This is an optimization exercise on Yosys and OpenROAD, whose aim is small area, a short achievable clock period and few clock cycles per item, not a production implementation.
At most, simulation tests tie the RTL to the original design; equivalence was not proved.
Some runs may be left out. An edit can pass the tests and still lose a function that they never use.
The RTL of runs 1 to 3 and 14 was laid out without a check of its function.

==> flow/design.v, too long to show whole: its modules and the start of the top module <==
// module ntt_fa: 4 lines
// module ntt_ha: 4 lines
// module ntt_16point: 2107 lines
module ntt_16point(
    input wire clk,
    input wire rst,
    input wire start,
    input wire [111:0] data_in,
    output reg done,
    output wire [6:0] result_0,
    output wire [6:0] result_1,
    output wire [6:0] result_2,
    output wire [6:0] result_3,
    output wire [6:0] result_4,
    output wire [6:0] result_5,
    output wire [6:0] result_6,
    output wire [6:0] result_7,
    output wire [6:0] result_8,
    output wire [6:0] result_9,
    output wire [6:0] result_10,
    output wire [6:0] result_11,
    output wire [6:0] result_12,
    output wire [6:0] result_13,
    output wire [6:0] result_14,
    output wire [6:0] result_15
);
  // ...
==> flow/flow/run.sh <==
#!/bin/bash
set -euo pipefail
export BUFFER_PORTS_ARGS="-buffer_cell sky130_fd_sc_hd__buf_1"
bash standard.sh > flow_make.log 2>&1
==> flow/standard.sh <==
#!/bin/bash
# synth_recipe.tcl (not shown) runs the flow's synth.tcl, then flattens the netlist and writes it again
# the make line also repeats each setting of config.mk as NAME=value (left out here)
make -C /OpenROAD-flow-scripts/flow DESIGN_CONFIG=/design/flow/config.mk WORK_HOME=/design/flow/orfs CLKGATE_MAP_FILE= SYNTH_SCRIPT=/design/flow/synth_recipe.tcl "${@:-finish}"
==> flow/config.mk <==
export PLATFORM = sky130hd
export DESIGN_NAME = ntt_16point
export DESIGN_NICKNAME = ntt_16point
export VERILOG_FILES = /design/flow/design.v
export SDC_FILE = /design/flow/constraint.sdc
export NUM_CORES = 4
export LEC_CHECK = 0
export CAP_MARGIN = 20
export CORE_MARGIN = 2
export CORE_UTILIZATION = 40
export SLEW_MARGIN = 20
export SYNTH_HIERARCHICAL = 1
==> flow/constraint.sdc <==
create_clock -name core_clock -period 16.0 [get_ports {clk}]
set_input_delay 3.2000 -clock core_clock [delete_from_list [all_inputs] [get_ports {clk}]]
set_output_delay 3.2000 -clock core_clock [all_outputs]
set_load 0.01 [all_outputs]
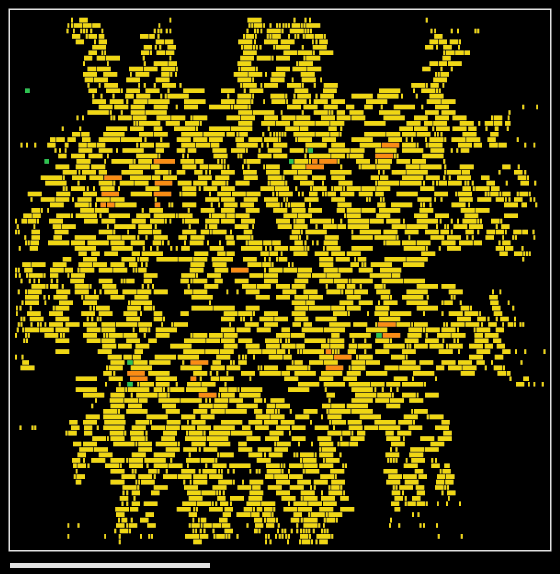
*Sizing map, run 1*
The bar under the picture is 100 microns long.
[green] x3 and x4 | cells: 7 | most used: clkinv_4
[orange] x6 and larger | cells: 24 | most used: clkbuf_16
[yellow] x1 and smaller | cells: 2,150 | most used: fa_1

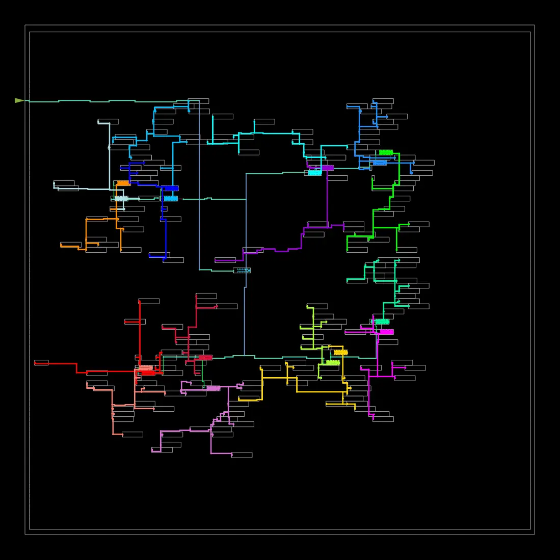
*Clock tree after CTS, run 1*
CTS buffer count: 17
root buf cell: clkbuf_16
seq_cells: 174
CTS sink count: 174

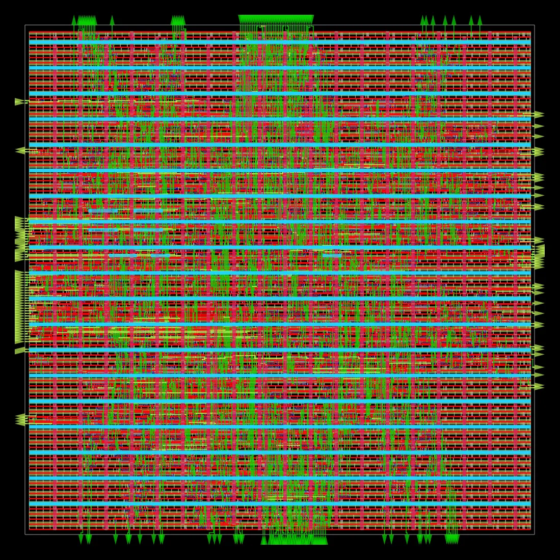
*The whole layout, all layers, run 1*
Finished Layout Cells: 3,128
Die Area: 73,000 sq um
Post-Route WL: 59.5 mm

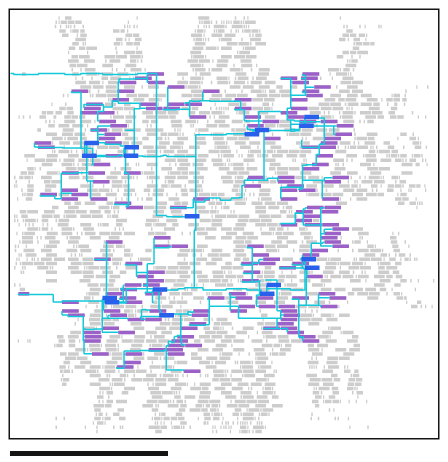
*Clock network drawn from the DEF, run 1*
The bar under the picture is 100 microns long.
[purple] flip-flops | count: 174
[cyan] clock wires | length: 2,690 microns
[blue] clock-net drivers | count: 17
routed clock nets: 18

==> results.py, run 1 <==
metrics = {
    "final_layout": {
        "fill_cells": 6528,
        "regArea_sq_um": 5220,
        "nets": 3395,
        "multi_input_area_sq_um": 20000,
        "final_cell_area_sq_um": 30100,
        "drive_above_1_share": 0.0142,
        "final_cell_mix": "fa_1 (787), inv_1 (601), ha_1 (325), buf_1 (226), edfxtp_1 (173)",
        "final_common_cell": "fa_1",
        "fin_util": 0.430,
        "area_delta_synth_final_pct": 6.29,
    },
    "sta": {
        "hold_viol_final": 0,
        "fin_skew_ns": 0,
        "fmax_ghz": 0.0960,
        "grt_setup_unrepaired": "false",
        "period_needed_ns": 10.41,
        "tightestPinTransition_ns": 0.977,
        "whs_ns": 0.481,
        "relSlewSlack": 0.348,
        "period_share": 0.651,
        "tns_ns": 0,
        "setup_viol": 0,
        "maxSlewViolCount": 0,
        "setup_ws_ns": 5.59,
    },
    "run_status": {
        "outcome": "no timing/DRC/antenna violations",
    },
    "critical_path": {
        "cp_num_cells": 25,
        "critical_path_arrival_ns": 7.21,
        "critPathMostFrequentCell": "fa_1",
        "reg2reg_slack_ns": 15.42,
        "critPathTopFamily": "adder cells",
        "crit_buf_inv": 5,
        "cpMaxStageDelayCell": "fa_1",
        "max_stage_delay_ns": 0.58,
        "critPathKind": "flip-flop to output port",
        "ff2ff_path_depth": 1,
        "end_kind": "output port",
        "cp.required_ns": 12.80,
        "critPathMaxFanout": 2,
        "crit_path_start_kind": "flip-flop",
    },
    "routing": {
        "drt_pass1_iterations": 4,
        "viasPerCell": 4.54,
        "wl_per_cell_microns": 19.0,
        "drc": 0,
        "ant_nets": 0,
        "first_iter_violations": 578,
        "vias": 14200,
    },
    "clock_network": {
        "clk_pin_slew_ns": 0.07,
        "post_cts_buffers": 0,
        "cts_htree_levels": 4,
        "clk_path_buf_depth": 2,
        "cts_tree": "built",
        "ctsResizeCount": 0,
        "postCtsHoldBufs": 0,
        "insertion_delay_ns": 0.44,
    },
    "die": {
        "rows": 97,
        "start_util": 0.404,
        "ios": 228,
        "core_area_sq_um": 70100,
        "die_h_microns": 270,
        "die_w_microns": 270,
    },
    "logic_synthesis": {
        "mappedNetlistNets": 3259,
        "ys_types": 11,
        "ys_seq_elements": 174,
        "yosysSeqAreaShare": 0.184,
        "synth_cells": 2032,
        "syn_area_per_cell_sq_um": 14.0,
        "yosys_warnings": 7,
        "syn_area_sq_um": 28400,
    },
    "worst_hold_path": {
        "hold_depth": 1,
        "min_path_type": "flip-flop to flip-flop",
    },
    "placed_design": {
        "hpwlAfterDp_mm": 55.5,
        "placed_cells": 3089,
        "io_buffer_count": 227,
        "place_congestion": 0.901,
        "dpl_cell_area_sq_um": 29600,
        "dp_slack_ns": 5.54,
    },
    "grt": {
        "antenna_found_initial": 17,
        "grtUsageTotal": 0.175,
        "grt_max_degree": 70,
        "grt_pass1_wl_mm": 96.6,
        "grt_pass1_vias": 17500,
        "overflow": 0,
    },
    "flow_run": {
        "drv_cap": 0,
    },
}
## run 1: cells by family after synthesis
kind of cell / Yosys count / synth area share
and+or+nand+nor: 16 / 0.00256
DFF: 174 / 0.184
buffers and inverters: 713 / 0.109
xor gates and xnor gates: 16 / 0.00494
AOI/OAI and AO/OA: 1 / 0.000353
adders and majority gates: 1112 / 0.699
## run 1: Yosys cell counts
master,n,share of area
dfxtp_1,1,0.00071
fa_1,787,0.56
nor2b_1,5,0.0011
edfxtp_1,173,0.18
ha_1,325,0.14
xor2_1,11,0.0034
xnor2_1,5,0.0015
buf_4,112,0.030
nor2_1,11,0.0015
o21ba_1,1,0.00035
inv_1,601,0.080
## run 1: area by class of cell
class,instances,area share
antenna,7,0.000581
tap,940,0.0390
inverter,601,0.0749
timing repair buffer,229,0.0289
clock buffer,18,0.0142
multi-input combinational,1145,0.665
clock inverter,14,0.00432
sequential,174,0.173
## run 1: per-layer routing
metal / wire [microns] / track usage / up-vias / share of wire
met5: 84 / 0 / - / 0.0014
met1: 23800 / 0.217 / 7653 / 0.40
met4: 1930 / 0.0593 / 14 / 0.033
met3: 2690 / 0.0360 / 80 / 0.045
met2: 31000 / 0.306 / 258 / 0.52
li1: - / - / 6184 / -
--- run 2: outline of the changes from run 1 ---
flow/design.v: 2115 -> 2165 lines; modules unchanged: 2
  ntt_16point: edited, 2107 -> 2157 lines
==> run 2 against run 1 <==
Fmax is 4.5% higher. Area after synthesis is 0.77% higher. Die area is 0.76% higher. Via count is 4.1% higher. Synthesized cell count is 4.1% higher. Setup slack better by 0.45 ns. Core utilization is 0.23 points higher. Critical endpoint is now r1633.
==> results.py, run 2 <==
metrics = {
    "sta": {
        "grt_setup_unrepaired": "false",
        "tightestPinTransition_ns": 1.05,
        "period_share": 0.623,
        "setup_viol": 0,
        "tns_ns": 0,
        "maxSlewViolCount": 0,
    },
    "placed_design": {
        "io_buffer_count": 227,
        "dpl_cell_area_sq_um": 29800,
        "place_congestion": 0.944,
        "hpwlAfterDp_mm": 57.6,
    },
    "die": {
        "rows": 97,
        "ios": 228,
        "die_h_microns": 271,
        "core_area_sq_um": 70400,
        "dieArea_sq_um": 73600,
        "die_w_microns": 271,
    },
    "final_layout": {
        "n_antenna_cell": 6,
        "seq_cell_count": 174,
        "seq_share": 0.172,
        "clock_buffer_count": 17,
        "nets": 3414,
        "final_common_cell": "fa_1",
        "clock_area_frac": 0.0200,
        "final_cell_area_sq_um": 30400,
        "drive_above_1_share": 0.0163,
        "fill_cells": 6554,
    },
    "logic_synthesis": {
        "synth_most_common_cell": "fa_1",
        "synth.area.mux_share": 0,
        "ys_top_cells_by_count": "fa_1 (787), inv_1 (601), ha_1 (261)",
        "mappedNetlistNets": 3278,
        "synth_area_leaders": "fa_1 (55%), edfxtp_1 (18%), ha_1 (11%), inv_1 (7.9%), buf_4 (2.9%)",
        "syn_area_sq_um": 28600,
        "ys.flop_type": "edfxtp_1",
        "synthArstFlopShare": 0,
        "synth-adder-area-share": 0.666,
        "yosys_warnings": 7,
        "ys_seq_elements": 174,
    },
    "critical_path": {
        "ff2ff_path_depth": 2,
        "max_stage_delay_ns": 0.59,
        "reg2reg_slack_ns": 15.44,
        "critPathMostFrequentCell": "fa_1",
        "critPathKind": "primary input to flip-flop",
        "crit_buf_inv": 4,
        "cp.required_ns": 16.22,
        "critical_path_arrival_ns": 10.18,
        "critPathTopFamily": "adder cells",
        "critPathMaxFanout": 3,
    },
    "clock_network": {
        "post_cts_buffers": 0,
        "insertion_delay_ns": 0.48,
        "clkSinkCount": 174,
        "numCtsBuffers": 17,
        "ctsResizeCount": 0,
        "clk_path_buf_depth": 2,
        "clk_pin_slew_ns": 0.06,
    },
    "routing": {
        "vias": 14800,
        "wl_met1_mm": 23.7,
        "ant_nets": 0,
        "wl_met3_mm": 3.12,
        "finalWirelength_mm": 61.1,
        "drt_pass1_iterations": 5,
    },
    "grt": {
        "grt.busiest_layer": "met2",
        "grt_pass1_vias": 17700,
        "met2_usage": 0.314,
        "grt_pass1_wl_mm": 97.6,
        "overflow": 0,
        "grt_max_degree": 83,
        "grtUsageTotal": 0.178,
    },
    "run_status": {
        "outcome": "no timing/DRC/antenna violations",
    },
    "worst_hold_path": {
        "hold_depth": 2,
        "min_path_type": "flip-flop to flip-flop",
    },
    "flow_run": {
        "drv_cap": 0,
    },
}
[run 2: cell types whose count changed after synthesis, moves of 4 or more]
cell | previous run | this run
ha_1 | 325 | 261
xnor2_1 | 5 | 45
nand2_1 | 0 | 25
xor2_1 | 11 | 35
nand3_1 | 0 | 16
and3_1 | 0 | 12
a31oi_1 | 0 | 9
nand4_1 | 0 | 9
and2b_1 | 0 | 5
nor2b_1 | 5 | 0
o21a_1 | 0 | 4
[run 2: stage by stage]
step	hold WS [ns]	setup slack [ns]
global route	0.511	5.77
finish	0.481	6.04
global placement	0.466	5.66
CTS	0.493	6.06
detailed placement	0.476	5.53
floorplan	0.503	6.08
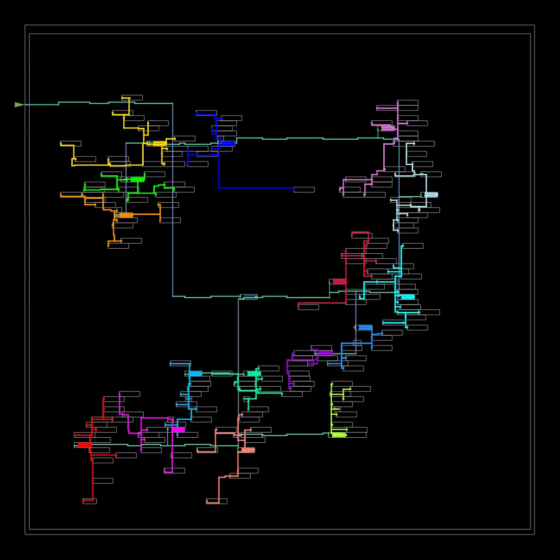
*Clock tree after CTS, run 2*
CTS HTree Levels: 4

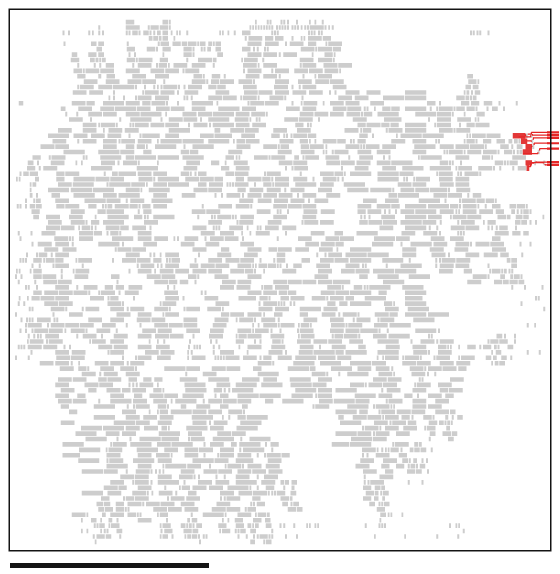
*I/O nets highlighted, run 2*
The bar under the picture is 100 microns long.
[red] result_5 | direction: output | edge: east | end cells: 7 | buffers: 7 | wire: 83.1 microns

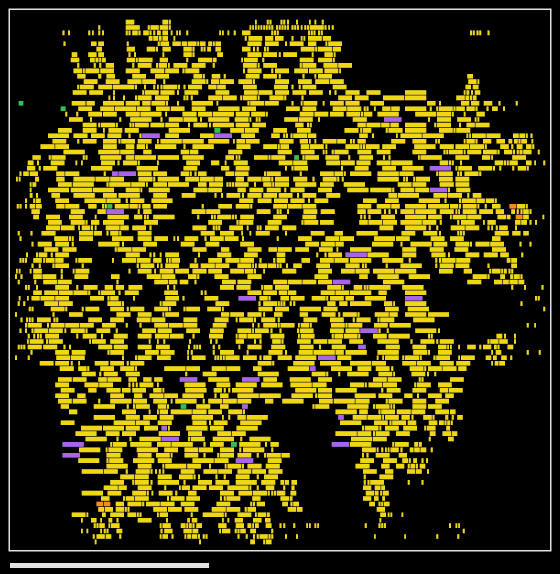
*Sizing map, run 2*
The bar under the picture is 100 microns long.
[orange] x2 | cells: 4
[yellow] x1 and smaller | cells: 2,226 | most used: fa_1
[green] x3 and x4 | cells: 7 | most used: clkinv_4
[purple] x6 and larger | cells: 26 | most used: clkbuf_16

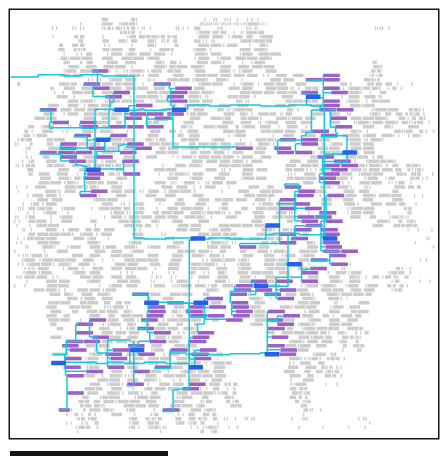
*Clock network drawn from the DEF, run 2*
The bar under the picture is 100 microns long.
[cyan] clock wires | length: 2,600 microns
[purple] flip-flops | count: 174
[blue] clock-net drivers | count: 17
routed clock nets: 18

### The whole layout, all layers, run 2

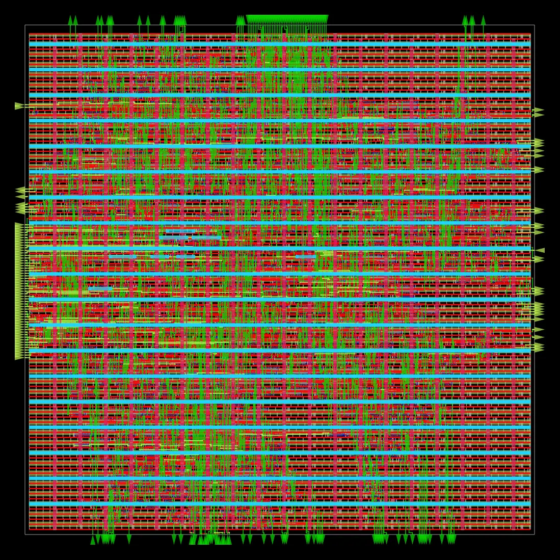

--- run 3: outline of the changes from run 2 ---
flow/design.v: 2165 -> 2092 lines; modules unchanged: 2
  ntt_16point: edited, 2157 -> 2084 lines
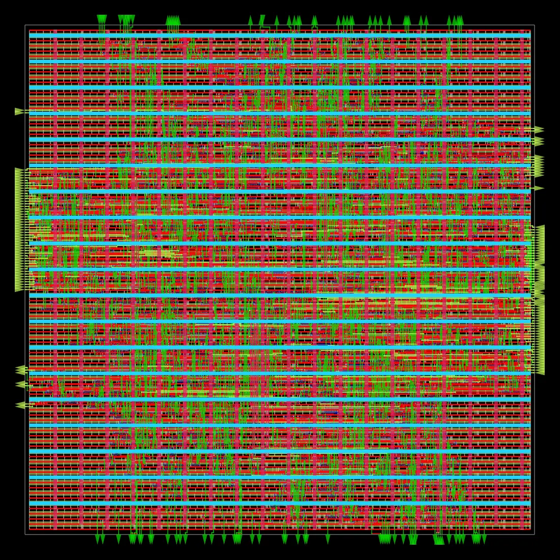
*The whole layout, all layers, run 3*
Die Area: 71,100 sq um
Finished Layout Cells: 3,053
Die W: 267 microns
Finished Cell Area: 29,300 sq um
row count: 96

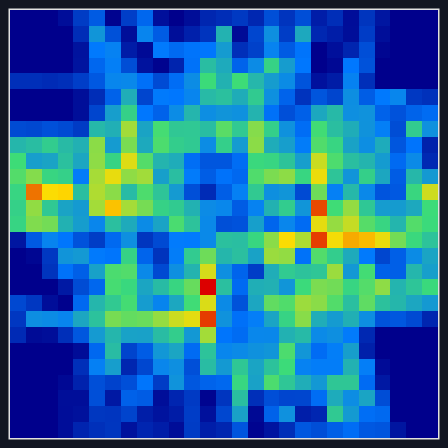
*Signal metal coverage by tile, run 3*
27 x 27 tiles, from dark blue (low) to red (high), scaled to the fullest tile. Values are wire area over tile area, all layers added.
fullest tile: 0.49
mean over tiles: 0.14
tiles over half the peak: 13%
densest ninth of the die: east

==> run 3 against run 2 <==
Still clean. Via count is 3.5% lower. Clock skew unchanged. Setup slack better by 0.13 ns. Critical path depth fell by 1. Non-clock buffer count did not move. Die area down 3.4%. Flip-flop and latch count decreased by 9. Area after synthesis fell by 3.4%. Worst hold slack got worse by 0.0057 ns. Highest routed layer is now met4.
==> results.py, run 3 <==
metrics = {
    "logic_synthesis": {
        "netlist.area_leader.share": 0.565,
        "synth_largest_area_cell": "fa_1",
        "mappedNetlistNets": 3145,
        "ys.flop_type": "edfxtp_1",
        "synthArstFlopShare": 0,
        "ys_top_cells_by_count": "fa_1 (779), inv_1 (565), ha_1 (228)",
        "synth_most_common_cell": "fa_1",
        "yosysSeqAreaShare": 0.179,
        "syn_area_per_cell_sq_um": 13.6,
        "syn_area_sq_um": 27600,
    },
    "critical_path": {
        "crit_path_start_kind": "primary input",
        "critPathKind": "primary input to flip-flop",
        "ff2ff_path_depth": 2,
        "cp.required_ns": 16.18,
        "end_kind": "flip-flop",
    },
    "clock_network": {
        "postCtsHoldBufs": 0,
        "cts_tree": "built",
        "root_buffer": "clkbuf_16",
        "numCtsBuffers": 17,
        "ctsResizeCount": 0,
        "insertion_delay_ns": 0.44,
        "cts_htree_levels": 4,
    },
    "run_status": {
        "outcome": "no timing/DRC/antenna violations",
    },
    "grt": {
        "grt_pass1_vias": 17300,
        "overflow": 0,
        "antenna_found_initial": 2,
    },
    "routing": {
        "viasPerCell": 4.67,
        "drc": 0,
        "routed-wl-met2_mm": 29.0,
        "wl_met1_mm": 24.8,
        "drt_pass1_iterations": 5,
        "first_iter_violations": 687,
        "vias": 14300,
    },
    "final_layout": {
        "final_common_cell": "fa_1",
        "final_cell_mix": "fa_1 (779), inv_1 (565), ha_1 (228), buf_1 (226), edfxtp_1 (164)",
        "area_delta_synth_final_pct": 6.35,
    },
    "sta": {
        "relSlewSlack": 0.280,
        "tightestPinTransition_ns": 1.08,
        "hold_viol_final": 0,
        "grt_setup_unrepaired": "false",
        "fmax_ghz": 0.102,
        "period_needed_ns": 9.84,
        "tns_ns": 0,
    },
    "die": {
        "core_area_sq_um": 68500,
    },
    "placed_design": {
        "dp_slack_ns": 5.69,
        "place_congestion": 0.971,
        "hpwlAfterDp_mm": 56.1,
    },
}
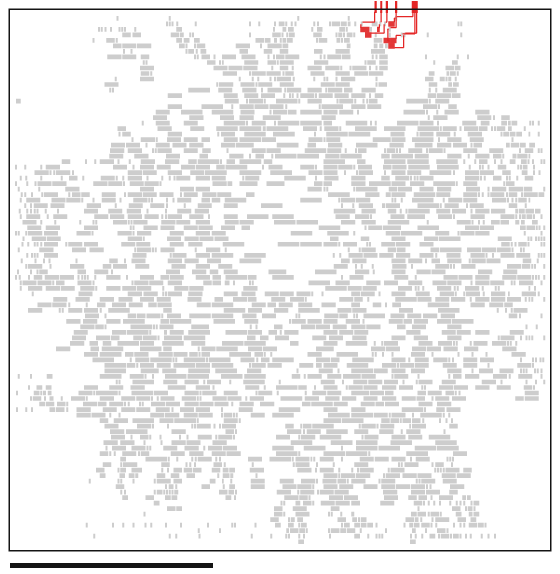
*I/O nets highlighted, run 3*
The bar under the picture is 100 microns long.
[red] result_5 | direction: output | edge: north | end cells: 7 | buffers: 7 | wire: 118 microns

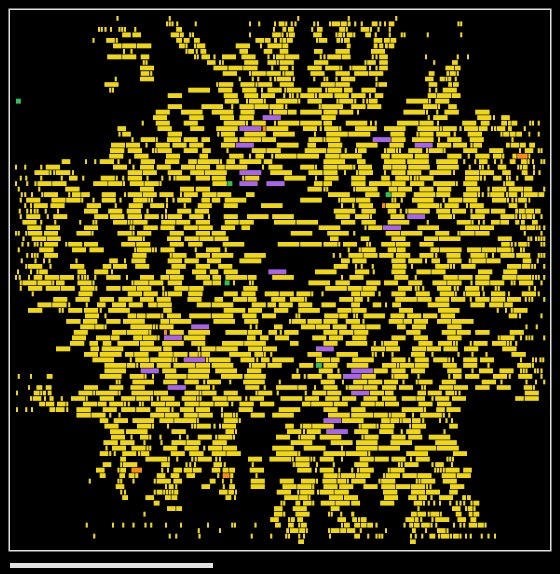
*Sizing map, run 3*
The bar under the picture is 100 microns long.
[purple] x6 and larger | cells: 22 | most used: clkbuf_16
[orange] x2 | cells: 6 | most used: clkinv_2
[green] x3 and x4 | cells: 5 | most used: buf_4
[yellow] x1 and smaller | cells: 2,136 | most used: fa_1

==> run 3: cell type report <==
type / count / area (sq um)
fillers: 6308 / 39100
clock buffers: 18 / 429
inverters: 565 / 2120
well taps: 882 / 1100
multi-input cells: 1181 / 19700
flip-flops and latches: 165 / 4940
repair buffers: 229 / 871
diodes: 2 / 5.00
clock inverters: 11 / 185
==> run 3: logic make-up after synthesis <==
group | after synthesis | share of synthesized area
compound gates | 14 | 0.00358
simple gates | 81 | 0.0162
xor+xnor | 79 | 0.0251
buf+inv | 677 | 0.107
fa+ha+maj | 1007 | 0.669
flops | 165 | 0.179
==> run 3: worst max-delay path: cells and delay by family <==
| family | cells | cell delay [ns] |
|---|---|---|
| buf+inv | 2 | 0.15 |
| fa+ha+maj | 16 | 6.65 |
==> run 3: stage by stage <==
stage / cells / util
2_1_floorplan: 2023 / -
3_3_place_gp: 3022 / 0.420
3_5_place_dp: 3022 / 0.420
4_1_cts: 3051 / 0.429
5_1_grt: 3053 / 0.429
6_report: 3053 / 0.429
## Run 4: large edit since run 3, in outline
flow/design.v: 2092 -> 2393 lines; modules unchanged: 2
  ntt_16point: edited, 2084 -> 2385 lines
==> flow/run.sh (new file) <==
#!/bin/bash
# synth_recipe.tcl (not shown) runs the flow's synth.tcl, then flattens the netlist and writes it again
# the make line also repeats each setting of config.mk as NAME=value (left out here)
make -C /OpenROAD-flow-scripts/flow DESIGN_CONFIG=/design/flow/config.mk WORK_HOME=/design/flow/orfs CLKGATE_MAP_FILE= SYNTH_SCRIPT=/design/flow/synth_recipe.tcl finish
--- a/flow/config.mk
+++ b/flow/config.mk
@@ -9,4 +9,5 @@
 export CORE_MARGIN = 2
 export CORE_UTILIZATION = 40
+export SETUP_SLACK_MARGIN = 3
 export SLEW_MARGIN = 20
 export SYNTH_HIERARCHICAL = 1
removed: flow/flow/run.sh
removed: flow/standard.sh
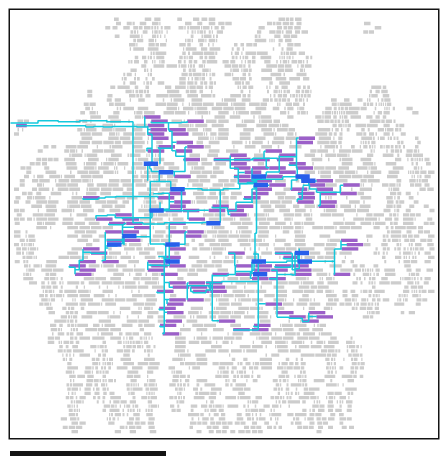
*Clock network drawn from the DEF, run 4*
The bar under the picture is 100 microns long.
[cyan] clock wires | length: 2,080 microns
[blue] clock-net drivers | count: 17
[purple] flip-flops | count: 141
flops lie: centre

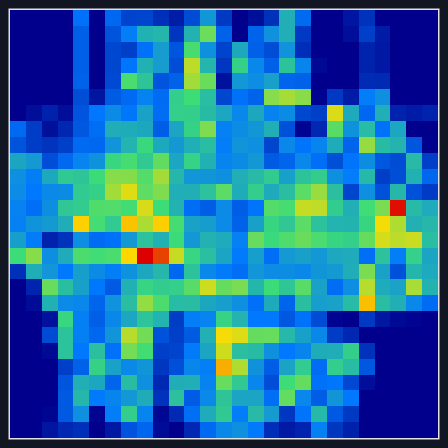
*Signal metal coverage by tile, run 4*
27 x 27 tiles, from dark blue (low) to red (high), scaled to the fullest tile. Values are wire area over tile area, all layers added.
emptiest ninth of the die: north-east
fullest tile: 0.56
mean over tiles: 0.15
tiles over half the peak: 13%
nearly empty tiles: 18%

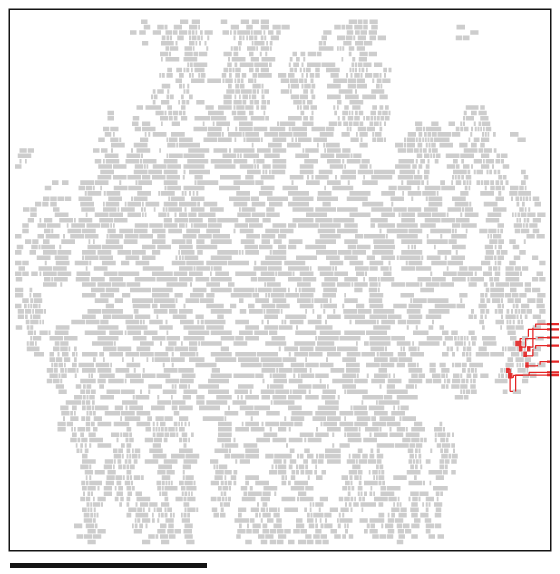
*I/O nets highlighted, run 4*
The bar under the picture is 100 microns long.
[red] result_5 | direction: output | edge: east | end cells: 7 | buffers: 7 | wire: 145 microns

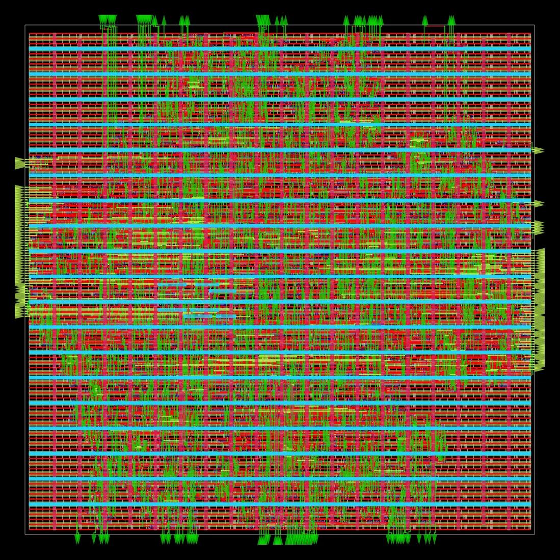
*The whole layout, all layers, run 4*
Post-Route WL: 71.5 mm
Die W: 274 microns

==> run 4 against run 3 <==
Largest cell class unchanged. Fmax shrank 23%. Critical path type is now flip-flop to output port. Critical endpoint is now result_10[2]. Synthesized cell count rose by 27%. Via count rose by 33%. Final cell count grew 22%. Still clean.
==> results.py, run 4 <==
metrics = {
    "critical_path": {
        "critPathKind": "flip-flop to output port",
        "cpMaxStageDelayCell": "fa_2",
        "cp.required_ns": 12.80,
        "reg2reg_slack_ns": 15.45,
        "cp_num_cells": 25,
        "max_stage_delay_ns": 0.61,
        "crit_path_start_kind": "flip-flop",
        "ff2ff_path_depth": 2,
        "critical_path_arrival_ns": 9.52,
        "end_kind": "output port",
        "critPathMostFrequentCell": "fa_1",
        "crit_buf_inv": 2,
        "critPathTopFamily": "adder cells",
        "critPathMaxFanout": 14,
    },
    "sta": {
        "setup_ws_ns": 3.28,
        "whs_ns": 0.470,
        "grt_setup_unrepaired": "true",
        "relSlewSlack": 0.335,
        "fin_skew_ns": 0,
        "maxSlewViolCount": 0,
        "fmax_ghz": 0.0786,
        "hold_viol_final": 0,
        "tns_ns": 0,
        "period_needed_ns": 12.72,
        "tightestPinTransition_ns": 0.998,
        "period_share": 0.795,
        "setup_viol": 0,
    },
    "logic_synthesis": {
        "yosys_warnings": 7,
        "synth-simple-area-share": 0.0557,
        "synth_largest_area_cell": "fa_1",
        "synthXorXnorAreaFrac": 0.00992,
        "ys_top_cells_by_count": "fa_1 (641), inv_1 (482), ha_1 (319)",
        "netlist.area_leader.share": 0.440,
        "syn_area_per_cell_sq_um": 11.3,
        "synth_compound_area_frac": 0.0897,
        "ys.flop_type": "edfxtp_1",
        "ys_seq_elements": 141,
        "synth_area_leaders": "fa_1 (44%), edfxtp_1 (14%), ha_1 (14%), inv_1 (6.2%), buf_4 (2.9%)",
        "synthArstFlopShare": 0,
        "synth.area.mux_share": 0.0225,
        "synth_most_common_cell": "fa_1",
        "synth_top_family_by_area": "adder cells",
        "synth_cells": 2579,
        "ys_types": 70,
        "yosysSeqAreaShare": 0.145,
        "syn_area_sq_um": 29100,
        "mappedNetlistNets": 3654,
        "synth_edf_count": 140,
        "synth-adder-area-share": 0.578,
    },
    "die": {
        "rows": 98,
        "dieArea_sq_um": 75000,
        "start_util": 0.405,
        "core_area_sq_um": 71900,
        "ios": 228,
    },
    "flow_run": {
        "drv_cap": 0,
    },
    "final_layout": {
        "final_common_cell": "fa_1",
        "n_antenna_cell": 0,
        "nets": 3833,
        "final-instance-count-excl-fill": 3721,
        "final_cell_area_sq_um": 33400,
        "fin_util": 0.465,
        "fill_cells": 6510,
        "drive_above_1_share": 0.0917,
        "final_cell_mix": "fa_1 (590), inv_1 (482), ha_1 (315), clkdlybuf4s50_1 (162), edfxtp_1 (140)",
        "area_delta_synth_final_pct": 14.8,
    },
    "clock_network": {
        "postCtsHoldBufs": 0,
        "clkSinkCount": 141,
        "clk_pin_slew_ns": 0.07,
        "numCtsBuffers": 17,
        "clk_path_buf_depth": 2,
        "cts_tree": "built",
        "root_buffer": "clkbuf_16",
        "insertion_delay_ns": 0.43,
        "cts_htree_levels": 4,
    },
    "routing": {
        "wl_per_cell_microns": 19.2,
        "viasPerCell": 5.09,
        "vias": 18900,
        "ant_nets": 0,
        "drt_pass1_iterations": 5,
        "first_iter_violations": 1061,
        "drc": 0,
    },
    "grt": {
        "grt_pass1_wl_mm": 108,
        "antenna_found_initial": 8,
        "overflow": 0,
        "grtUsageTotal": 0.190,
        "grt_max_degree": 78,
        "grt_pass1_vias": 19900,
    },
    "run_status": {
        "outcome": "no timing/DRC/antenna violations",
    },
    "placed_design": {
        "io_buffer_count": 227,
        "placed_cells": 3590,
        "dpl_cell_area_sq_um": 31500,
        "dp_slack_ns": 3.19,
        "place_congestion": 0.898,
        "hpwlAfterDp_mm": 63.3,
    },
    "worst_hold_path": {
        "min_path_type": "flip-flop to flip-flop",
        "hold_depth": 2,
    },
}
Testbench counts for the RTL of run 4, summed over its fixed seeds: cycles 512, transforms 512.
==> run 4: worst min-delay path, cell delays in order (launching register included) <==
cell	delay, ns
dfxtp_1	0.33
nor2_1	0.05
nor2_1	0.06
==> run 4: area by class of cell <==
class                      count  area (sq um)  area share
multi-input combinational   1797         22500       0.673
sequential                   141          4220       0.126
timing repair buffer         319          3130      0.0937
inverter                     482          1810      0.0541
tap                          950          1190      0.0355
clock buffer                  17           425      0.0127
clock inverter                15           146     0.00438
==> run 4: repair_timing <==
action	4_1_cts	5_1_grt
buffers inserted	4	87
pin swaps	2	37
resized for setup	24	140
endpoints found under the setup margin	69	108
gates cloned	0	8
==> run 4: routing by layer <==
metal	up-vias	part of all wire	GRT usage
met5	-	0.0012	0
met4	14	0.015	0.0325
met3	68	0.066	0.0489
met2	465	0.50	0.322
li1	8656	-	-
met1	9744	0.42	0.248
--- run 5 (diff from run 4) ---
--- a/flow/config.mk
+++ b/flow/config.mk
@@ -8,6 +8,5 @@
 export CAP_MARGIN = 20
 export CORE_MARGIN = 2
 export CORE_UTILIZATION = 40
-export SETUP_SLACK_MARGIN = 3
 export SLEW_MARGIN = 20
 export SYNTH_HIERARCHICAL = 1
==> run 5 against run 4 <==
Still clean on timing, DRC and antenna. Global-route usage about the same. Sequential share of layout area grew 0.52 points. Final cell count decreased by 2.6%. Critical path type unchanged. Highest routed layer unchanged.
==> results.py, run 5 <==
metrics = {
    "run_status": {
        "outcome": "no timing/DRC/antenna violations",
    },
    "critical_path": {
        "critPathTopFamily": "adder cells",
        "crit_path_start_kind": "flip-flop",
        "cp_num_cells": 27,
        "end_kind": "output port",
        "cpMaxStageDelayCell": "fa_1",
        "critPathMostFrequentCell": "fa_1",
        "critPathMaxFanout": 10,
        "critical_path_arrival_ns": 10.03,
        "max_stage_delay_ns": 0.72,
    },
    "grt": {
        "grt_pass1_wl_mm": 108,
        "grt_max_degree": 78,
        "grtUsageTotal": 0.189,
        "grt_pass1_vias": 19800,
        "overflow": 0,
        "antenna_found_initial": 8,
    },
    "sta": {
        "setup_viol": 0,
        "period_share": 0.827,
        "period_needed_ns": 13.23,
        "relSlewSlack": 0.338,
        "grt_setup_unrepaired": "false",
        "maxSlewViolCount": 0,
        "tns_ns": 0,
        "fin_skew_ns": 0,
        "fmax_ghz": 0.0756,
        "tightestPinTransition_ns": 0.993,
        "hold_viol_final": 0,
    },
    "logic_synthesis": {
        "synthXorXnorAreaFrac": 0.00992,
        "syn_area_sq_um": 29100,
        "ys_top_cells_by_count": "fa_1 (641), inv_1 (482), ha_1 (319)",
        "ys_seq_elements": 141,
        "ys.flop_type": "edfxtp_1",
        "synth_compound_area_frac": 0.0897,
        "synth-adder-area-share": 0.578,
        "synthArstFlopShare": 0,
        "ys_types": 70,
        "synth-simple-area-share": 0.0557,
        "mappedNetlistNets": 3654,
        "synth_cells": 2579,
        "synth.area.mux_share": 0.0225,
        "yosysSeqAreaShare": 0.145,
        "yosys_warnings": 7,
        "synth_largest_area_cell": "fa_1",
    },
    "clock_network": {
        "root_buffer": "clkbuf_16",
        "cts_htree_levels": 4,
        "numCtsBuffers": 17,
        "post_cts_buffers": 0,
        "cts_tree": "built",
        "ctsResizeCount": 0,
        "clk_pin_slew_ns": 0.07,
        "postCtsHoldBufs": 0,
        "insertion_delay_ns": 0.43,
    },
    "final_layout": {
        "final_common_cell": "fa_1",
        "nets": 3734,
        "area_delta_synth_final_pct": 10.2,
        "regArea_sq_um": 4220,
        "drive_above_1_share": 0.0284,
        "multi_input_area_sq_um": 22000,
        "final_cell_mix": "fa_1 (641), inv_1 (482), ha_1 (319), clkdlybuf4s50_1 (226), edfxtp_1 (140)",
        "fin_util": 0.447,
    },
    "die": {
        "dieArea_sq_um": 75000,
        "ios": 228,
        "die_w_microns": 274,
        "start_util": 0.405,
    },
    "flow_run": {
        "drv_cap": 0,
    },
    "placed_design": {
        "hpwlAfterDp_mm": 63.3,
        "io_buffer_count": 227,
        "place_congestion": 0.898,
    },
    "routing": {
        "drc": 0,
        "wl_met1_mm": 29.3,
        "finalWirelength_mm": 69.4,
        "top_layer_used": "met5",
        "drt_pass1_iterations": 5,
        "first_iter_violations": 1040,
        "wl_per_cell_microns": 19.2,
    },
    "worst_hold_path": {
        "min_path_type": "flip-flop to flip-flop",
        "hold_depth": 2,
    },
}
==> run 5: cell counts after synthesis <==
Identical to the previous run, type by type.
==> run 5: worst reg2reg max path, stage by stage (launching register included) <==
cell	delay [ns]
dfxtp_1	0.31
nor2_1	0.10
nor2_1	0.05
==> run 5: layout make-up <==
type,count,share of cell area
diodes,1,0.0000779
clock buffers,17,0.0132
clock inverters,15,0.00456
inverters,482,0.0563
multi-input cells,1789,0.686
flip-flops and latches,141,0.132
well taps,950,0.0370
repair buffers,228,0.0710
==> run 5: stage by stage <==
step,hold slack [ns],area [sq um],worst slack (ns)
finish,0.470,32100,2.77
global route,0.506,32100,2.25
CTS,0.477,32100,2.76
detailed placement,0.463,31500,3.19
global placement,0.455,31500,3.34
floorplan,0.503,29100,4.14
==> run 5: layer usage <==
layer | vias up | track usage
met4 | 14 | 0.0325
li1 | 8439 | -
met3 | 62 | 0.0489
met5 | - | 0
met2 | 479 | 0.321
met1 | 9485 | 0.247
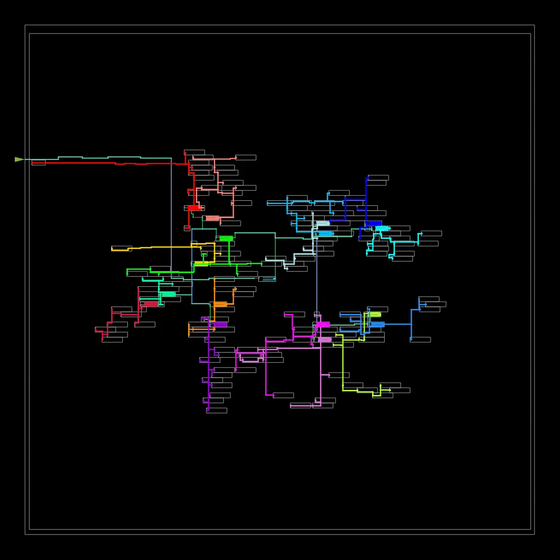
*Clock tree after CTS, run 5*
seq_cells: 141
CTS sink count: 141

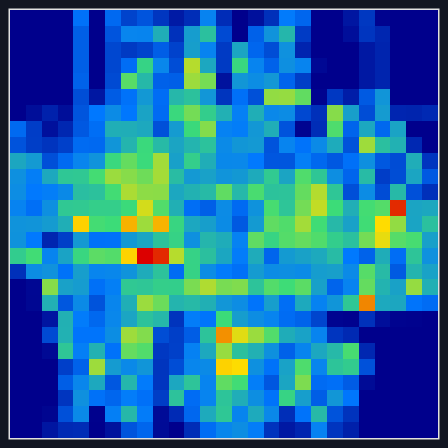
*Signal metal coverage by tile, run 5*
27 x 27 tiles, from dark blue (low) to red (high), scaled to the fullest tile. Values are wire area over tile area, all layers added.
emptiest ninth of the die: north-east
mean over tiles: 0.15
nearly empty tiles: 18%

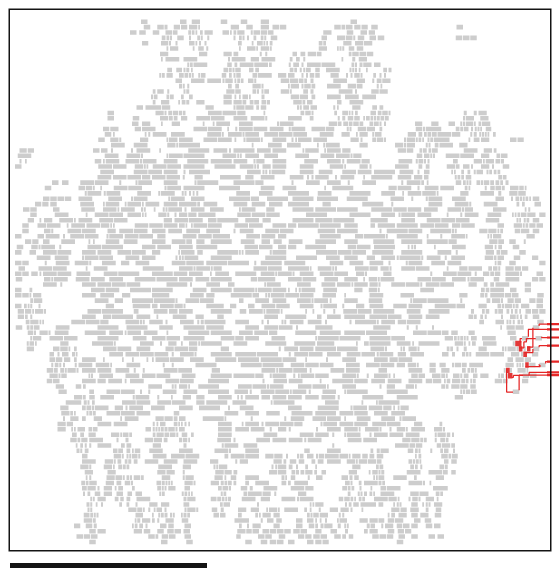
*I/O nets highlighted, run 5*
The bar under the picture is 100 microns long.
[red] result_5 | direction: output | edge: east | end cells: 7 | buffers: 7 | wire: 133 microns

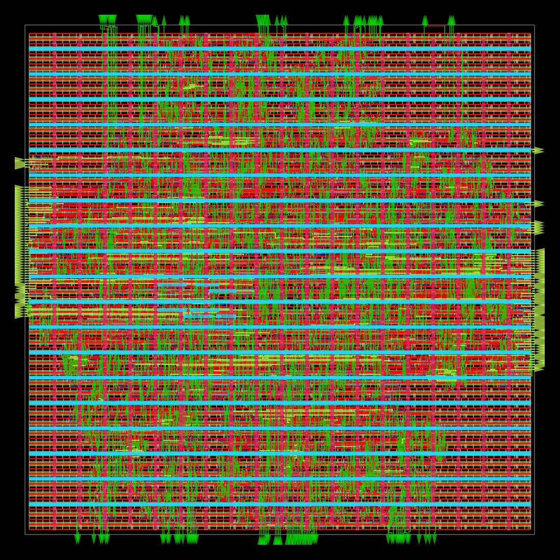
*The whole layout, all layers, run 5*
height of the die: 274 microns
Finished Cell Area: 32,100 sq um

==> run 6: too many edits to list; what changed since run 5 <==
flow/design.v: 2393 -> 2137 lines; modules unchanged: 2
  ntt_16point: edited, 2385 -> 2129 lines
--- a/flow/config.mk
+++ b/flow/config.mk
@@ -8,5 +8,6 @@
 export CAP_MARGIN = 20
 export CORE_MARGIN = 2
-export CORE_UTILIZATION = 40
+export CORE_UTILIZATION = 65
+export PLACE_DENSITY = 0.75
 export SLEW_MARGIN = 20
 export SYNTH_HIERARCHICAL = 1
==> run 6 against run 5 <==
Area after synthesis is 0.94% higher. Register-to-register slack hardly changed. Still clean. Largest cell class unchanged. Wire length fell by 20%. Non-clock buffer count is 1 higher. Final cell count fell by 20%. Synthesized cell count fell by 16%. Clock skew did not move. Final area hardly changed.
==> results.py, run 6 <==
metrics = {
    "critical_path": {
        "end_kind": "output port",
        "critical_path_arrival_ns": 8.49,
        "critPathKind": "flip-flop to output port",
        "cp_num_cells": 23,
        "crit_buf_inv": 4,
        "cp.required_ns": 12.80,
        "cpMaxStageDelayCell": "fa_1",
        "ff2ff_path_depth": 2,
        "critPathMaxFanout": 7,
        "reg2reg_slack_ns": 15.45,
        "crit_path_start_kind": "flip-flop",
        "critPathTopFamily": "adder cells",
    },
    "clock_network": {
        "cts_htree_levels": 4,
        "numCtsBuffers": 17,
        "cts_tree": "built",
        "clk_pin_slew_ns": 0.06,
        "postCtsHoldBufs": 0,
        "post_cts_buffers": 0,
        "root_buffer": "clkbuf_16",
        "ctsResizeCount": 0,
    },
    "grt": {
        "grt_max_degree": 49,
        "overflow": 0,
        "antenna_found_initial": 0,
        "grt_pass1_wl_mm": 93.8,
        "grtUsageTotal": 0.264,
        "grt_pass1_vias": 18400,
    },
    "logic_synthesis": {
        "mappedNetlistNets": 3443,
        "ys_top_cells_by_count": "fa_1 (773), inv_1 (620), ha_1 (377)",
        "synth_most_common_cell": "fa_1",
        "syn_area_per_cell_sq_um": 13.5,
        "yosys_warnings": 7,
        "synth_cells": 2178,
        "synth_edf_count": 139,
        "synth_area_leaders": "fa_1 (53%), ha_1 (16%), edfxtp_1 (14%), inv_1 (7.9%), mux2_4 (3.3%)",
        "ys_seq_elements": 140,
        "yosysSeqAreaShare": 0.143,
        "synthArstFlopShare": 0,
        "syn_area_sq_um": 29400,
        "netlist.area_leader.share": 0.526,
        "synth_largest_area_cell": "fa_1",
    },
    "routing": {
        "first_iter_violations": 711,
        "vias": 15100,
        "wl_per_cell_microns": 19.1,
        "ant_nets": 0,
        "drt_pass1_iterations": 5,
        "finalWirelength_mm": 55.3,
    },
    "sta": {
        "hold_viol_final": 0,
        "fmax_ghz": 0.0856,
        "period_share": 0.730,
        "tightestPinTransition_ns": 0.664,
        "tns_ns": 0,
        "period_needed_ns": 11.69,
        "relSlewSlack": 0.557,
        "setup_viol": 0,
        "grt_setup_unrepaired": "false",
        "maxSlewViolCount": 0,
        "whs_ns": 0.477,
        "setup_ws_ns": 4.31,
    },
    "placed_design": {
        "io_buffer_count": 227,
        "place_congestion": 0.913,
        "dp_slack_ns": 4.75,
        "hpwlAfterDp_mm": 51.7,
        "placed_cells": 2871,
    },
    "final_layout": {
        "drive_above_1_share": 0.0493,
        "regArea_sq_um": 4190,
        "area_delta_synth_final_pct": 9.10,
        "final_cell_mix": "fa_1 (773), inv_1 (620), ha_1 (377), clkdlybuf4s50_1 (226), edfxtp_1 (139)",
        "n_antenna_cell": 0,
        "final_cell_area_sq_um": 32100,
        "nets": 3563,
        "fill_cells": 3024,
        "multi_input_area_sq_um": 21900,
    },
    "die": {
        "die_w_microns": 217,
        "rows": 77,
        "dieArea_sq_um": 47000,
        "start_util": 0.662,
        "die_h_microns": 217,
        "core_area_sq_um": 44400,
    },
    "worst_hold_path": {
        "hold_depth": 2,
        "min_path_type": "flip-flop to flip-flop",
    },
    "run_status": {
        "outcome": "no timing/DRC/antenna violations",
    },
    "flow_run": {
        "drv_cap": 0,
    },
}
Testbench counts for the RTL of run 6, summed over its fixed seeds: cycles 512, transforms 512.
run 6: per-layer routing:
metal | GRT usage | vias to the layer above | routed length (microns)
met1 | 0.340 | 8081 | 21800
met3 | 0.0257 | 66 | 2000
met4 | 0.0740 | 0 | 1560
met5 | 0 | - | 0
met2 | 0.479 | 343 | 30000
li1 | - | 6650 | -
run 6: kinds of logic after synthesis:
| family | synth area share |
|---|---|
| flops | 0.143 |
| buf+inv | 0.114 |
| compound gates | 0.000681 |
| fa+ha+maj | 0.687 |
| simple gates | 0.00825 |
| mux | 0.0368 |
| xor+xnor | 0.0113 |
run 6: layout make-up:
type,count,area share
clock inverters,14,0.00753
repair buffers,229,0.0712
inverters,620,0.0725
clock buffers,18,0.0134
well taps,592,0.0231
multi-input cells,1290,0.682
flip-flops and latches,140,0.131
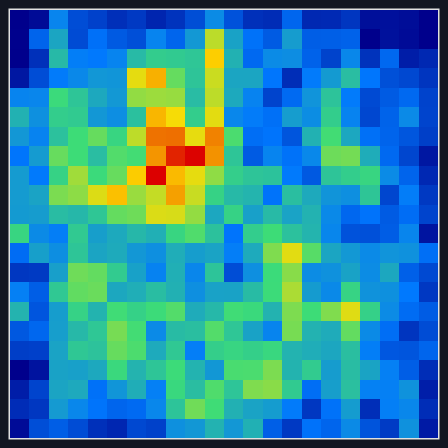
*Signal metal coverage by tile, run 6*
22 x 22 tiles, from dark blue (low) to red (high), scaled to the fullest tile. Values are wire area over tile area, all layers added.
mean over tiles: 0.18
emptiest ninth of the die: north-east
densest ninth of the die: centre

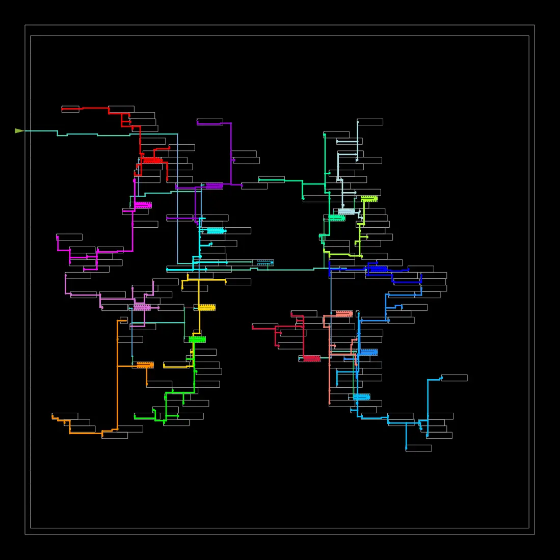
*Clock tree after CTS, run 6*
CTS sink count: 140
seq_cells: 140

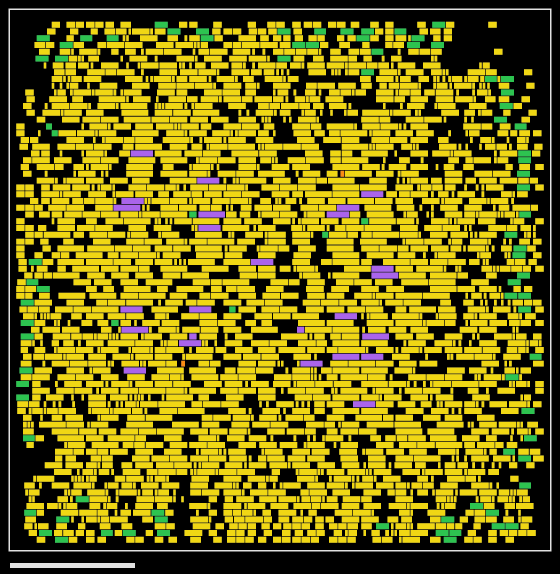
*Sizing map, run 6*
The bar under the picture is 50 microns long.
[orange] x2 | cells: 2 | most used: clkinv_2
[purple] x6 and larger | cells: 25 | most used: clkbuf_16
[yellow] x1 and smaller | cells: 2,197 | most used: fa_1
[green] x3 and x4 | cells: 87 | most used: mux2_4

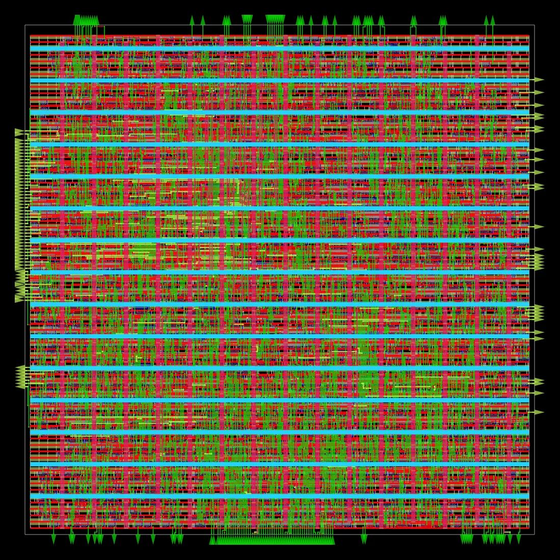
*The whole layout, all layers, run 6*
Ports: 228
final core utilization: 0.722

--- run 7 (diff from run 6) ---
--- a/flow/config.mk
+++ b/flow/config.mk
@@ -9,5 +9,6 @@
 export CORE_MARGIN = 2
 export CORE_UTILIZATION = 65
 export PLACE_DENSITY = 0.75
+export SETUP_SLACK_MARGIN = 5
 export SLEW_MARGIN = 20
 export SYNTH_HIERARCHICAL = 1
==> run 7 against run 6 <==
Core utilization rose by 3.8 points. Highest routed layer unchanged. Global-route usage grew 1.0 points. Largest cell class unchanged. Critical path type unchanged. Synthesized cell count stayed put. Critical endpoint is now result_14[6].
==> results.py, run 7 <==
metrics = {
    "clock_network": {
        "cts_htree_levels": 4,
        "clk_path_buf_depth": 2,
        "root_buffer": "clkbuf_16",
        "numCtsBuffers": 17,
        "cts_tree": "built",
        "insertion_delay_ns": 0.43,
        "clk_pin_slew_ns": 0.06,
        "clkSinkCount": 140,
    },
    "placed_design": {
        "place_congestion": 0.913,
        "io_buffer_count": 227,
        "hpwlAfterDp_mm": 51.7,
        "placed_cells": 2871,
        "dpl_cell_area_sq_um": 31400,
    },
    "critical_path": {
        "reg2reg_slack_ns": 15.45,
        "ff2ff_path_depth": 2,
        "critical_path_arrival_ns": 7.93,
        "critPathMostFrequentCell": "fa_2",
        "crit_path_start_kind": "flip-flop",
        "cpMaxStageDelayCell": "fa_1",
        "critPathMaxFanout": 5,
        "cp.required_ns": 12.80,
        "crit_buf_inv": 7,
        "end_kind": "output port",
        "critPathTopFamily": "adder cells",
        "critPathKind": "flip-flop to output port",
        "max_stage_delay_ns": 0.49,
        "cp_num_cells": 26,
    },
    "logic_synthesis": {
        "ys_types": 15,
        "synthArstFlopShare": 0,
        "synth_compound_area_frac": 0.000681,
        "mappedNetlistNets": 3443,
        "synth-simple-area-share": 0.00825,
        "synth_top_family_by_area": "adder cells",
        "synth_largest_area_cell": "fa_1",
        "synth_cells": 2178,
        "yosys_warnings": 7,
        "yosysSeqAreaShare": 0.143,
        "synthXorXnorAreaFrac": 0.0113,
        "syn_area_per_cell_sq_um": 13.5,
        "synth_edf_count": 139,
        "syn_area_sq_um": 29400,
        "synth_most_common_cell": "fa_1",
        "netlist.area_leader.share": 0.526,
        "ys.flop_type": "edfxtp_1",
        "synth_area_leaders": "fa_1 (53%), ha_1 (16%), edfxtp_1 (14%), inv_1 (7.9%), mux2_4 (3.3%)",
        "synth.area.mux_share": 0.0368,
        "synth-adder-area-share": 0.687,
        "ys_top_cells_by_count": "fa_1 (773), inv_1 (620), ha_1 (377)",
        "ys_seq_elements": 140,
    },
    "flow_run": {
        "drv_cap": 0,
    },
    "final_layout": {
        "drive_above_1_share": 0.228,
        "multi_input_area_sq_um": 22700,
        "final-instance-count-excl-fill": 3031,
        "final_cell_area_sq_um": 33800,
        "n_antenna_cell": 0,
        "nets": 3691,
        "regArea_sq_um": 4190,
        "final_cell_mix": "inv_1 (616), fa_1 (571), ha_1 (345), fa_2 (202), edfxtp_1 (139)",
        "fill_cells": 2797,
        "area_delta_synth_final_pct": 14.9,
        "final_common_cell": "inv_1",
    },
    "sta": {
        "tns_ns": 0,
        "hold_viol_final": 0,
        "whs_ns": 0.477,
        "setup_viol": 0,
        "fin_skew_ns": 0,
        "tightestPinTransition_ns": 0.668,
        "period_needed_ns": 11.13,
        "period_share": 0.696,
        "maxSlewViolCount": 0,
        "grt_setup_unrepaired": "true",
        "relSlewSlack": 0.555,
        "fmax_ghz": 0.0898,
    },
    "routing": {
        "drt_pass1_iterations": 7,
        "drc": 0,
        "viasPerCell": 5.22,
        "finalWirelength_mm": 59.6,
        "first_iter_violations": 755,
        "vias": 15800,
        "ant_nets": 0,
        "wl_per_cell_microns": 19.7,
    },
    "die": {
        "dieArea_sq_um": 47000,
        "core_area_sq_um": 44400,
        "die_w_microns": 217,
        "ios": 228,
        "die_h_microns": 217,
        "start_util": 0.662,
        "rows": 77,
    },
    "grt": {
        "grt_pass1_wl_mm": 97.0,
        "grt_pass1_vias": 19100,
        "antenna_found_initial": 0,
        "grtUsageTotal": 0.274,
        "overflow": 0,
        "grt_max_degree": 49,
    },
    "worst_hold_path": {
        "min_path_type": "flip-flop to flip-flop",
        "hold_depth": 2,
    },
    "run_status": {
        "outcome": "no timing/DRC/antenna violations",
    },
}
## run 7: cell counts after synthesis
Identical to the previous run, type by type.
## run 7: through the flow
stage                     worst slack [ns]  utilization
after floorplan                       5.53            -
after global placement                4.88        0.707
after detailed placement              4.75        0.707
after CTS                             4.76        0.744
after global routing                  4.63        0.761
final                                 4.87        0.761
## run 7: cell type report
class                           instances  share of cell area
Inverter                              620              0.0689
Sequential cell                       140               0.124
Timing Repair Buffer                  357              0.0946
Clock buffer                           18              0.0127
Multi-Input combinational cell       1290               0.671
Tap cell                              592              0.0219
Clock inverter                         14             0.00715
## run 7: what timing repair did
| action | CTS | global route |
|---|---|---|
| setup buffers | 79 | 49 |
| resized for setup | 354 | 246 |
| pin swaps | 87 | 122 |
| hold buffers | 0 | 0 |
| setup endpoints to repair | 99 | 110 |
## run 7: layer usage
metal  share of wire  wire length, microns  track usage
met5               0                     0            0
met3           0.041                  2470       0.0378
met2            0.54                 32400        0.493
met4           0.041                  2460        0.102
met1            0.37                 22300        0.339
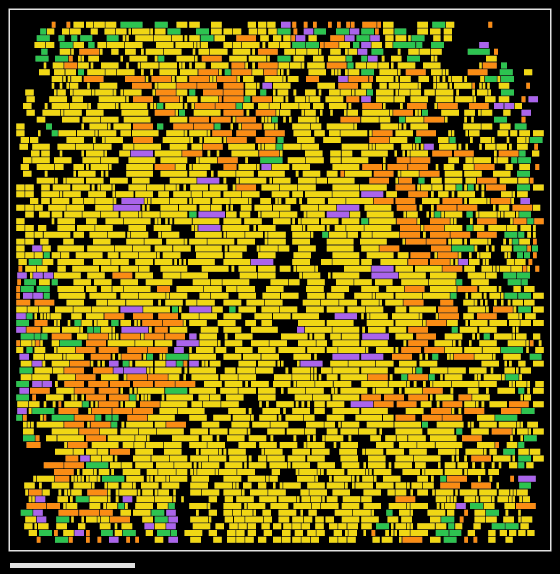
*Sizing map, run 7*
The bar under the picture is 50 microns long.
[purple] x6 and larger | cells: 79 | most used: buf_6
[yellow] x1 and smaller | cells: 1,884 | most used: inv_1
[orange] x2 | cells: 290 | most used: fa_2
[green] x3 and x4 | cells: 186 | most used: buf_4

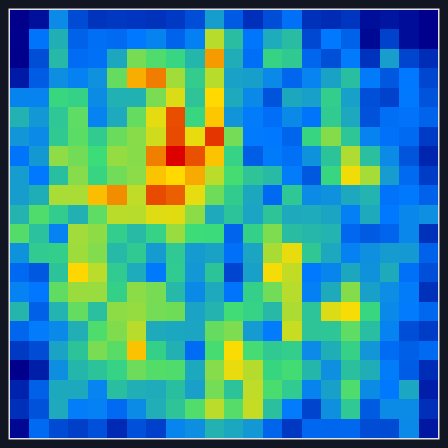
*Signal metal coverage by tile, run 7*
22 x 22 tiles, from dark blue (low) to red (high), scaled to the fullest tile. Values are wire area over tile area, all layers added.
fullest tile: 0.53
mean over tiles: 0.20
emptiest ninth of the die: north-east

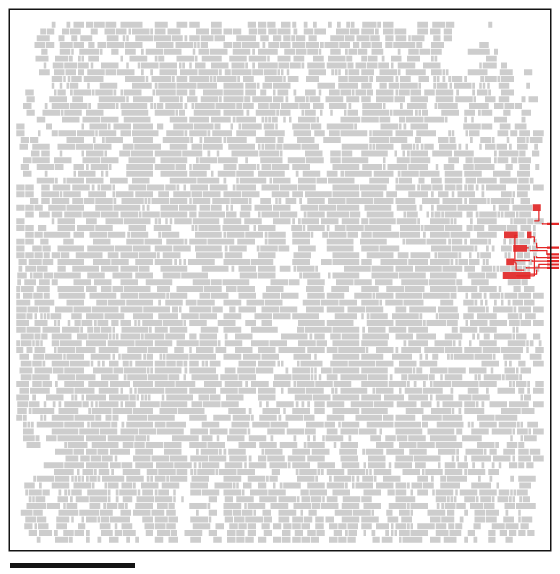
*I/O nets highlighted, run 7*
The bar under the picture is 50 microns long.
[red] result_5 | direction: output | edge: east | end cells: 7 | buffers: 7 | wire: 102 microns

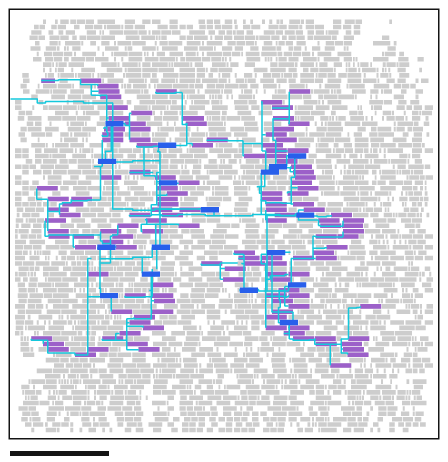
*Clock network drawn from the DEF, run 7*
The bar under the picture is 50 microns long.
[purple] flip-flops | count: 140
[cyan] clock wires | length: 1,960 microns
[blue] clock-net drivers | count: 17
routed clock nets: 18

--- run 8 (diff from run 7) ---
--- a/flow/config.mk
+++ b/flow/config.mk
@@ -7,8 +7,6 @@
 export LEC_CHECK = 0
 export CAP_MARGIN = 20
 export CORE_MARGIN = 2
-export CORE_UTILIZATION = 65
-export PLACE_DENSITY = 0.75
-export SETUP_SLACK_MARGIN = 5
+export CORE_UTILIZATION = 40
 export SLEW_MARGIN = 20
 export SYNTH_HIERARCHICAL = 1
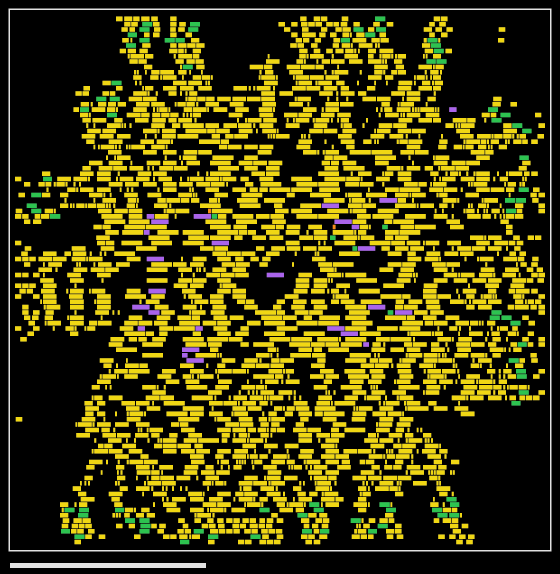
*Sizing map, run 8*
The bar under the picture is 100 microns long.
[orange] x2 | cells: 2 | most used: clkinv_2
[yellow] x1 and smaller | cells: 2,197 | most used: fa_1
[green] x3 and x4 | cells: 85 | most used: mux2_4
[purple] x6 and larger | cells: 26 | most used: clkbuf_16

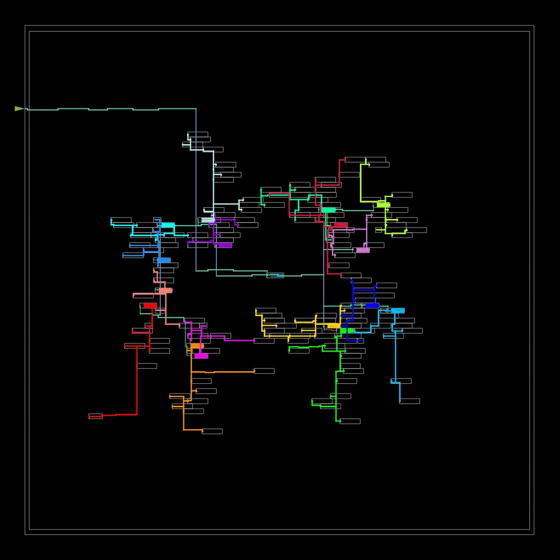
*Clock tree after CTS, run 8*

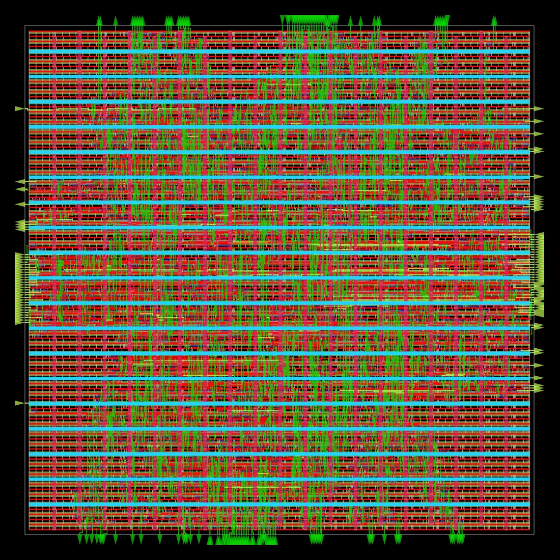
*The whole layout, all layers, run 8*
Finished Layout Cells: 3,269
row count: 99
Post-Route WL: 60.4 mm

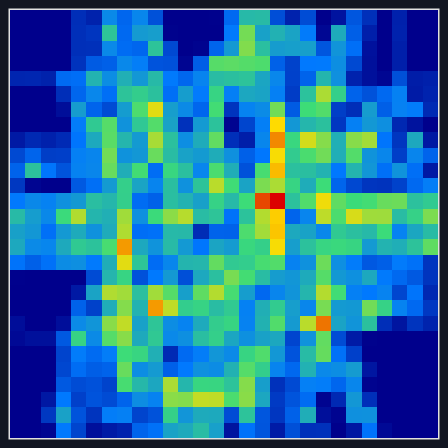
*Signal metal coverage by tile, run 8*
28 x 28 tiles, from dark blue (low) to red (high), scaled to the fullest tile. Values are wire area over tile area, all layers added.
tiles over half the peak: 14%
nearly empty tiles: 16%
mean over tiles: 0.12
densest ninth of the die: centre
fullest tile: 0.43

==> run 8 against run 7 <==
Via count shrank 5.2%. Flip-flop and latch count is the same. Die area is 61% higher. Fmax is 4.8% lower. First-iteration DRC count shrank 30%. Final area is 4.0% lower. Setup slack lost 0.56 ns. Final cell count up 7.9%. Worst hold slack better by 0.071 ns.
==> results.py, run 8 <==
metrics = {
    "critical_path": {
        "cp.required_ns": 12.80,
        "ff2ff_path_depth": 2,
        "end_kind": "output port",
        "crit_path_start_kind": "flip-flop",
        "cpMaxStageDelayCell": "fa_1",
        "critPathTopFamily": "adder cells",
        "reg2reg_slack_ns": 15.39,
        "critPathMostFrequentCell": "fa_1",
        "cp_num_cells": 23,
    },
    "run_status": {
        "outcome": "no timing/DRC/antenna violations",
    },
    "sta": {
        "hold_viol_final": 0,
        "period_share": 0.731,
        "fin_skew_ns": 0,
        "relSlewSlack": 0.463,
        "setup_viol": 0,
        "fmax_ghz": 0.0855,
        "tns_ns": 0,
        "maxSlewViolCount": 0,
    },
    "final_layout": {
        "area_delta_synth_final_pct": 10.3,
        "final_cell_mix": "fa_1 (773), inv_1 (620), ha_1 (377), clkdlybuf4s50_1 (226), edfxtp_1 (139)",
        "multi_input_area_sq_um": 21900,
        "nets": 3562,
        "fin_util": 0.445,
        "n_antenna_cell": 0,
        "regArea_sq_um": 4190,
        "final_common_cell": "fa_1",
        "drive_above_1_share": 0.0489,
    },
    "placed_design": {
        "place_congestion": 0.878,
        "hpwlAfterDp_mm": 57.3,
        "io_buffer_count": 227,
    },
    "worst_hold_path": {
        "min_path_type": "flip-flop to flip-flop",
        "hold_depth": 2,
    },
    "grt": {
        "grtUsageTotal": 0.174,
        "grt_max_degree": 80,
        "met1_usage": 0.222,
        "met2_usage": 0.317,
        "grt_pass1_vias": 18400,
        "grt_pass1_wl_mm": 99.5,
        "overflow": 0,
        "grt.met3_usage": 0.0239,
    },
    "routing": {
        "wl_per_cell_microns": 18.5,
        "top_layer_used": "met4",
        "viasPerCell": 4.59,
        "wl_met1_mm": 24.7,
        "wl_met3_mm": 2.21,
        "drt_pass1_iterations": 4,
        "routed-wl-met2_mm": 32.4,
        "vias": 15000,
    },
    "logic_synthesis": {
        "synth.area.mux_share": 0.0368,
        "synth_cells": 2178,
        "synth_most_common_cell": "fa_1",
        "syn_area_sq_um": 29400,
        "synth_area_leaders": "fa_1 (53%), ha_1 (16%), edfxtp_1 (14%), inv_1 (7.9%), mux2_4 (3.3%)",
        "synthArstFlopShare": 0,
        "synth_largest_area_cell": "fa_1",
        "synth_top_family_by_area": "adder cells",
        "synth-adder-area-share": 0.687,
        "ys.flop_type": "edfxtp_1",
        "syn_area_per_cell_sq_um": 13.5,
        "mappedNetlistNets": 3443,
        "synth_edf_count": 139,
        "ys_seq_elements": 140,
        "synth_compound_area_frac": 0.000681,
        "yosys_warnings": 7,
    },
    "clock_network": {
        "numCtsBuffers": 17,
        "postCtsHoldBufs": 0,
        "cts_htree_levels": 4,
        "post_cts_buffers": 0,
        "clkSinkCount": 140,
        "cts_tree": "built",
    },
    "die": {
        "ios": 228,
        "core_area_sq_um": 72800,
        "start_util": 0.404,
        "die_h_microns": 275,
        "dieArea_sq_um": 75700,
    },
    "flow_run": {
        "drv_cap": 0,
    },
}
run 8: cell counts after synthesis:
Identical to the previous run, type by type.
run 8: worst min-delay path, delay by kind of cell (launching register included):
kind / cells / cell delay, ns
DFF: 1 / 0.34
and+or+nand+nor: 2 / 0.16
run 8: cell families after synthesis:
logic type               Yosys count
adder cells (fa/ha/maj)         1150
buffers and inverters            748
flip-flops                       140
multiplexers                      76
XOR/XNOR                          38
AND/OR/NAND/NOR                   22
AO/OA/AOI/OAI                      4
run 8: per-stage QoR:
stage               cells  cell area, sq um  setup slack [ns]
floorplan            2178             29400              5.53
global placement     3237             31900              4.84
detailed placement   3237             31900              4.68
CTS                  3269             32400              4.26
global route         3269             32400              3.95
finish               3269             32400              4.31
run 8: final cells by class:
type / instances / share of cell area
clock inverters: 15 / 0.00421
well taps: 959 / 0.0370
flip-flops and latches: 140 / 0.129
clock buffers: 17 / 0.0131
repair buffers: 228 / 0.0703
inverters: 620 / 0.0718
multi-input cells: 1290 / 0.674
### Clock network drawn from the DEF, run 8

The bar under the picture is 100 microns long.
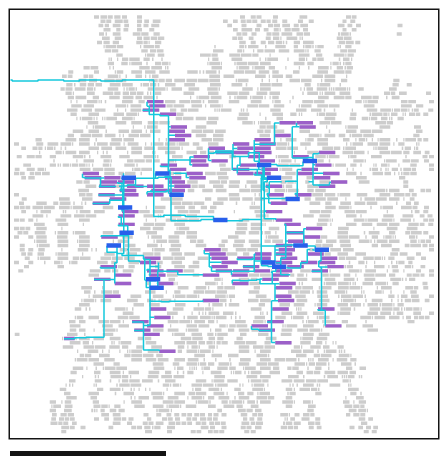

--- run 9 (diff from run 8) ---
==> flow/flow/run.sh (new file) <==
#!/bin/bash
set -euo pipefail
export BUFFER_PORTS_ARGS="-buffer_cell sky130_fd_sc_hd__buf_1"
bash standard.sh > flow_make.log 2>&1
==> flow/standard.sh (new file) <==
#!/bin/bash
# synth_recipe.tcl (not shown) runs the flow's synth.tcl, then flattens the netlist and writes it again
# the make line also repeats each setting of config.mk as NAME=value (left out here)
make -C /OpenROAD-flow-scripts/flow DESIGN_CONFIG=/design/flow/config.mk WORK_HOME=/design/flow/orfs CLKGATE_MAP_FILE= SYNTH_SCRIPT=/design/flow/synth_recipe.tcl "${@:-finish}"
removed: flow/run.sh
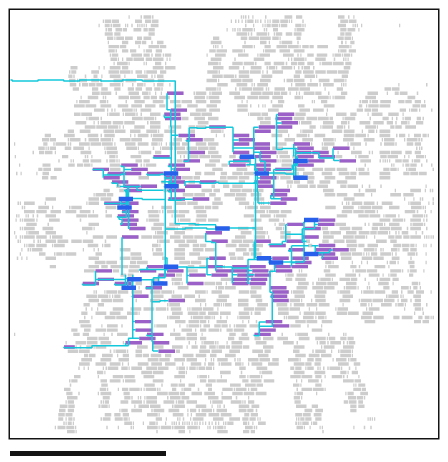
*Clock network drawn from the DEF, run 9*
The bar under the picture is 100 microns long.
[cyan] clock wires | length: 2,020 microns
[blue] clock-net drivers | count: 17
[purple] flip-flops | count: 140
routed clock nets: 18

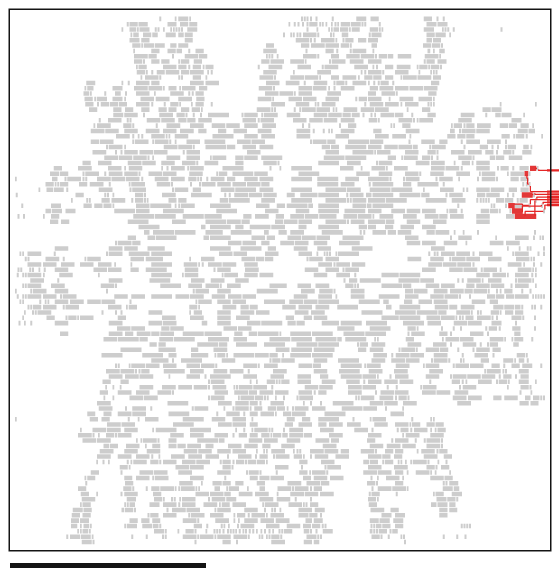
*I/O nets highlighted, run 9*
The bar under the picture is 100 microns long.
[red] result_5 | direction: output | edge: east | end cells: 7 | buffers: 7 | wire: 99.8 microns

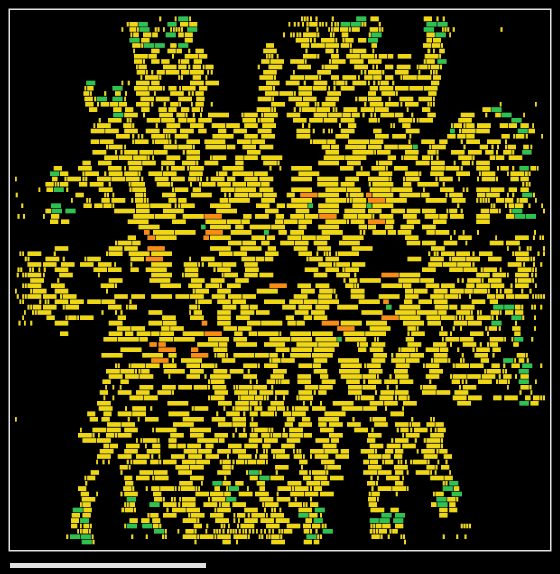
*Sizing map, run 9*
The bar under the picture is 100 microns long.
[orange] x6 and larger | cells: 26 | most used: clkbuf_16
[green] x3 and x4 | cells: 88 | most used: mux2_4
[yellow] x1 and smaller | cells: 2,196 | most used: fa_1

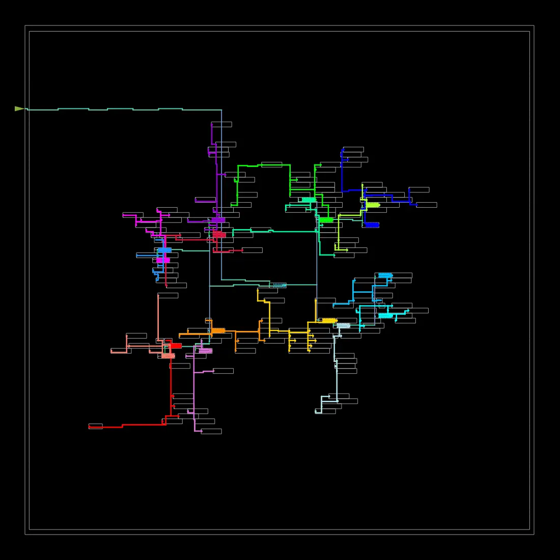
*Clock tree after CTS, run 9*

==> run 9 against run 8 <==
Still clean. Sequential share of layout area is 0.59 points higher. Setup slack better by 0.38 ns. Count of clock-buffer cells in the layout stayed put. Global-route usage is 0.30 points lower. Core utilization is 1.9 points lower.
==> results.py, run 9 <==
metrics = {
    "final_layout": {
        "nets": 3563,
        "final_cell_mix": "fa_1 (773), inv_1 (620), ha_1 (377), buf_1 (226), edfxtp_1 (139)",
        "fill_cells": 6672,
        "final-instance-count-excl-fill": 3269,
    },
    "sta": {
        "period_needed_ns": 11.31,
        "period_share": 0.707,
        "tightestPinTransition_ns": 0.973,
        "setup_viol": 0,
        "setup_ws_ns": 4.69,
        "hold_viol_final": 0,
        "tns_ns": 0,
        "whs_ns": 0.473,
    },
    "logic_synthesis": {
        "syn_area_per_cell_sq_um": 13.5,
        "mappedNetlistNets": 3443,
        "netlist.area_leader.share": 0.526,
        "syn_area_sq_um": 29400,
        "ys_types": 15,
        "ys_top_cells_by_count": "fa_1 (773), inv_1 (620), ha_1 (377)",
        "yosys_warnings": 7,
        "yosysSeqAreaShare": 0.143,
        "synth_most_common_cell": "fa_1",
        "synth_area_leaders": "fa_1 (53%), ha_1 (16%), edfxtp_1 (14%), inv_1 (7.9%), mux2_4 (3.3%)",
    },
    "run_status": {
        "outcome": "no timing/DRC/antenna violations",
    },
    "die": {
        "die_w_microns": 275,
        "rows": 99,
        "ios": 228,
    },
    "clock_network": {
        "numCtsBuffers": 17,
        "ctsResizeCount": 0,
        "root_buffer": "clkbuf_16",
        "insertion_delay_ns": 0.43,
        "post_cts_buffers": 0,
        "clk_pin_slew_ns": 0.07,
    },
    "routing": {
        "ant_nets": 0,
        "wl_per_cell_microns": 18.3,
        "drc": 0,
        "viasPerCell": 4.58,
        "drt_pass1_iterations": 4,
    },
    "critical_path": {
        "cpMaxStageDelayCell": "fa_1",
        "crit_buf_inv": 3,
        "critPathKind": "flip-flop to output port",
        "reg2reg_slack_ns": 15.43,
        "max_stage_delay_ns": 0.55,
        "ff2ff_path_depth": 2,
        "critPathMaxFanout": 7,
        "critPathMostFrequentCell": "fa_1",
        "critPathTopFamily": "adder cells",
        "cp_num_cells": 22,
    },
    "grt": {
        "overflow": 0,
        "grt_pass1_wl_mm": 97.6,
        "grtUsageTotal": 0.171,
        "grt_pass1_vias": 18200,
    },
    "placed_design": {
        "placed_cells": 3238,
        "io_buffer_count": 227,
        "dpl_cell_area_sq_um": 30500,
    },
    "worst_hold_path": {
        "hold_depth": 2,
        "min_path_type": "flip-flop to flip-flop",
    },
    "flow_run": {
        "drv_cap": 0,
    },
}
[run 9: cell types whose count changed in the layout (fill, tap and decap cells not counted), sizes merged]
cell,previous run,this run
inv,627,629
clkbuf,17,18
clkdlybuf4s50,226,0
buf,2,228
clkinvlp,0,4
clkinv,8,1
[run 9: layout make-up]
cell class,count,area [sq um],area share
flip-flops and latches,140,4190,0.135
inverters,620,2330,0.0750
clock inverters,14,128,0.00412
multi-input cells,1290,21900,0.705
clock buffers,17,425,0.0137
well taps,959,1200,0.0387
repair buffers,229,871,0.0281
[run 9: metal layers]
metal	wire length, microns	GRT usage	part of all wire	vias up
met4	1370	0.0404	0.023	0
met1	24300	0.216	0.41	8027
li1	-	-	-	6650
met3	2570	0.0278	0.043	49
met2	31700	0.307	0.53	255
met5	0	0	0	-
[run 9: kinds of logic (layout without fill, tap and decap cells)]
kind of cell,after synthesis,after routing,share of synthesized area
adders and majority gates,1150,1150,0.687
muxes,76,76,0.0368
xor gates and xnor gates,38,38,0.0113
and+or+nand+nor,22,22,0.00825
AOI/OAI and AO/OA,4,4,0.000681
buffers and inverters,748,880,0.114
DFF,140,140,0.143
--- run 10 (diff from run 9) ---
==> flow/flow/run.sh (replaced) <==
#!/bin/bash
set -euo pipefail
export BUFFER_PORTS_ARGS="-buffer_cell sky130_fd_sc_hd__buf_2"
bash standard.sh > flow_make.log 2>&1
==> run 10 against run 9 <==
First-iteration DRC count increased by 1.5%. Area after synthesis unchanged. Synthesized cell count unchanged. Worst hold slack improved by 0.021 ns. Via count decreased by 0.95%. Still clean. Highest routed layer unchanged. Count of clock-buffer cells in the layout unchanged. Final area increased by 1.1%. Register-to-register slack got worse by 0.02 ns. Sequential share of layout area decreased by 0.14 points. Die area unchanged. Critical endpoint is now result_4[6]. Global-route usage about the same.
==> results.py, run 10 <==
metrics = {
    "clock_network": {
        "post_cts_buffers": 0,
        "insertion_delay_ns": 0.43,
        "clk_pin_slew_ns": 0.07,
        "clk_path_buf_depth": 2,
        "cts_htree_levels": 4,
        "clkSinkCount": 140,
        "root_buffer": "clkbuf_16",
    },
    "logic_synthesis": {
        "synth_compound_area_frac": 0.000681,
        "netlist.area_leader.share": 0.526,
        "synth.area.mux_share": 0.0368,
        "yosysSeqAreaShare": 0.143,
        "synth_top_family_by_area": "adder cells",
        "syn_area_sq_um": 29400,
        "yosys_warnings": 7,
        "mappedNetlistNets": 3443,
        "synth-adder-area-share": 0.687,
        "ys_top_cells_by_count": "fa_1 (773), inv_1 (620), ha_1 (377)",
        "ys.flop_type": "edfxtp_1",
        "ys_seq_elements": 140,
        "ys_types": 15,
    },
    "placed_design": {
        "dpl_cell_area_sq_um": 30700,
        "io_buffer_count": 227,
        "place_congestion": 0.894,
    },
    "sta": {
        "grt_setup_unrepaired": "false",
        "period_needed_ns": 11.34,
        "setup_viol": 0,
        "period_share": 0.708,
        "relSlewSlack": 0.386,
        "hold_viol_final": 0,
        "tns_ns": 0,
    },
    "final_layout": {
        "fin_util": 0.430,
        "final_common_cell": "fa_1",
        "final_cell_area_sq_um": 31300,
        "n_antenna_cell": 0,
        "area_delta_synth_final_pct": 6.58,
    },
    "routing": {
        "first_iter_violations": 473,
        "finalWirelength_mm": 59.6,
        "vias": 14800,
        "viasPerCell": 4.54,
        "drc": 0,
        "wl_per_cell_microns": 18.2,
        "ant_nets": 0,
    },
    "die": {
        "die_h_microns": 275,
        "rows": 99,
    },
    "critical_path": {
        "critical_path_arrival_ns": 8.14,
        "crit_path_start_kind": "flip-flop",
        "end_kind": "output port",
        "cp.required_ns": 12.80,
        "critPathMaxFanout": 7,
        "critPathMostFrequentCell": "fa_1",
        "ff2ff_path_depth": 2,
    },
    "flow_run": {
        "drv_cap": 0,
    },
    "grt": {
        "overflow": 0,
        "grt_pass1_wl_mm": 97.8,
        "met2_usage": 0.310,
        "grt.met3_usage": 0.0189,
        "met1_usage": 0.224,
    },
    "run_status": {
        "outcome": "no timing/DRC/antenna violations",
    },
}
[run 10: final cells by class]
type	instances	area (sq um)	share of cell area
inverters	620	2330	0.0742
well taps	959	1200	0.0383
flip-flops and latches	140	4190	0.134
multi-input cells	1290	21900	0.698
repair buffers	228	1150	0.0367
clock inverters	15	181	0.00579
clock buffers	17	425	0.0136
[run 10: through the flow]
stage	hold WS, ns	worst slack (ns)	std cells
after floorplan	0.503	5.53	2178
after global placement	0.458	5.24	3237
after detailed placement	0.472	5.08	3237
after CTS	0.491	4.61	3269
after global routing	0.541	4.39	3269
final	0.494	4.66	3269
[run 10: worst max-delay path, delay by kind of cell (launching register included)]
kind | cells | cell delay (ns)
adder cells (fa/ha/maj) | 17 | 6.62
flip-flops | 1 | 0.41
buffers and inverters | 4 | 0.30
AND/OR/NAND/NOR | 1 | 0.21
XOR/XNOR | 1 | 0.14
[run 10: routing by layer]
layer | share of wire | up-vias
met1 | 0.41 | 7966
met4 | 0.012 | 0
met3 | 0.036 | 23
met2 | 0.54 | 204
met5 | 0 | -
li1 | - | 6646
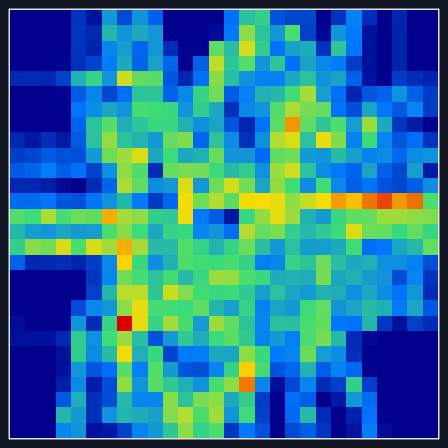
*Signal metal coverage by tile, run 10*
28 x 28 tiles, from dark blue (low) to red (high), scaled to the fullest tile. Values are wire area over tile area, all layers added.
nearly empty tiles: 16%
densest ninth of the die: centre
mean over tiles: 0.12
fullest tile: 0.39
tiles over half the peak: 21%

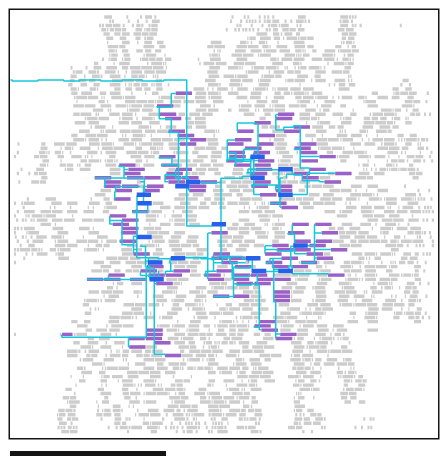
*Clock network drawn from the DEF, run 10*
The bar under the picture is 100 microns long.
[purple] flip-flops | count: 140
[cyan] clock wires | length: 2,080 microns
[blue] clock-net drivers | count: 17
routed clock nets: 18

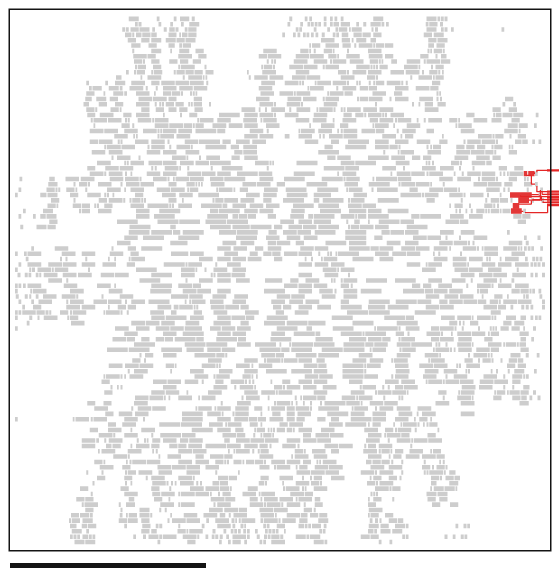
*I/O nets highlighted, run 10*
The bar under the picture is 100 microns long.
[red] result_5 | direction: output | edge: east | end cells: 7 | buffers: 7 | wire: 101 microns

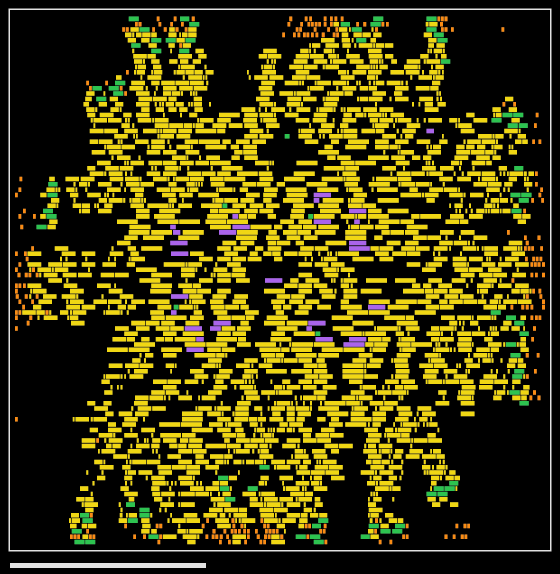
*Sizing map, run 10*
The bar under the picture is 100 microns long.
[yellow] x1 and smaller | cells: 1,970 | most used: fa_1
[green] x3 and x4 | cells: 85 | most used: mux2_4
[orange] x2 | cells: 226 | most used: buf_2
[purple] x6 and larger | cells: 29 | most used: clkbuf_16

## Run 11: large edit since run 10, in outline
flow/design.v: 2137 -> 2192 lines; modules unchanged: 2
  ntt_16point: edited, 2129 -> 2184 lines
==> flow/flow/run.sh (replaced) <==
#!/bin/bash
set -euo pipefail
export BUFFER_PORTS_ARGS="-buffer_cell sky130_fd_sc_hd__buf_1"
bash standard.sh > flow_make.log 2>&1
==> run 11 against run 10 <==
Core utilization shrank 0.52 points. Fmax grew 9.2%. First-iteration DRC count grew 8.7%. Largest cell class unchanged.
==> results.py, run 11 <==
metrics = {
    "sta": {
        "relSlewSlack": 0.380,
        "fmax_ghz": 0.0963,
        "fin_skew_ns": 0,
        "hold_viol_final": 0,
        "grt_setup_unrepaired": "false",
        "tightestPinTransition_ns": 0.930,
        "tns_ns": 0,
        "maxSlewViolCount": 0,
        "period_needed_ns": 10.38,
    },
    "routing": {
        "drc": 0,
        "first_iter_violations": 514,
        "top_layer_used": "met5",
        "wl_met1_mm": 24.8,
        "ant_nets": 0,
        "wl_met3_mm": 2.46,
        "wl_per_cell_microns": 18.6,
        "routed-wl-met2_mm": 32.6,
        "viasPerCell": 4.59,
    },
    "grt": {
        "antenna_found_initial": 3,
        "grtUsageTotal": 0.171,
        "grt_pass1_vias": 18400,
        "overflow": 0,
        "grt_max_degree": 72,
    },
    "final_layout": {
        "inv_count": 619,
        "seq_share": 0.148,
        "signal_buffers": 229,
        "area_delta_synth_final_pct": 5.56,
        "multi_input_area_share": 0.693,
        "biggestCellCategory": "multi-input combinational cells",
        "final_cell_mix": "fa_1 (773), inv_1 (619), ha_1 (377), buf_1 (226), edfxtp_1 (155)",
        "regArea_sq_um": 4670,
        "buf_share": 0.0276,
        "multi_input_area_sq_um": 21900,
        "multi_input_comb_cells": 1291,
        "clock_buffer_count": 18,
        "drive_above_1_share": 0.0477,
        "fill_cells": 6788,
        "nets": 3579,
        "final_common_cell": "fa_1",
        "clock_area_frac": 0.0190,
    },
    "logic_synthesis": {
        "synth-adder-area-share": 0.676,
        "synth_compound_area_frac": 0.000837,
        "synth.area.mux_share": 0.0357,
        "yosys_warnings": 7,
        "ys_top_cells_by_count": "fa_1 (773), inv_1 (619), ha_1 (377)",
        "mappedNetlistNets": 3459,
        "synth_most_common_cell": "fa_1",
        "synth_top_family_by_area": "adder cells",
        "synth_edf_count": 155,
        "synth_largest_area_cell": "fa_1",
        "synthArstFlopShare": 0,
        "syn_area_per_cell_sq_um": 13.6,
        "synthXorXnorAreaFrac": 0.0111,
        "ys_seq_elements": 156,
    },
    "die": {
        "dieArea_sq_um": 76900,
        "start_util": 0.403,
        "rows": 100,
        "core_area_sq_um": 74200,
        "ios": 228,
    },
    "critical_path": {
        "cpMaxStageDelayCell": "fa_1",
        "critPathMostFrequentCell": "fa_1",
        "crit_path_start_kind": "flip-flop",
        "crit_buf_inv": 3,
        "cp_num_cells": 20,
        "cp.required_ns": 12.80,
        "critical_path_arrival_ns": 7.18,
        "critPathKind": "flip-flop to output port",
        "critPathMaxFanout": 8,
        "ff2ff_path_depth": 2,
        "max_stage_delay_ns": 0.55,
        "critPathTopFamily": "adder cells",
    },
    "clock_network": {
        "root_buffer": "clkbuf_16",
        "cts_htree_levels": 4,
        "clk_path_buf_depth": 2,
        "postCtsHoldBufs": 0,
        "post_cts_buffers": 0,
        "insertion_delay_ns": 0.43,
    },
    "run_status": {
        "outcome": "no timing/DRC/antenna violations",
    },
    "worst_hold_path": {
        "hold_depth": 2,
    },
    "placed_design": {
        "hpwlAfterDp_mm": 57.8,
        "place_congestion": 0.910,
    },
}
Testbench counts for the RTL of run 11, summed over its fixed seeds: cycles 512, transforms 512.
## run 11: cell count changes in the layout (fill, tap and decap cells not counted), sizes merged, moves of 2 or more
cell    before  now
inv        628  620
edfxtp     139  155
clkbuf      17   19
clkinv       1    6
## run 11: stage by stage
step / util / cells / setup WS, ns / hold WS (ns) / instance area [sq um]
2_1_floorplan: - / 2194 / 5.97 / 0.503 / 29900
3_3_place_gp: 0.417 / 3264 / 5.64 / 0.453 / 30900
3_5_place_dp: 0.417 / 3264 / 5.40 / 0.464 / 30900
4_1_cts: 0.425 / 3295 / 5.58 / 0.482 / 31500
5_1_grt: 0.425 / 3296 / 5.32 / 0.507 / 31500
6_report: 0.425 / 3296 / 5.62 / 0.476 / 31500
## run 11: metal layers
| metal | GRT usage | vias to the layer above |
|---|---|---|
| met5 | 0 | - |
| li1 | - | 6711 |
| met3 | 0.0283 | 50 |
| met2 | 0.307 | 277 |
| met4 | 0.0397 | 2 |
| met1 | 0.216 | 8103 |
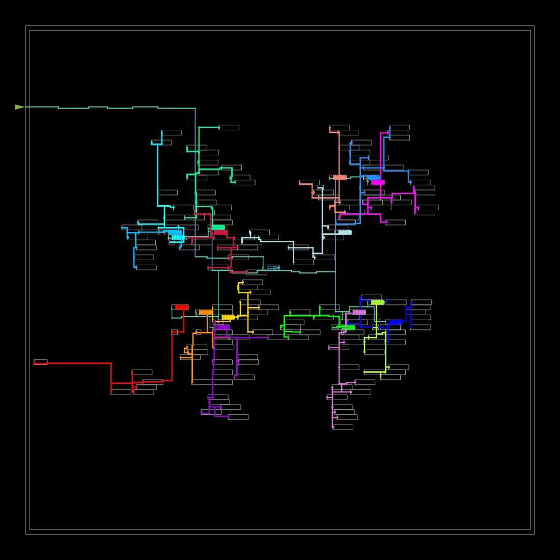
*Clock tree after CTS, run 11*
seq_cells: 156
CTS sink count: 156

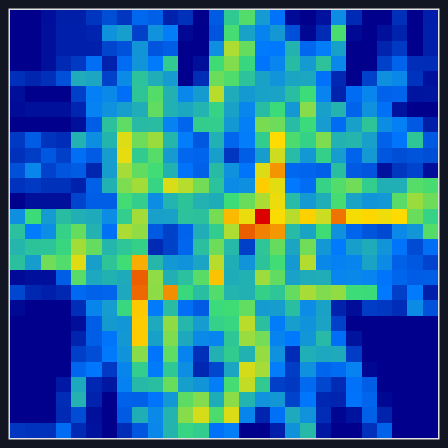
*Signal metal coverage by tile, run 11*
28 x 28 tiles, from dark blue (low) to red (high), scaled to the fullest tile. Values are wire area over tile area, all layers added.
fullest tile: 0.44
nearly empty tiles: 14%
densest ninth of the die: centre

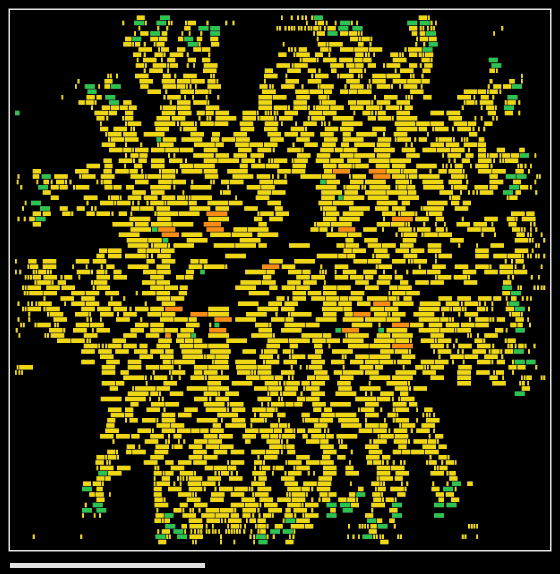
*Sizing map, run 11*
The bar under the picture is 100 microns long.
[yellow] x1 and smaller | cells: 2,215 | most used: fa_1
[orange] x6 and larger | cells: 21 | most used: clkbuf_16
[green] x3 and x4 | cells: 90 | most used: mux2_4

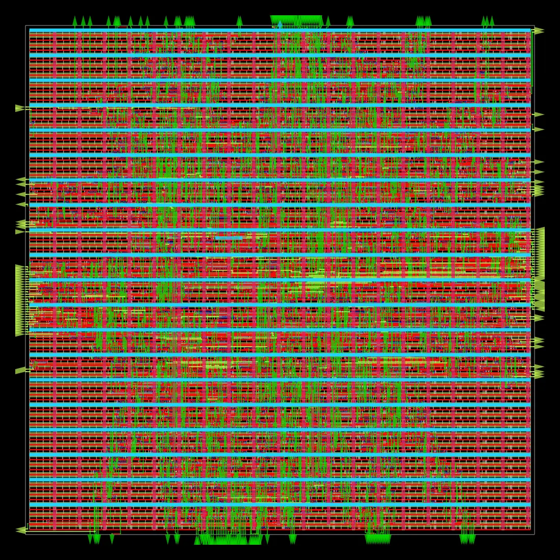
*The whole layout, all layers, run 11*
height of the die: 277 microns
final core utilization: 0.425
Finished Layout Cells: 3,296
Die W: 277 microns
Post-Route WL: 61.2 mm

==> run 12: too many edits to list; what changed since run 11 <==
flow/design.v: 2192 -> 2128 lines; modules unchanged: 2
  ntt_16point: edited, 2184 -> 2120 lines
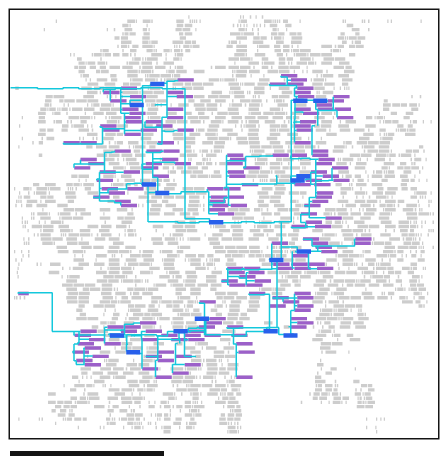
*Clock network drawn from the DEF, run 12*
The bar under the picture is 100 microns long.
[purple] flip-flops | count: 174
[cyan] clock wires | length: 2,520 microns
[blue] clock-net drivers | count: 17
routed clock nets: 18

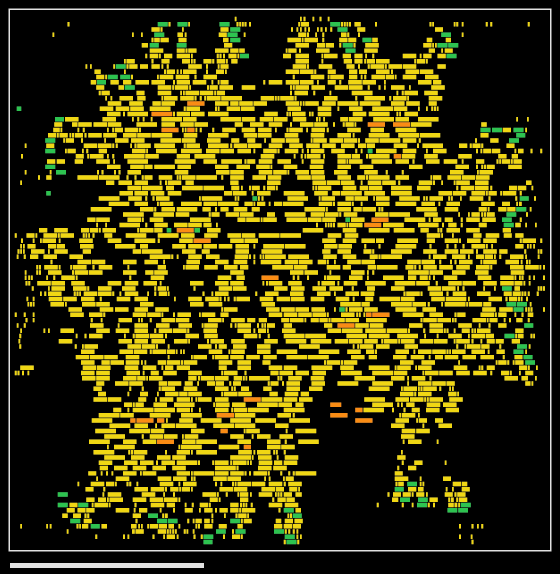
*Sizing map, run 12*
The bar under the picture is 100 microns long.
[yellow] x1 and smaller | cells: 2,228 | most used: fa_1
[orange] x6 and larger | cells: 27 | most used: clkbuf_16
[green] x3 and x4 | cells: 83 | most used: mux2_4

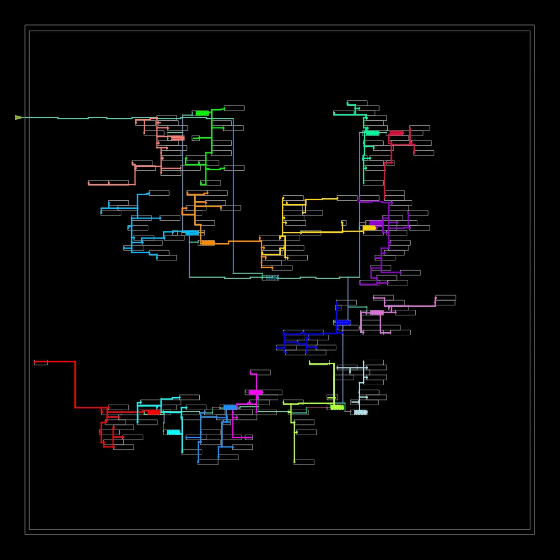
*Clock tree after CTS, run 12*
CTS sink count: 174
seq_cells: 174

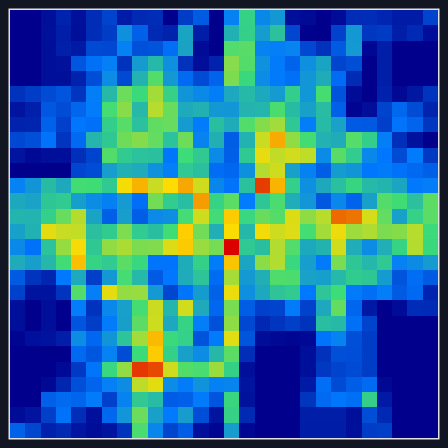
*Signal metal coverage by tile, run 12*
28 x 28 tiles, from dark blue (low) to red (high), scaled to the fullest tile. Values are wire area over tile area, all layers added.
emptiest ninth of the die: south-east
densest ninth of the die: centre
mean over tiles: 0.13
nearly empty tiles: 14%

==> run 12 against run 11 <==
Critical path depth down 1. Final cell count up 0.42%. Critical path type is now primary input to flip-flop.
==> results.py, run 12 <==
metrics = {
    "logic_synthesis": {
        "ys_seq_elements": 174,
        "synthArstFlopShare": 0,
        "synth.area.mux_share": 0.0353,
        "synthXorXnorAreaFrac": 0.00934,
        "syn_area_sq_um": 30000,
        "synth_top_family_by_area": "adder cells",
        "ys_top_cells_by_count": "fa_1 (783), inv_1 (662), ha_1 (323)",
        "synth_cells": 2205,
        "synth_most_common_cell": "fa_1",
        "synth-adder-area-share": 0.657,
        "ys_types": 16,
        "syn_area_per_cell_sq_um": 13.6,
    },
    "grt": {
        "met1_usage": 0.226,
        "overflow": 0,
        "met2_usage": 0.299,
        "antenna_found_initial": 5,
        "grt.met3_usage": 0.0420,
    },
    "clock_network": {
        "root_buffer": "clkbuf_16",
        "postCtsHoldBufs": 0,
        "numCtsBuffers": 17,
    },
    "sta": {
        "relSlewSlack": 0.320,
        "maxSlewViolCount": 0,
        "tns_ns": 0,
        "period_needed_ns": 10.13,
        "setup_ws_ns": 5.87,
        "whs_ns": 0.482,
        "fin_skew_ns": 0,
        "setup_viol": 0,
    },
    "routing": {
        "viasPerCell": 4.59,
        "drt_pass1_iterations": 5,
        "wl_met3_mm": 3.53,
        "ant_nets": 0,
    },
    "critical_path": {
        "end_kind": "flip-flop",
        "reg2reg_slack_ns": 15.43,
        "cpMaxStageDelayCell": "fa_1",
        "max_stage_delay_ns": 0.60,
        "critPathTopFamily": "adder cells",
        "ff2ff_path_depth": 2,
        "critical_path_arrival_ns": 10.33,
        "critPathMostFrequentCell": "fa_1",
        "cp_num_cells": 19,
    },
    "placed_design": {
        "hpwlAfterDp_mm": 59.1,
        "dpl_cell_area_sq_um": 31100,
        "io_buffer_count": 227,
        "place_congestion": 0.904,
    },
    "final_layout": {
        "fill_cells": 6942,
        "drive_above_1_share": 0.0470,
        "fin_util": 0.426,
        "nets": 3546,
        "final_cell_mix": "fa_1 (783), inv_1 (662), ha_1 (323), buf_1 (226), edfxtp_1 (173)",
    },
    "run_status": {
        "outcome": "no timing/DRC/antenna violations",
    },
    "die": {
        "rows": 100,
        "die_w_microns": 278,
        "dieArea_sq_um": 77300,
        "die_h_microns": 278,
    },
}
Testbench counts for the RTL of run 12, summed over its fixed seeds: cycles 512, transforms 512.
## run 12: cell types whose count changed after synthesis, sizes merged, moves of 2 or more
cell    delta
fa        +10
xor2       -3
edfxtp    +18
inv       +43
xnor2      -3
ha        -54
nand2      +2
nand2b     -3
## run 12: area by class of cell
cell class	count	area, sq um	area share
Antenna cell	3	7.51	0.000237
Clock buffer	17	425	0.0134
Clock inverter	15	171	0.00541
Inverter	662	2480	0.0784
Multi-Input combinational cell	1241	21300	0.672
Sequential cell	174	5220	0.165
Tap cell	969	1210	0.0383
Timing Repair Buffer	229	871	0.0275
## run 12: tightest hold or removal path, delay by kind of cell, from the launching register on
kind             cells  cell delay, ns
flip-flops           1            0.33
AND/OR/NAND/NOR      2            0.12
--- run 13: outline of the changes from run 12 ---
flow/design.v: 2128 -> 2165 lines; modules unchanged: 2
  ntt_16point: edited, 2120 -> 2157 lines
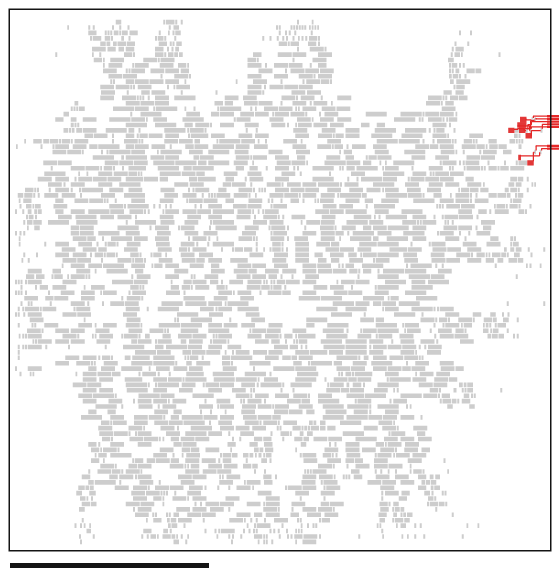
*I/O nets highlighted, run 13*
The bar under the picture is 100 microns long.
[red] result_5 | direction: output | edge: east | end cells: 7 | buffers: 7 | wire: 112 microns

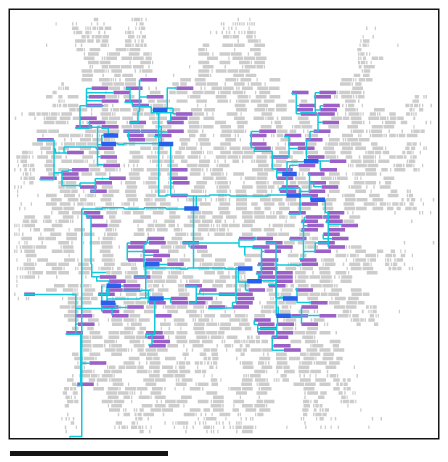
*Clock network drawn from the DEF, run 13*
The bar under the picture is 100 microns long.
[cyan] clock wires | length: 2,460 microns
[blue] clock-net drivers | count: 17
[purple] flip-flops | count: 174
routed clock nets: 18

==> run 13 against run 12 <==
Via count down 4.0%. Area after synthesis down 4.8%. Largest cell class unchanged.
==> results.py, run 13 <==
metrics = {
    "final_layout": {
        "fin_util": 0.431,
        "area_delta_synth_final_pct": 6.22,
        "regArea_sq_um": 5220,
        "final-instance-count-excl-fill": 3207,
        "fill_cells": 6532,
        "multi_input_area_sq_um": 20300,
        "nets": 3414,
        "final_common_cell": "fa_1",
        "drive_above_1_share": 0.0168,
    },
    "logic_synthesis": {
        "synth_largest_area_cell": "fa_1",
        "synth_area_leaders": "fa_1 (55%), edfxtp_1 (18%), ha_1 (11%), inv_1 (7.9%), buf_4 (2.9%)",
        "synth_cells": 2115,
        "synth_edf_count": 173,
        "netlist.area_leader.share": 0.551,
        "synth_most_common_cell": "fa_1",
        "syn_area_sq_um": 28600,
        "ys_top_cells_by_count": "fa_1 (787), inv_1 (601), ha_1 (261)",
        "ys_seq_elements": 174,
        "yosysSeqAreaShare": 0.183,
        "synthArstFlopShare": 0,
        "ys_types": 20,
        "mappedNetlistNets": 3278,
    },
    "clock_network": {
        "postCtsHoldBufs": 0,
        "cts_tree": "built",
        "cts_htree_levels": 4,
        "ctsResizeCount": 0,
        "insertion_delay_ns": 0.45,
        "clk_path_buf_depth": 2,
        "post_cts_buffers": 0,
        "root_buffer": "clkbuf_16",
        "numCtsBuffers": 17,
    },
    "placed_design": {
        "dp_slack_ns": 5.76,
        "io_buffer_count": 227,
        "dpl_cell_area_sq_um": 29800,
        "placed_cells": 3172,
    },
    "sta": {
        "maxSlewViolCount": 0,
        "hold_viol_final": 0,
        "tns_ns": 0,
        "fmax_ghz": 0.101,
        "fin_skew_ns": 0,
        "period_share": 0.617,
        "whs_ns": 0.486,
        "tightestPinTransition_ns": 0.902,
        "setup_ws_ns": 6.12,
        "setup_viol": 0,
    },
    "routing": {
        "finalWirelength_mm": 60.6,
        "drc": 0,
        "drt_pass1_iterations": 5,
        "wl_per_cell_microns": 18.9,
        "vias": 14600,
        "first_iter_violations": 616,
        "viasPerCell": 4.55,
    },
    "grt": {
        "grt_pass1_wl_mm": 97.2,
        "overflow": 0,
        "grt_pass1_vias": 17700,
        "grtUsageTotal": 0.175,
        "antenna_found_initial": 12,
    },
    "critical_path": {
        "critPathTopFamily": "adder cells",
        "critPathMaxFanout": 3,
        "ff2ff_path_depth": 2,
        "crit_buf_inv": 3,
        "end_kind": "output port",
        "cpMaxStageDelayCell": "fa_1",
    },
    "die": {
        "die_w_microns": 271,
        "die_h_microns": 271,
        "dieArea_sq_um": 73600,
        "start_util": 0.406,
        "rows": 97,
        "ios": 228,
    },
    "run_status": {
        "outcome": "no timing/DRC/antenna violations",
    },
    "flow_run": {
        "drv_cap": 0,
    },
    "worst_hold_path": {
        "hold_depth": 2,
    },
}
Testbench counts for the RTL of run 13, summed over its fixed seeds: cycles 512, transforms 512.
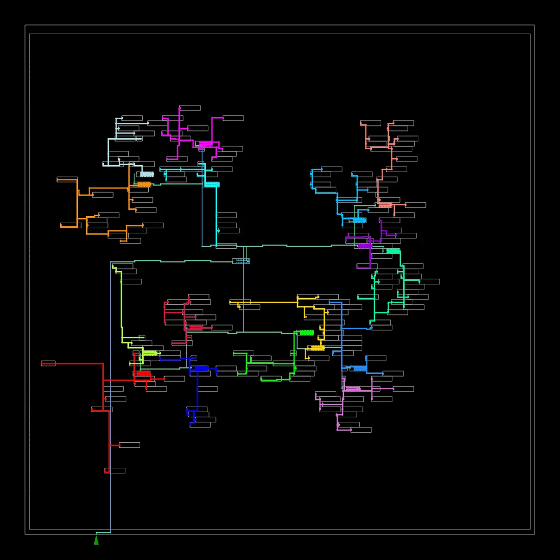
*Clock tree after CTS, run 13*

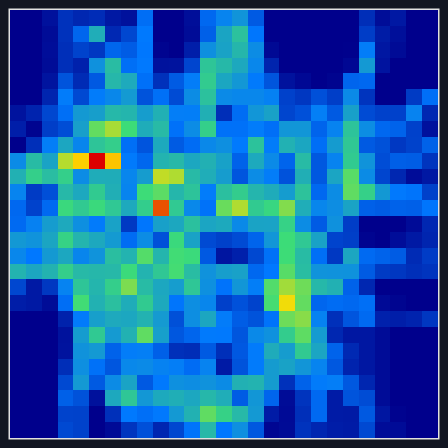
*Signal metal coverage by tile, run 13*
27 x 27 tiles, from dark blue (low) to red (high), scaled to the fullest tile. Values are wire area over tile area, all layers added.
mean over tiles: 0.13
nearly empty tiles: 17%
tiles over half the peak: 4.7%

-- run 13: changes by cell type in the layout (fill, tap and decap cells not counted), sizes merged, moves of 8 or more --
cell and delta:
a31oi +9, xnor2 +22, mux2 -62, nand4 +9
mux2i -13, nand3 +18, and3 +12, nand2 +19
xor2 +26, inv -64, nor2 +8, nand2b -13
ha -62
-- run 13: layout make-up --
type                            instances  share of cell area
Timing Repair Buffer                  229              0.0287
Sequential cell                       174               0.172
Clock buffer                           18              0.0141
Antenna cell                            3            0.000247
Inverter                              601              0.0743
Clock inverter                         14             0.00445
Tap cell                              940              0.0387
Multi-Input combinational cell       1228               0.668
-- run 13: cells by family after synthesis --
family / share of synthesized area
and+or+nand+nor: 0.0156
AOI/OAI and AO/OA: 0.00337
DFF: 0.183
adders and majority gates: 0.666
buffers and inverters: 0.108
xor gates and xnor gates: 0.0245
-- run 13: routing by layer --
metal	vias to the layer above	track usage	part of all wire	wire length, microns
li1	6443	-	-	-
met1	7847	0.218	0.40	24500
met2	231	0.317	0.54	32400
met3	51	0.0295	0.039	2370
met4	12	0.0408	0.019	1130
met5	-	0	0.0014	85
### The whole layout, all layers, run 13

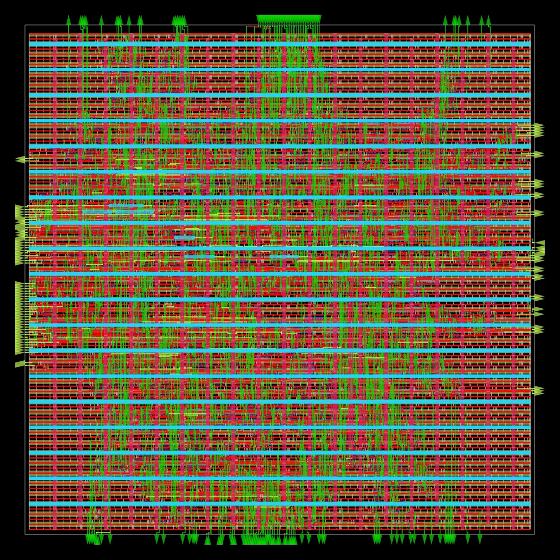

--- run 14: outline of the changes from run 13 ---
flow/design.v: 2165 -> 2068 lines; modules unchanged: 2
  ntt_16point: edited, 2157 -> 2060 lines
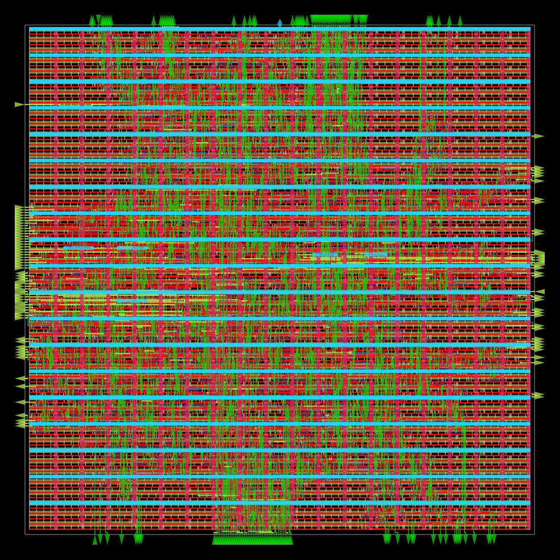
*The whole layout, all layers, run 14*
Finished Cell Area: 28,600 sq um
final core utilization: 0.428

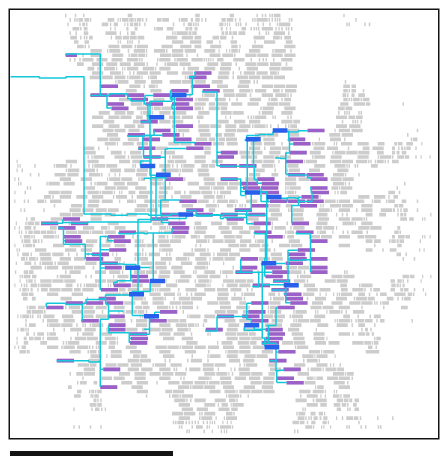
*Clock network drawn from the DEF, run 14*
The bar under the picture is 100 microns long.
[blue] clock-net drivers | count: 17
[purple] flip-flops | count: 145
[cyan] clock wires | length: 2,360 microns
routed clock nets: 18

==> run 14 against run 13 <==
Synthesized cell count decreased by 5.8%. Final cell count decreased by 5.7%. Final area decreased by 5.8%. Register-to-register slack about the same. Core utilization decreased by 0.32 points. Clock skew unchanged. Sequential share of layout area decreased by 2.0 points. Area after synthesis decreased by 6.0%. Fmax decreased by 2.8%. Largest cell class unchanged.
==> results.py, run 14 <==
metrics = {
    "logic_synthesis": {
        "ys_top_cells_by_count": "fa_1 (779), inv_1 (568), ha_1 (213)",
        "synth_area_leaders": "fa_1 (58%), edfxtp_1 (16%), ha_1 (9.9%), inv_1 (7.9%), buf_4 (3.1%)",
        "synth_most_common_cell": "fa_1",
        "synth-simple-area-share": 0.0182,
        "synth_top_family_by_area": "adder cells",
        "synth-adder-area-share": 0.680,
        "synth_compound_area_frac": 0.00415,
        "synth_edf_count": 144,
        "synth.area.mux_share": 0,
        "ys.flop_type": "edfxtp_1",
        "syn_area_sq_um": 26900,
        "synthXorXnorAreaFrac": 0.0254,
        "ys_types": 37,
    },
    "placed_design": {
        "io_buffer_count": 227,
        "dp_slack_ns": 5.69,
        "hpwlAfterDp_mm": 53.0,
        "place_congestion": 0.920,
    },
    "final_layout": {
        "final_common_cell": "fa_1",
        "multi_input_area_sq_um": 19500,
        "regArea_sq_um": 4340,
    },
    "clock_network": {
        "clk_path_buf_depth": 2,
        "insertion_delay_ns": 0.44,
        "cts_htree_levels": 4,
        "postCtsHoldBufs": 0,
        "post_cts_buffers": 0,
        "cts_tree": "built",
        "root_buffer": "clkbuf_16",
        "numCtsBuffers": 17,
        "clk_pin_slew_ns": 0.07,
    },
    "sta": {
        "setup_viol": 0,
        "maxSlewViolCount": 0,
        "period_needed_ns": 10.17,
        "fmax_ghz": 0.0984,
        "fin_skew_ns": 0,
        "tightestPinTransition_ns": 0.991,
        "setup_ws_ns": 5.83,
    },
    "critical_path": {
        "critical_path_arrival_ns": 6.97,
        "end_kind": "output port",
        "reg2reg_slack_ns": 15.44,
        "critPathMostFrequentCell": "fa_1",
        "critPathKind": "flip-flop to output port",
        "critPathMaxFanout": 4,
        "cp.required_ns": 12.80,
        "cpMaxStageDelayCell": "fa_1",
    },
    "die": {
        "dieArea_sq_um": 69200,
        "start_util": 0.402,
        "core_area_sq_um": 66800,
    },
    "worst_hold_path": {
        "hold_depth": 2,
        "min_path_type": "flip-flop to flip-flop",
    },
    "routing": {
        "drc": 0,
        "wl_per_cell_microns": 18.6,
        "viasPerCell": 4.58,
        "vias": 13800,
        "finalWirelength_mm": 56.3,
    },
    "grt": {
        "grt_pass1_vias": 16900,
    },
    "flow_run": {
        "drv_cap": 0,
    },
    "run_status": {
        "outcome": "no timing/DRC/antenna violations",
    },
}
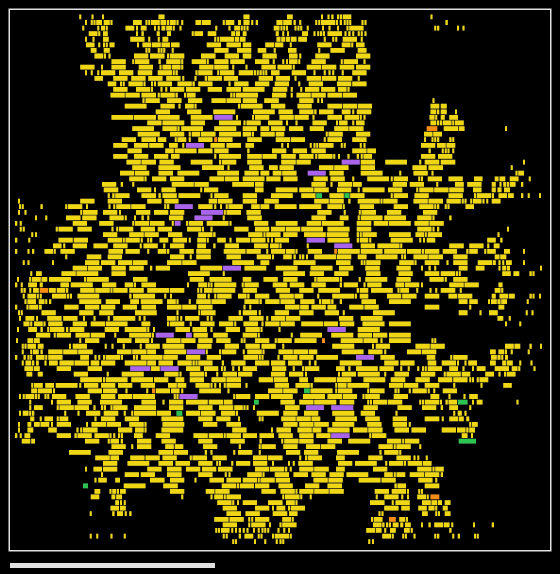
*Sizing map, run 14*
The bar under the picture is 100 microns long.
[yellow] x1 and smaller | cells: 2,104 | most used: fa_1
[green] x3 and x4 | cells: 8 | most used: clkinv_4
[orange] x2 | cells: 8 | most used: clkinv_2
[purple] x6 and larger | cells: 22 | most used: clkbuf_16

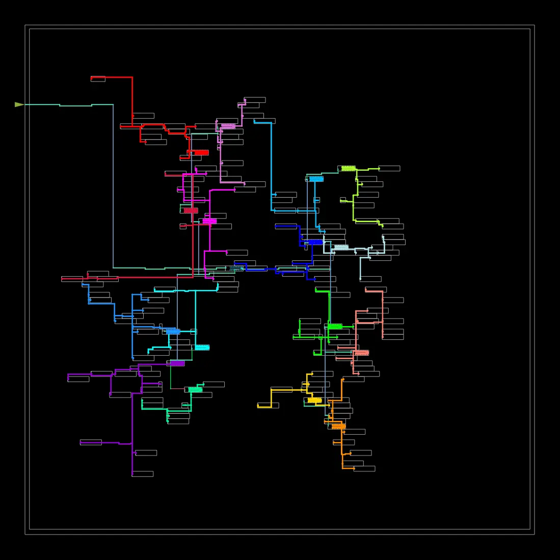
*Clock tree after CTS, run 14*
seq_cells: 145
CTS sink count: 145

## run 14: changes by cell type in the layout (fill, tap and decap cells not counted), sizes merged, moves of 9 or more
cell,change
edfxtp,-29
inv,-36
xnor2,-9
ha,-48
nand2,-10
## run 14: worst min-delay path, delay by kind of cell, from the launching register on
family	cells	cell delay, ns
flip-flops	1	0.34
AND/OR/NAND/NOR	2	0.12
## run 14: final cells by class
class,count,area share
diodes,9,0.000788
clock buffers,17,0.0149
clock inverters,15,0.00499
inverters,568,0.0746
multi-input cells,1168,0.683
flip-flops and latches,145,0.152
well taps,873,0.0382
repair buffers,229,0.0312
## run 14: per-stage QoR
stage	util	area [sq um]
final	0.428	28600
after global routing	0.428	28600
after CTS	0.427	28500
after detailed placement	0.419	28000
after global placement	0.419	28000
after floorplan	-	26900
## run 14: per-layer routing
layer	wire length [microns]	part of all wire	vias to the layer above
met5	62	0.0011	-
met4	1610	0.029	10
met3	2360	0.042	64
met2	29100	0.52	254
met1	23200	0.41	7467
li1	-	-	6054

==> notes/layouts.md <==
Pictures saved along the way, in no particular order.

I/O nets highlighted.
Plate I
The bar under the picture is 50 microns long.
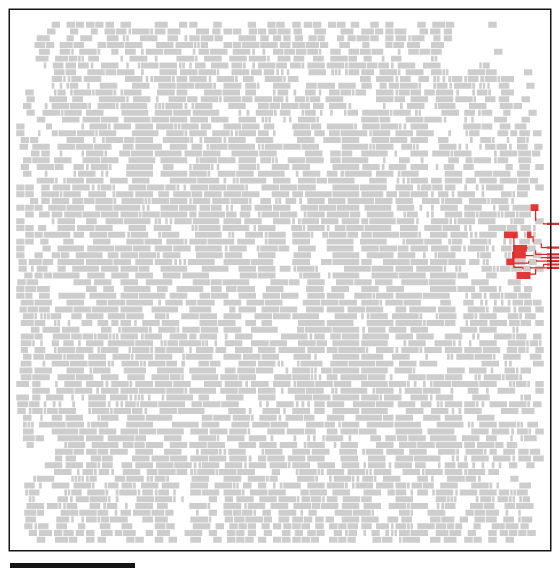
Plate II
The bar under the picture is 100 microns long.
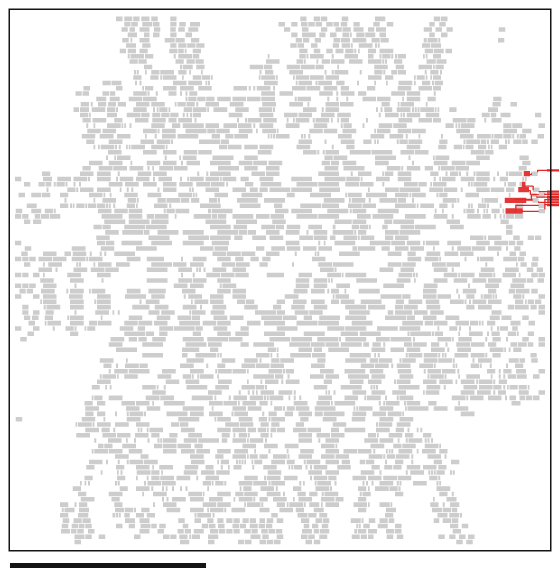
Plate III
The bar under the picture is 100 microns long.
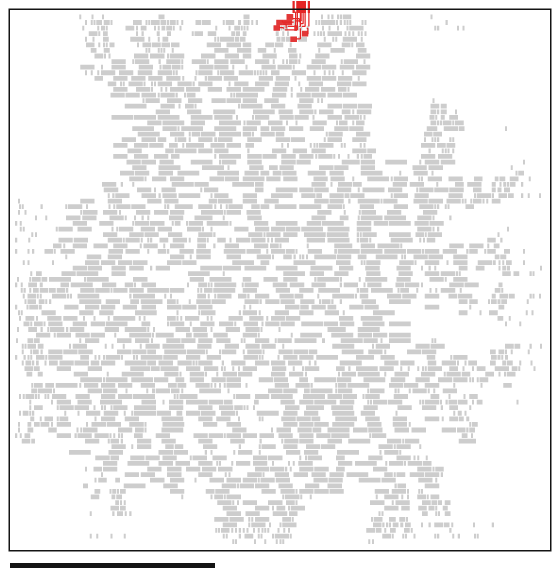
Plate IV
The bar under the picture is 100 microns long.
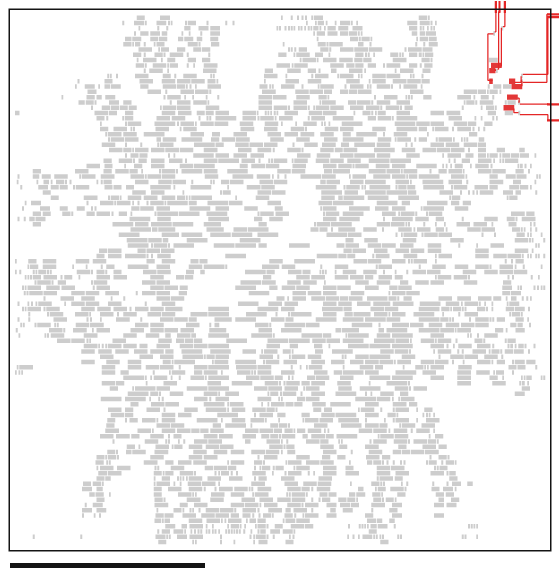
Plate II comes from run 8.
Plate IV comes from run 11.
Plate III comes from run 14.
Plate I comes from run 6.
Of these, smallest die: Plate I


==> screenshots <==
Clock tree after CTS.
shot_01.png
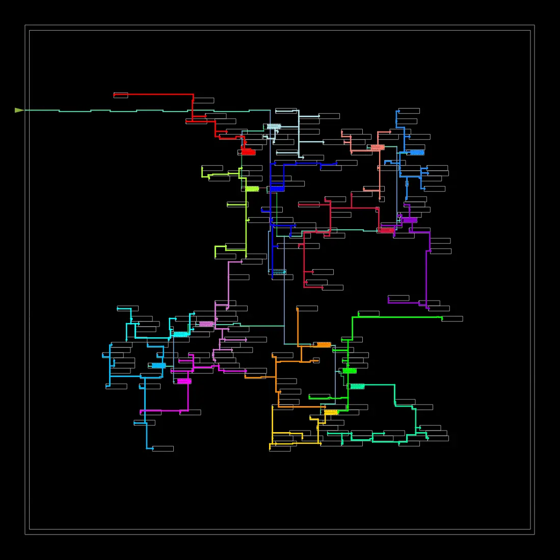
shot_02.png
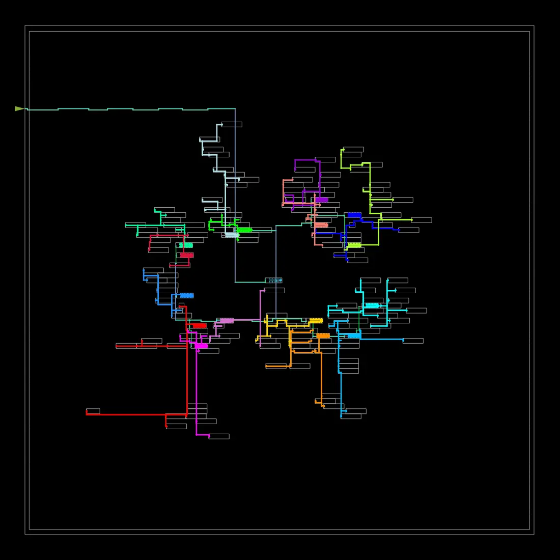
shot_03.png
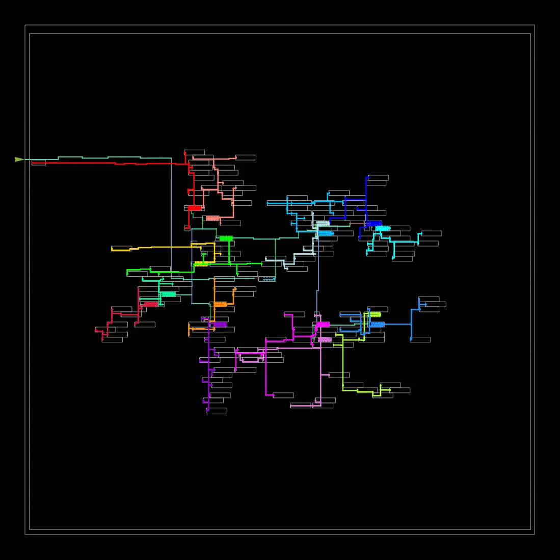
shot_04.png
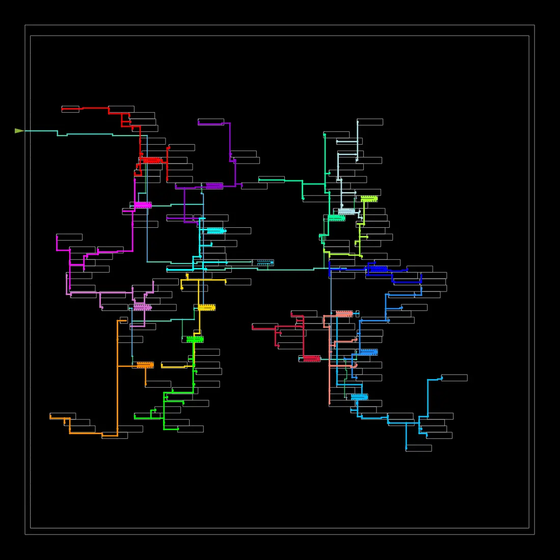
shot_03.png is run 4.
shot_01.png is run 3.
shot_04.png is run 7.
shot_02.png is run 10.

-- afterwards: timing with drivers on the ports --
No port has a modelled driver above. Below, the same layouts with a new extraction and two added sets of constraints.
Step 1 (the two cells are an assumption about what drives the block):
set clk [get_ports {clk}]
set_driving_cell -lib_cell sky130_fd_sc_hd__clkbuf_16 $clk
set_driving_cell -lib_cell sky130_fd_sc_hd__buf_2 [delete_from_list [all_inputs] $clk]
Step 2 adds t to the input delays and takes it off the output delays; t is the mean of the earliest and latest rising clock arrival at the registers after step 1. Input paths then give back, and output paths get back, about the clock's delay inside the block.
a / b / c = ideal ports / drivers / drivers and shift; a / b = the first two.
| run | shift t [ns] | setup slack, ns | clock arrival spread, ns |
|---|---|---|---|
| run 1 | 0.497 | 5.588 / 5.535 / 5.585 | 0.014 / 0.013 |
| run 2 | 0.542 | 6.037 / 6.069 / 5.527 | 0.019 / 0.019 |
| run 3 | 0.496 | 6.163 / 6.199 / 5.703 | 0.012 / 0.012 |
| run 4 | 0.475 | 3.282 / 3.228 / 3.704 | 0.011 / 0.011 |
| run 5 | 0.476 | 2.773 / 2.720 / 3.196 | 0.013 / 0.013 |
| run 6 | 0.478 | 4.314 / 4.264 / 4.742 | 0.013 / 0.013 |
| run 7 | 0.477 | 4.869 / 4.818 / 5.090 | 0.013 / 0.012 |
| run 8 | 0.487 | 4.308 / 4.249 / 4.736 | 0.011 / 0.011 |
| run 9 | 0.480 | 4.685 / 4.629 / 5.109 | 0.009 / 0.009 |
| run 10 | 0.476 | 4.665 / 4.607 / 5.083 | 0.017 / 0.016 |
| run 11 | 0.478 | 5.620 / 5.563 / 5.485 | 0.013 / 0.013 |
| run 12 | 0.518 | 5.873 / 5.907 / 5.389 | 0.013 / 0.013 |
| run 13 | 0.513 | 6.121 / 6.059 / 5.846 | 0.018 / 0.018 |
| run 14 | 0.493 | 5.833 / 5.780 / 5.622 | 0.015 / 0.014 |
After both steps setup and hold are still met in every run listed. For run 2, which loses most, drivers alone change the setup slack by +0.032 ns; drivers and shift together by -0.510 ns.
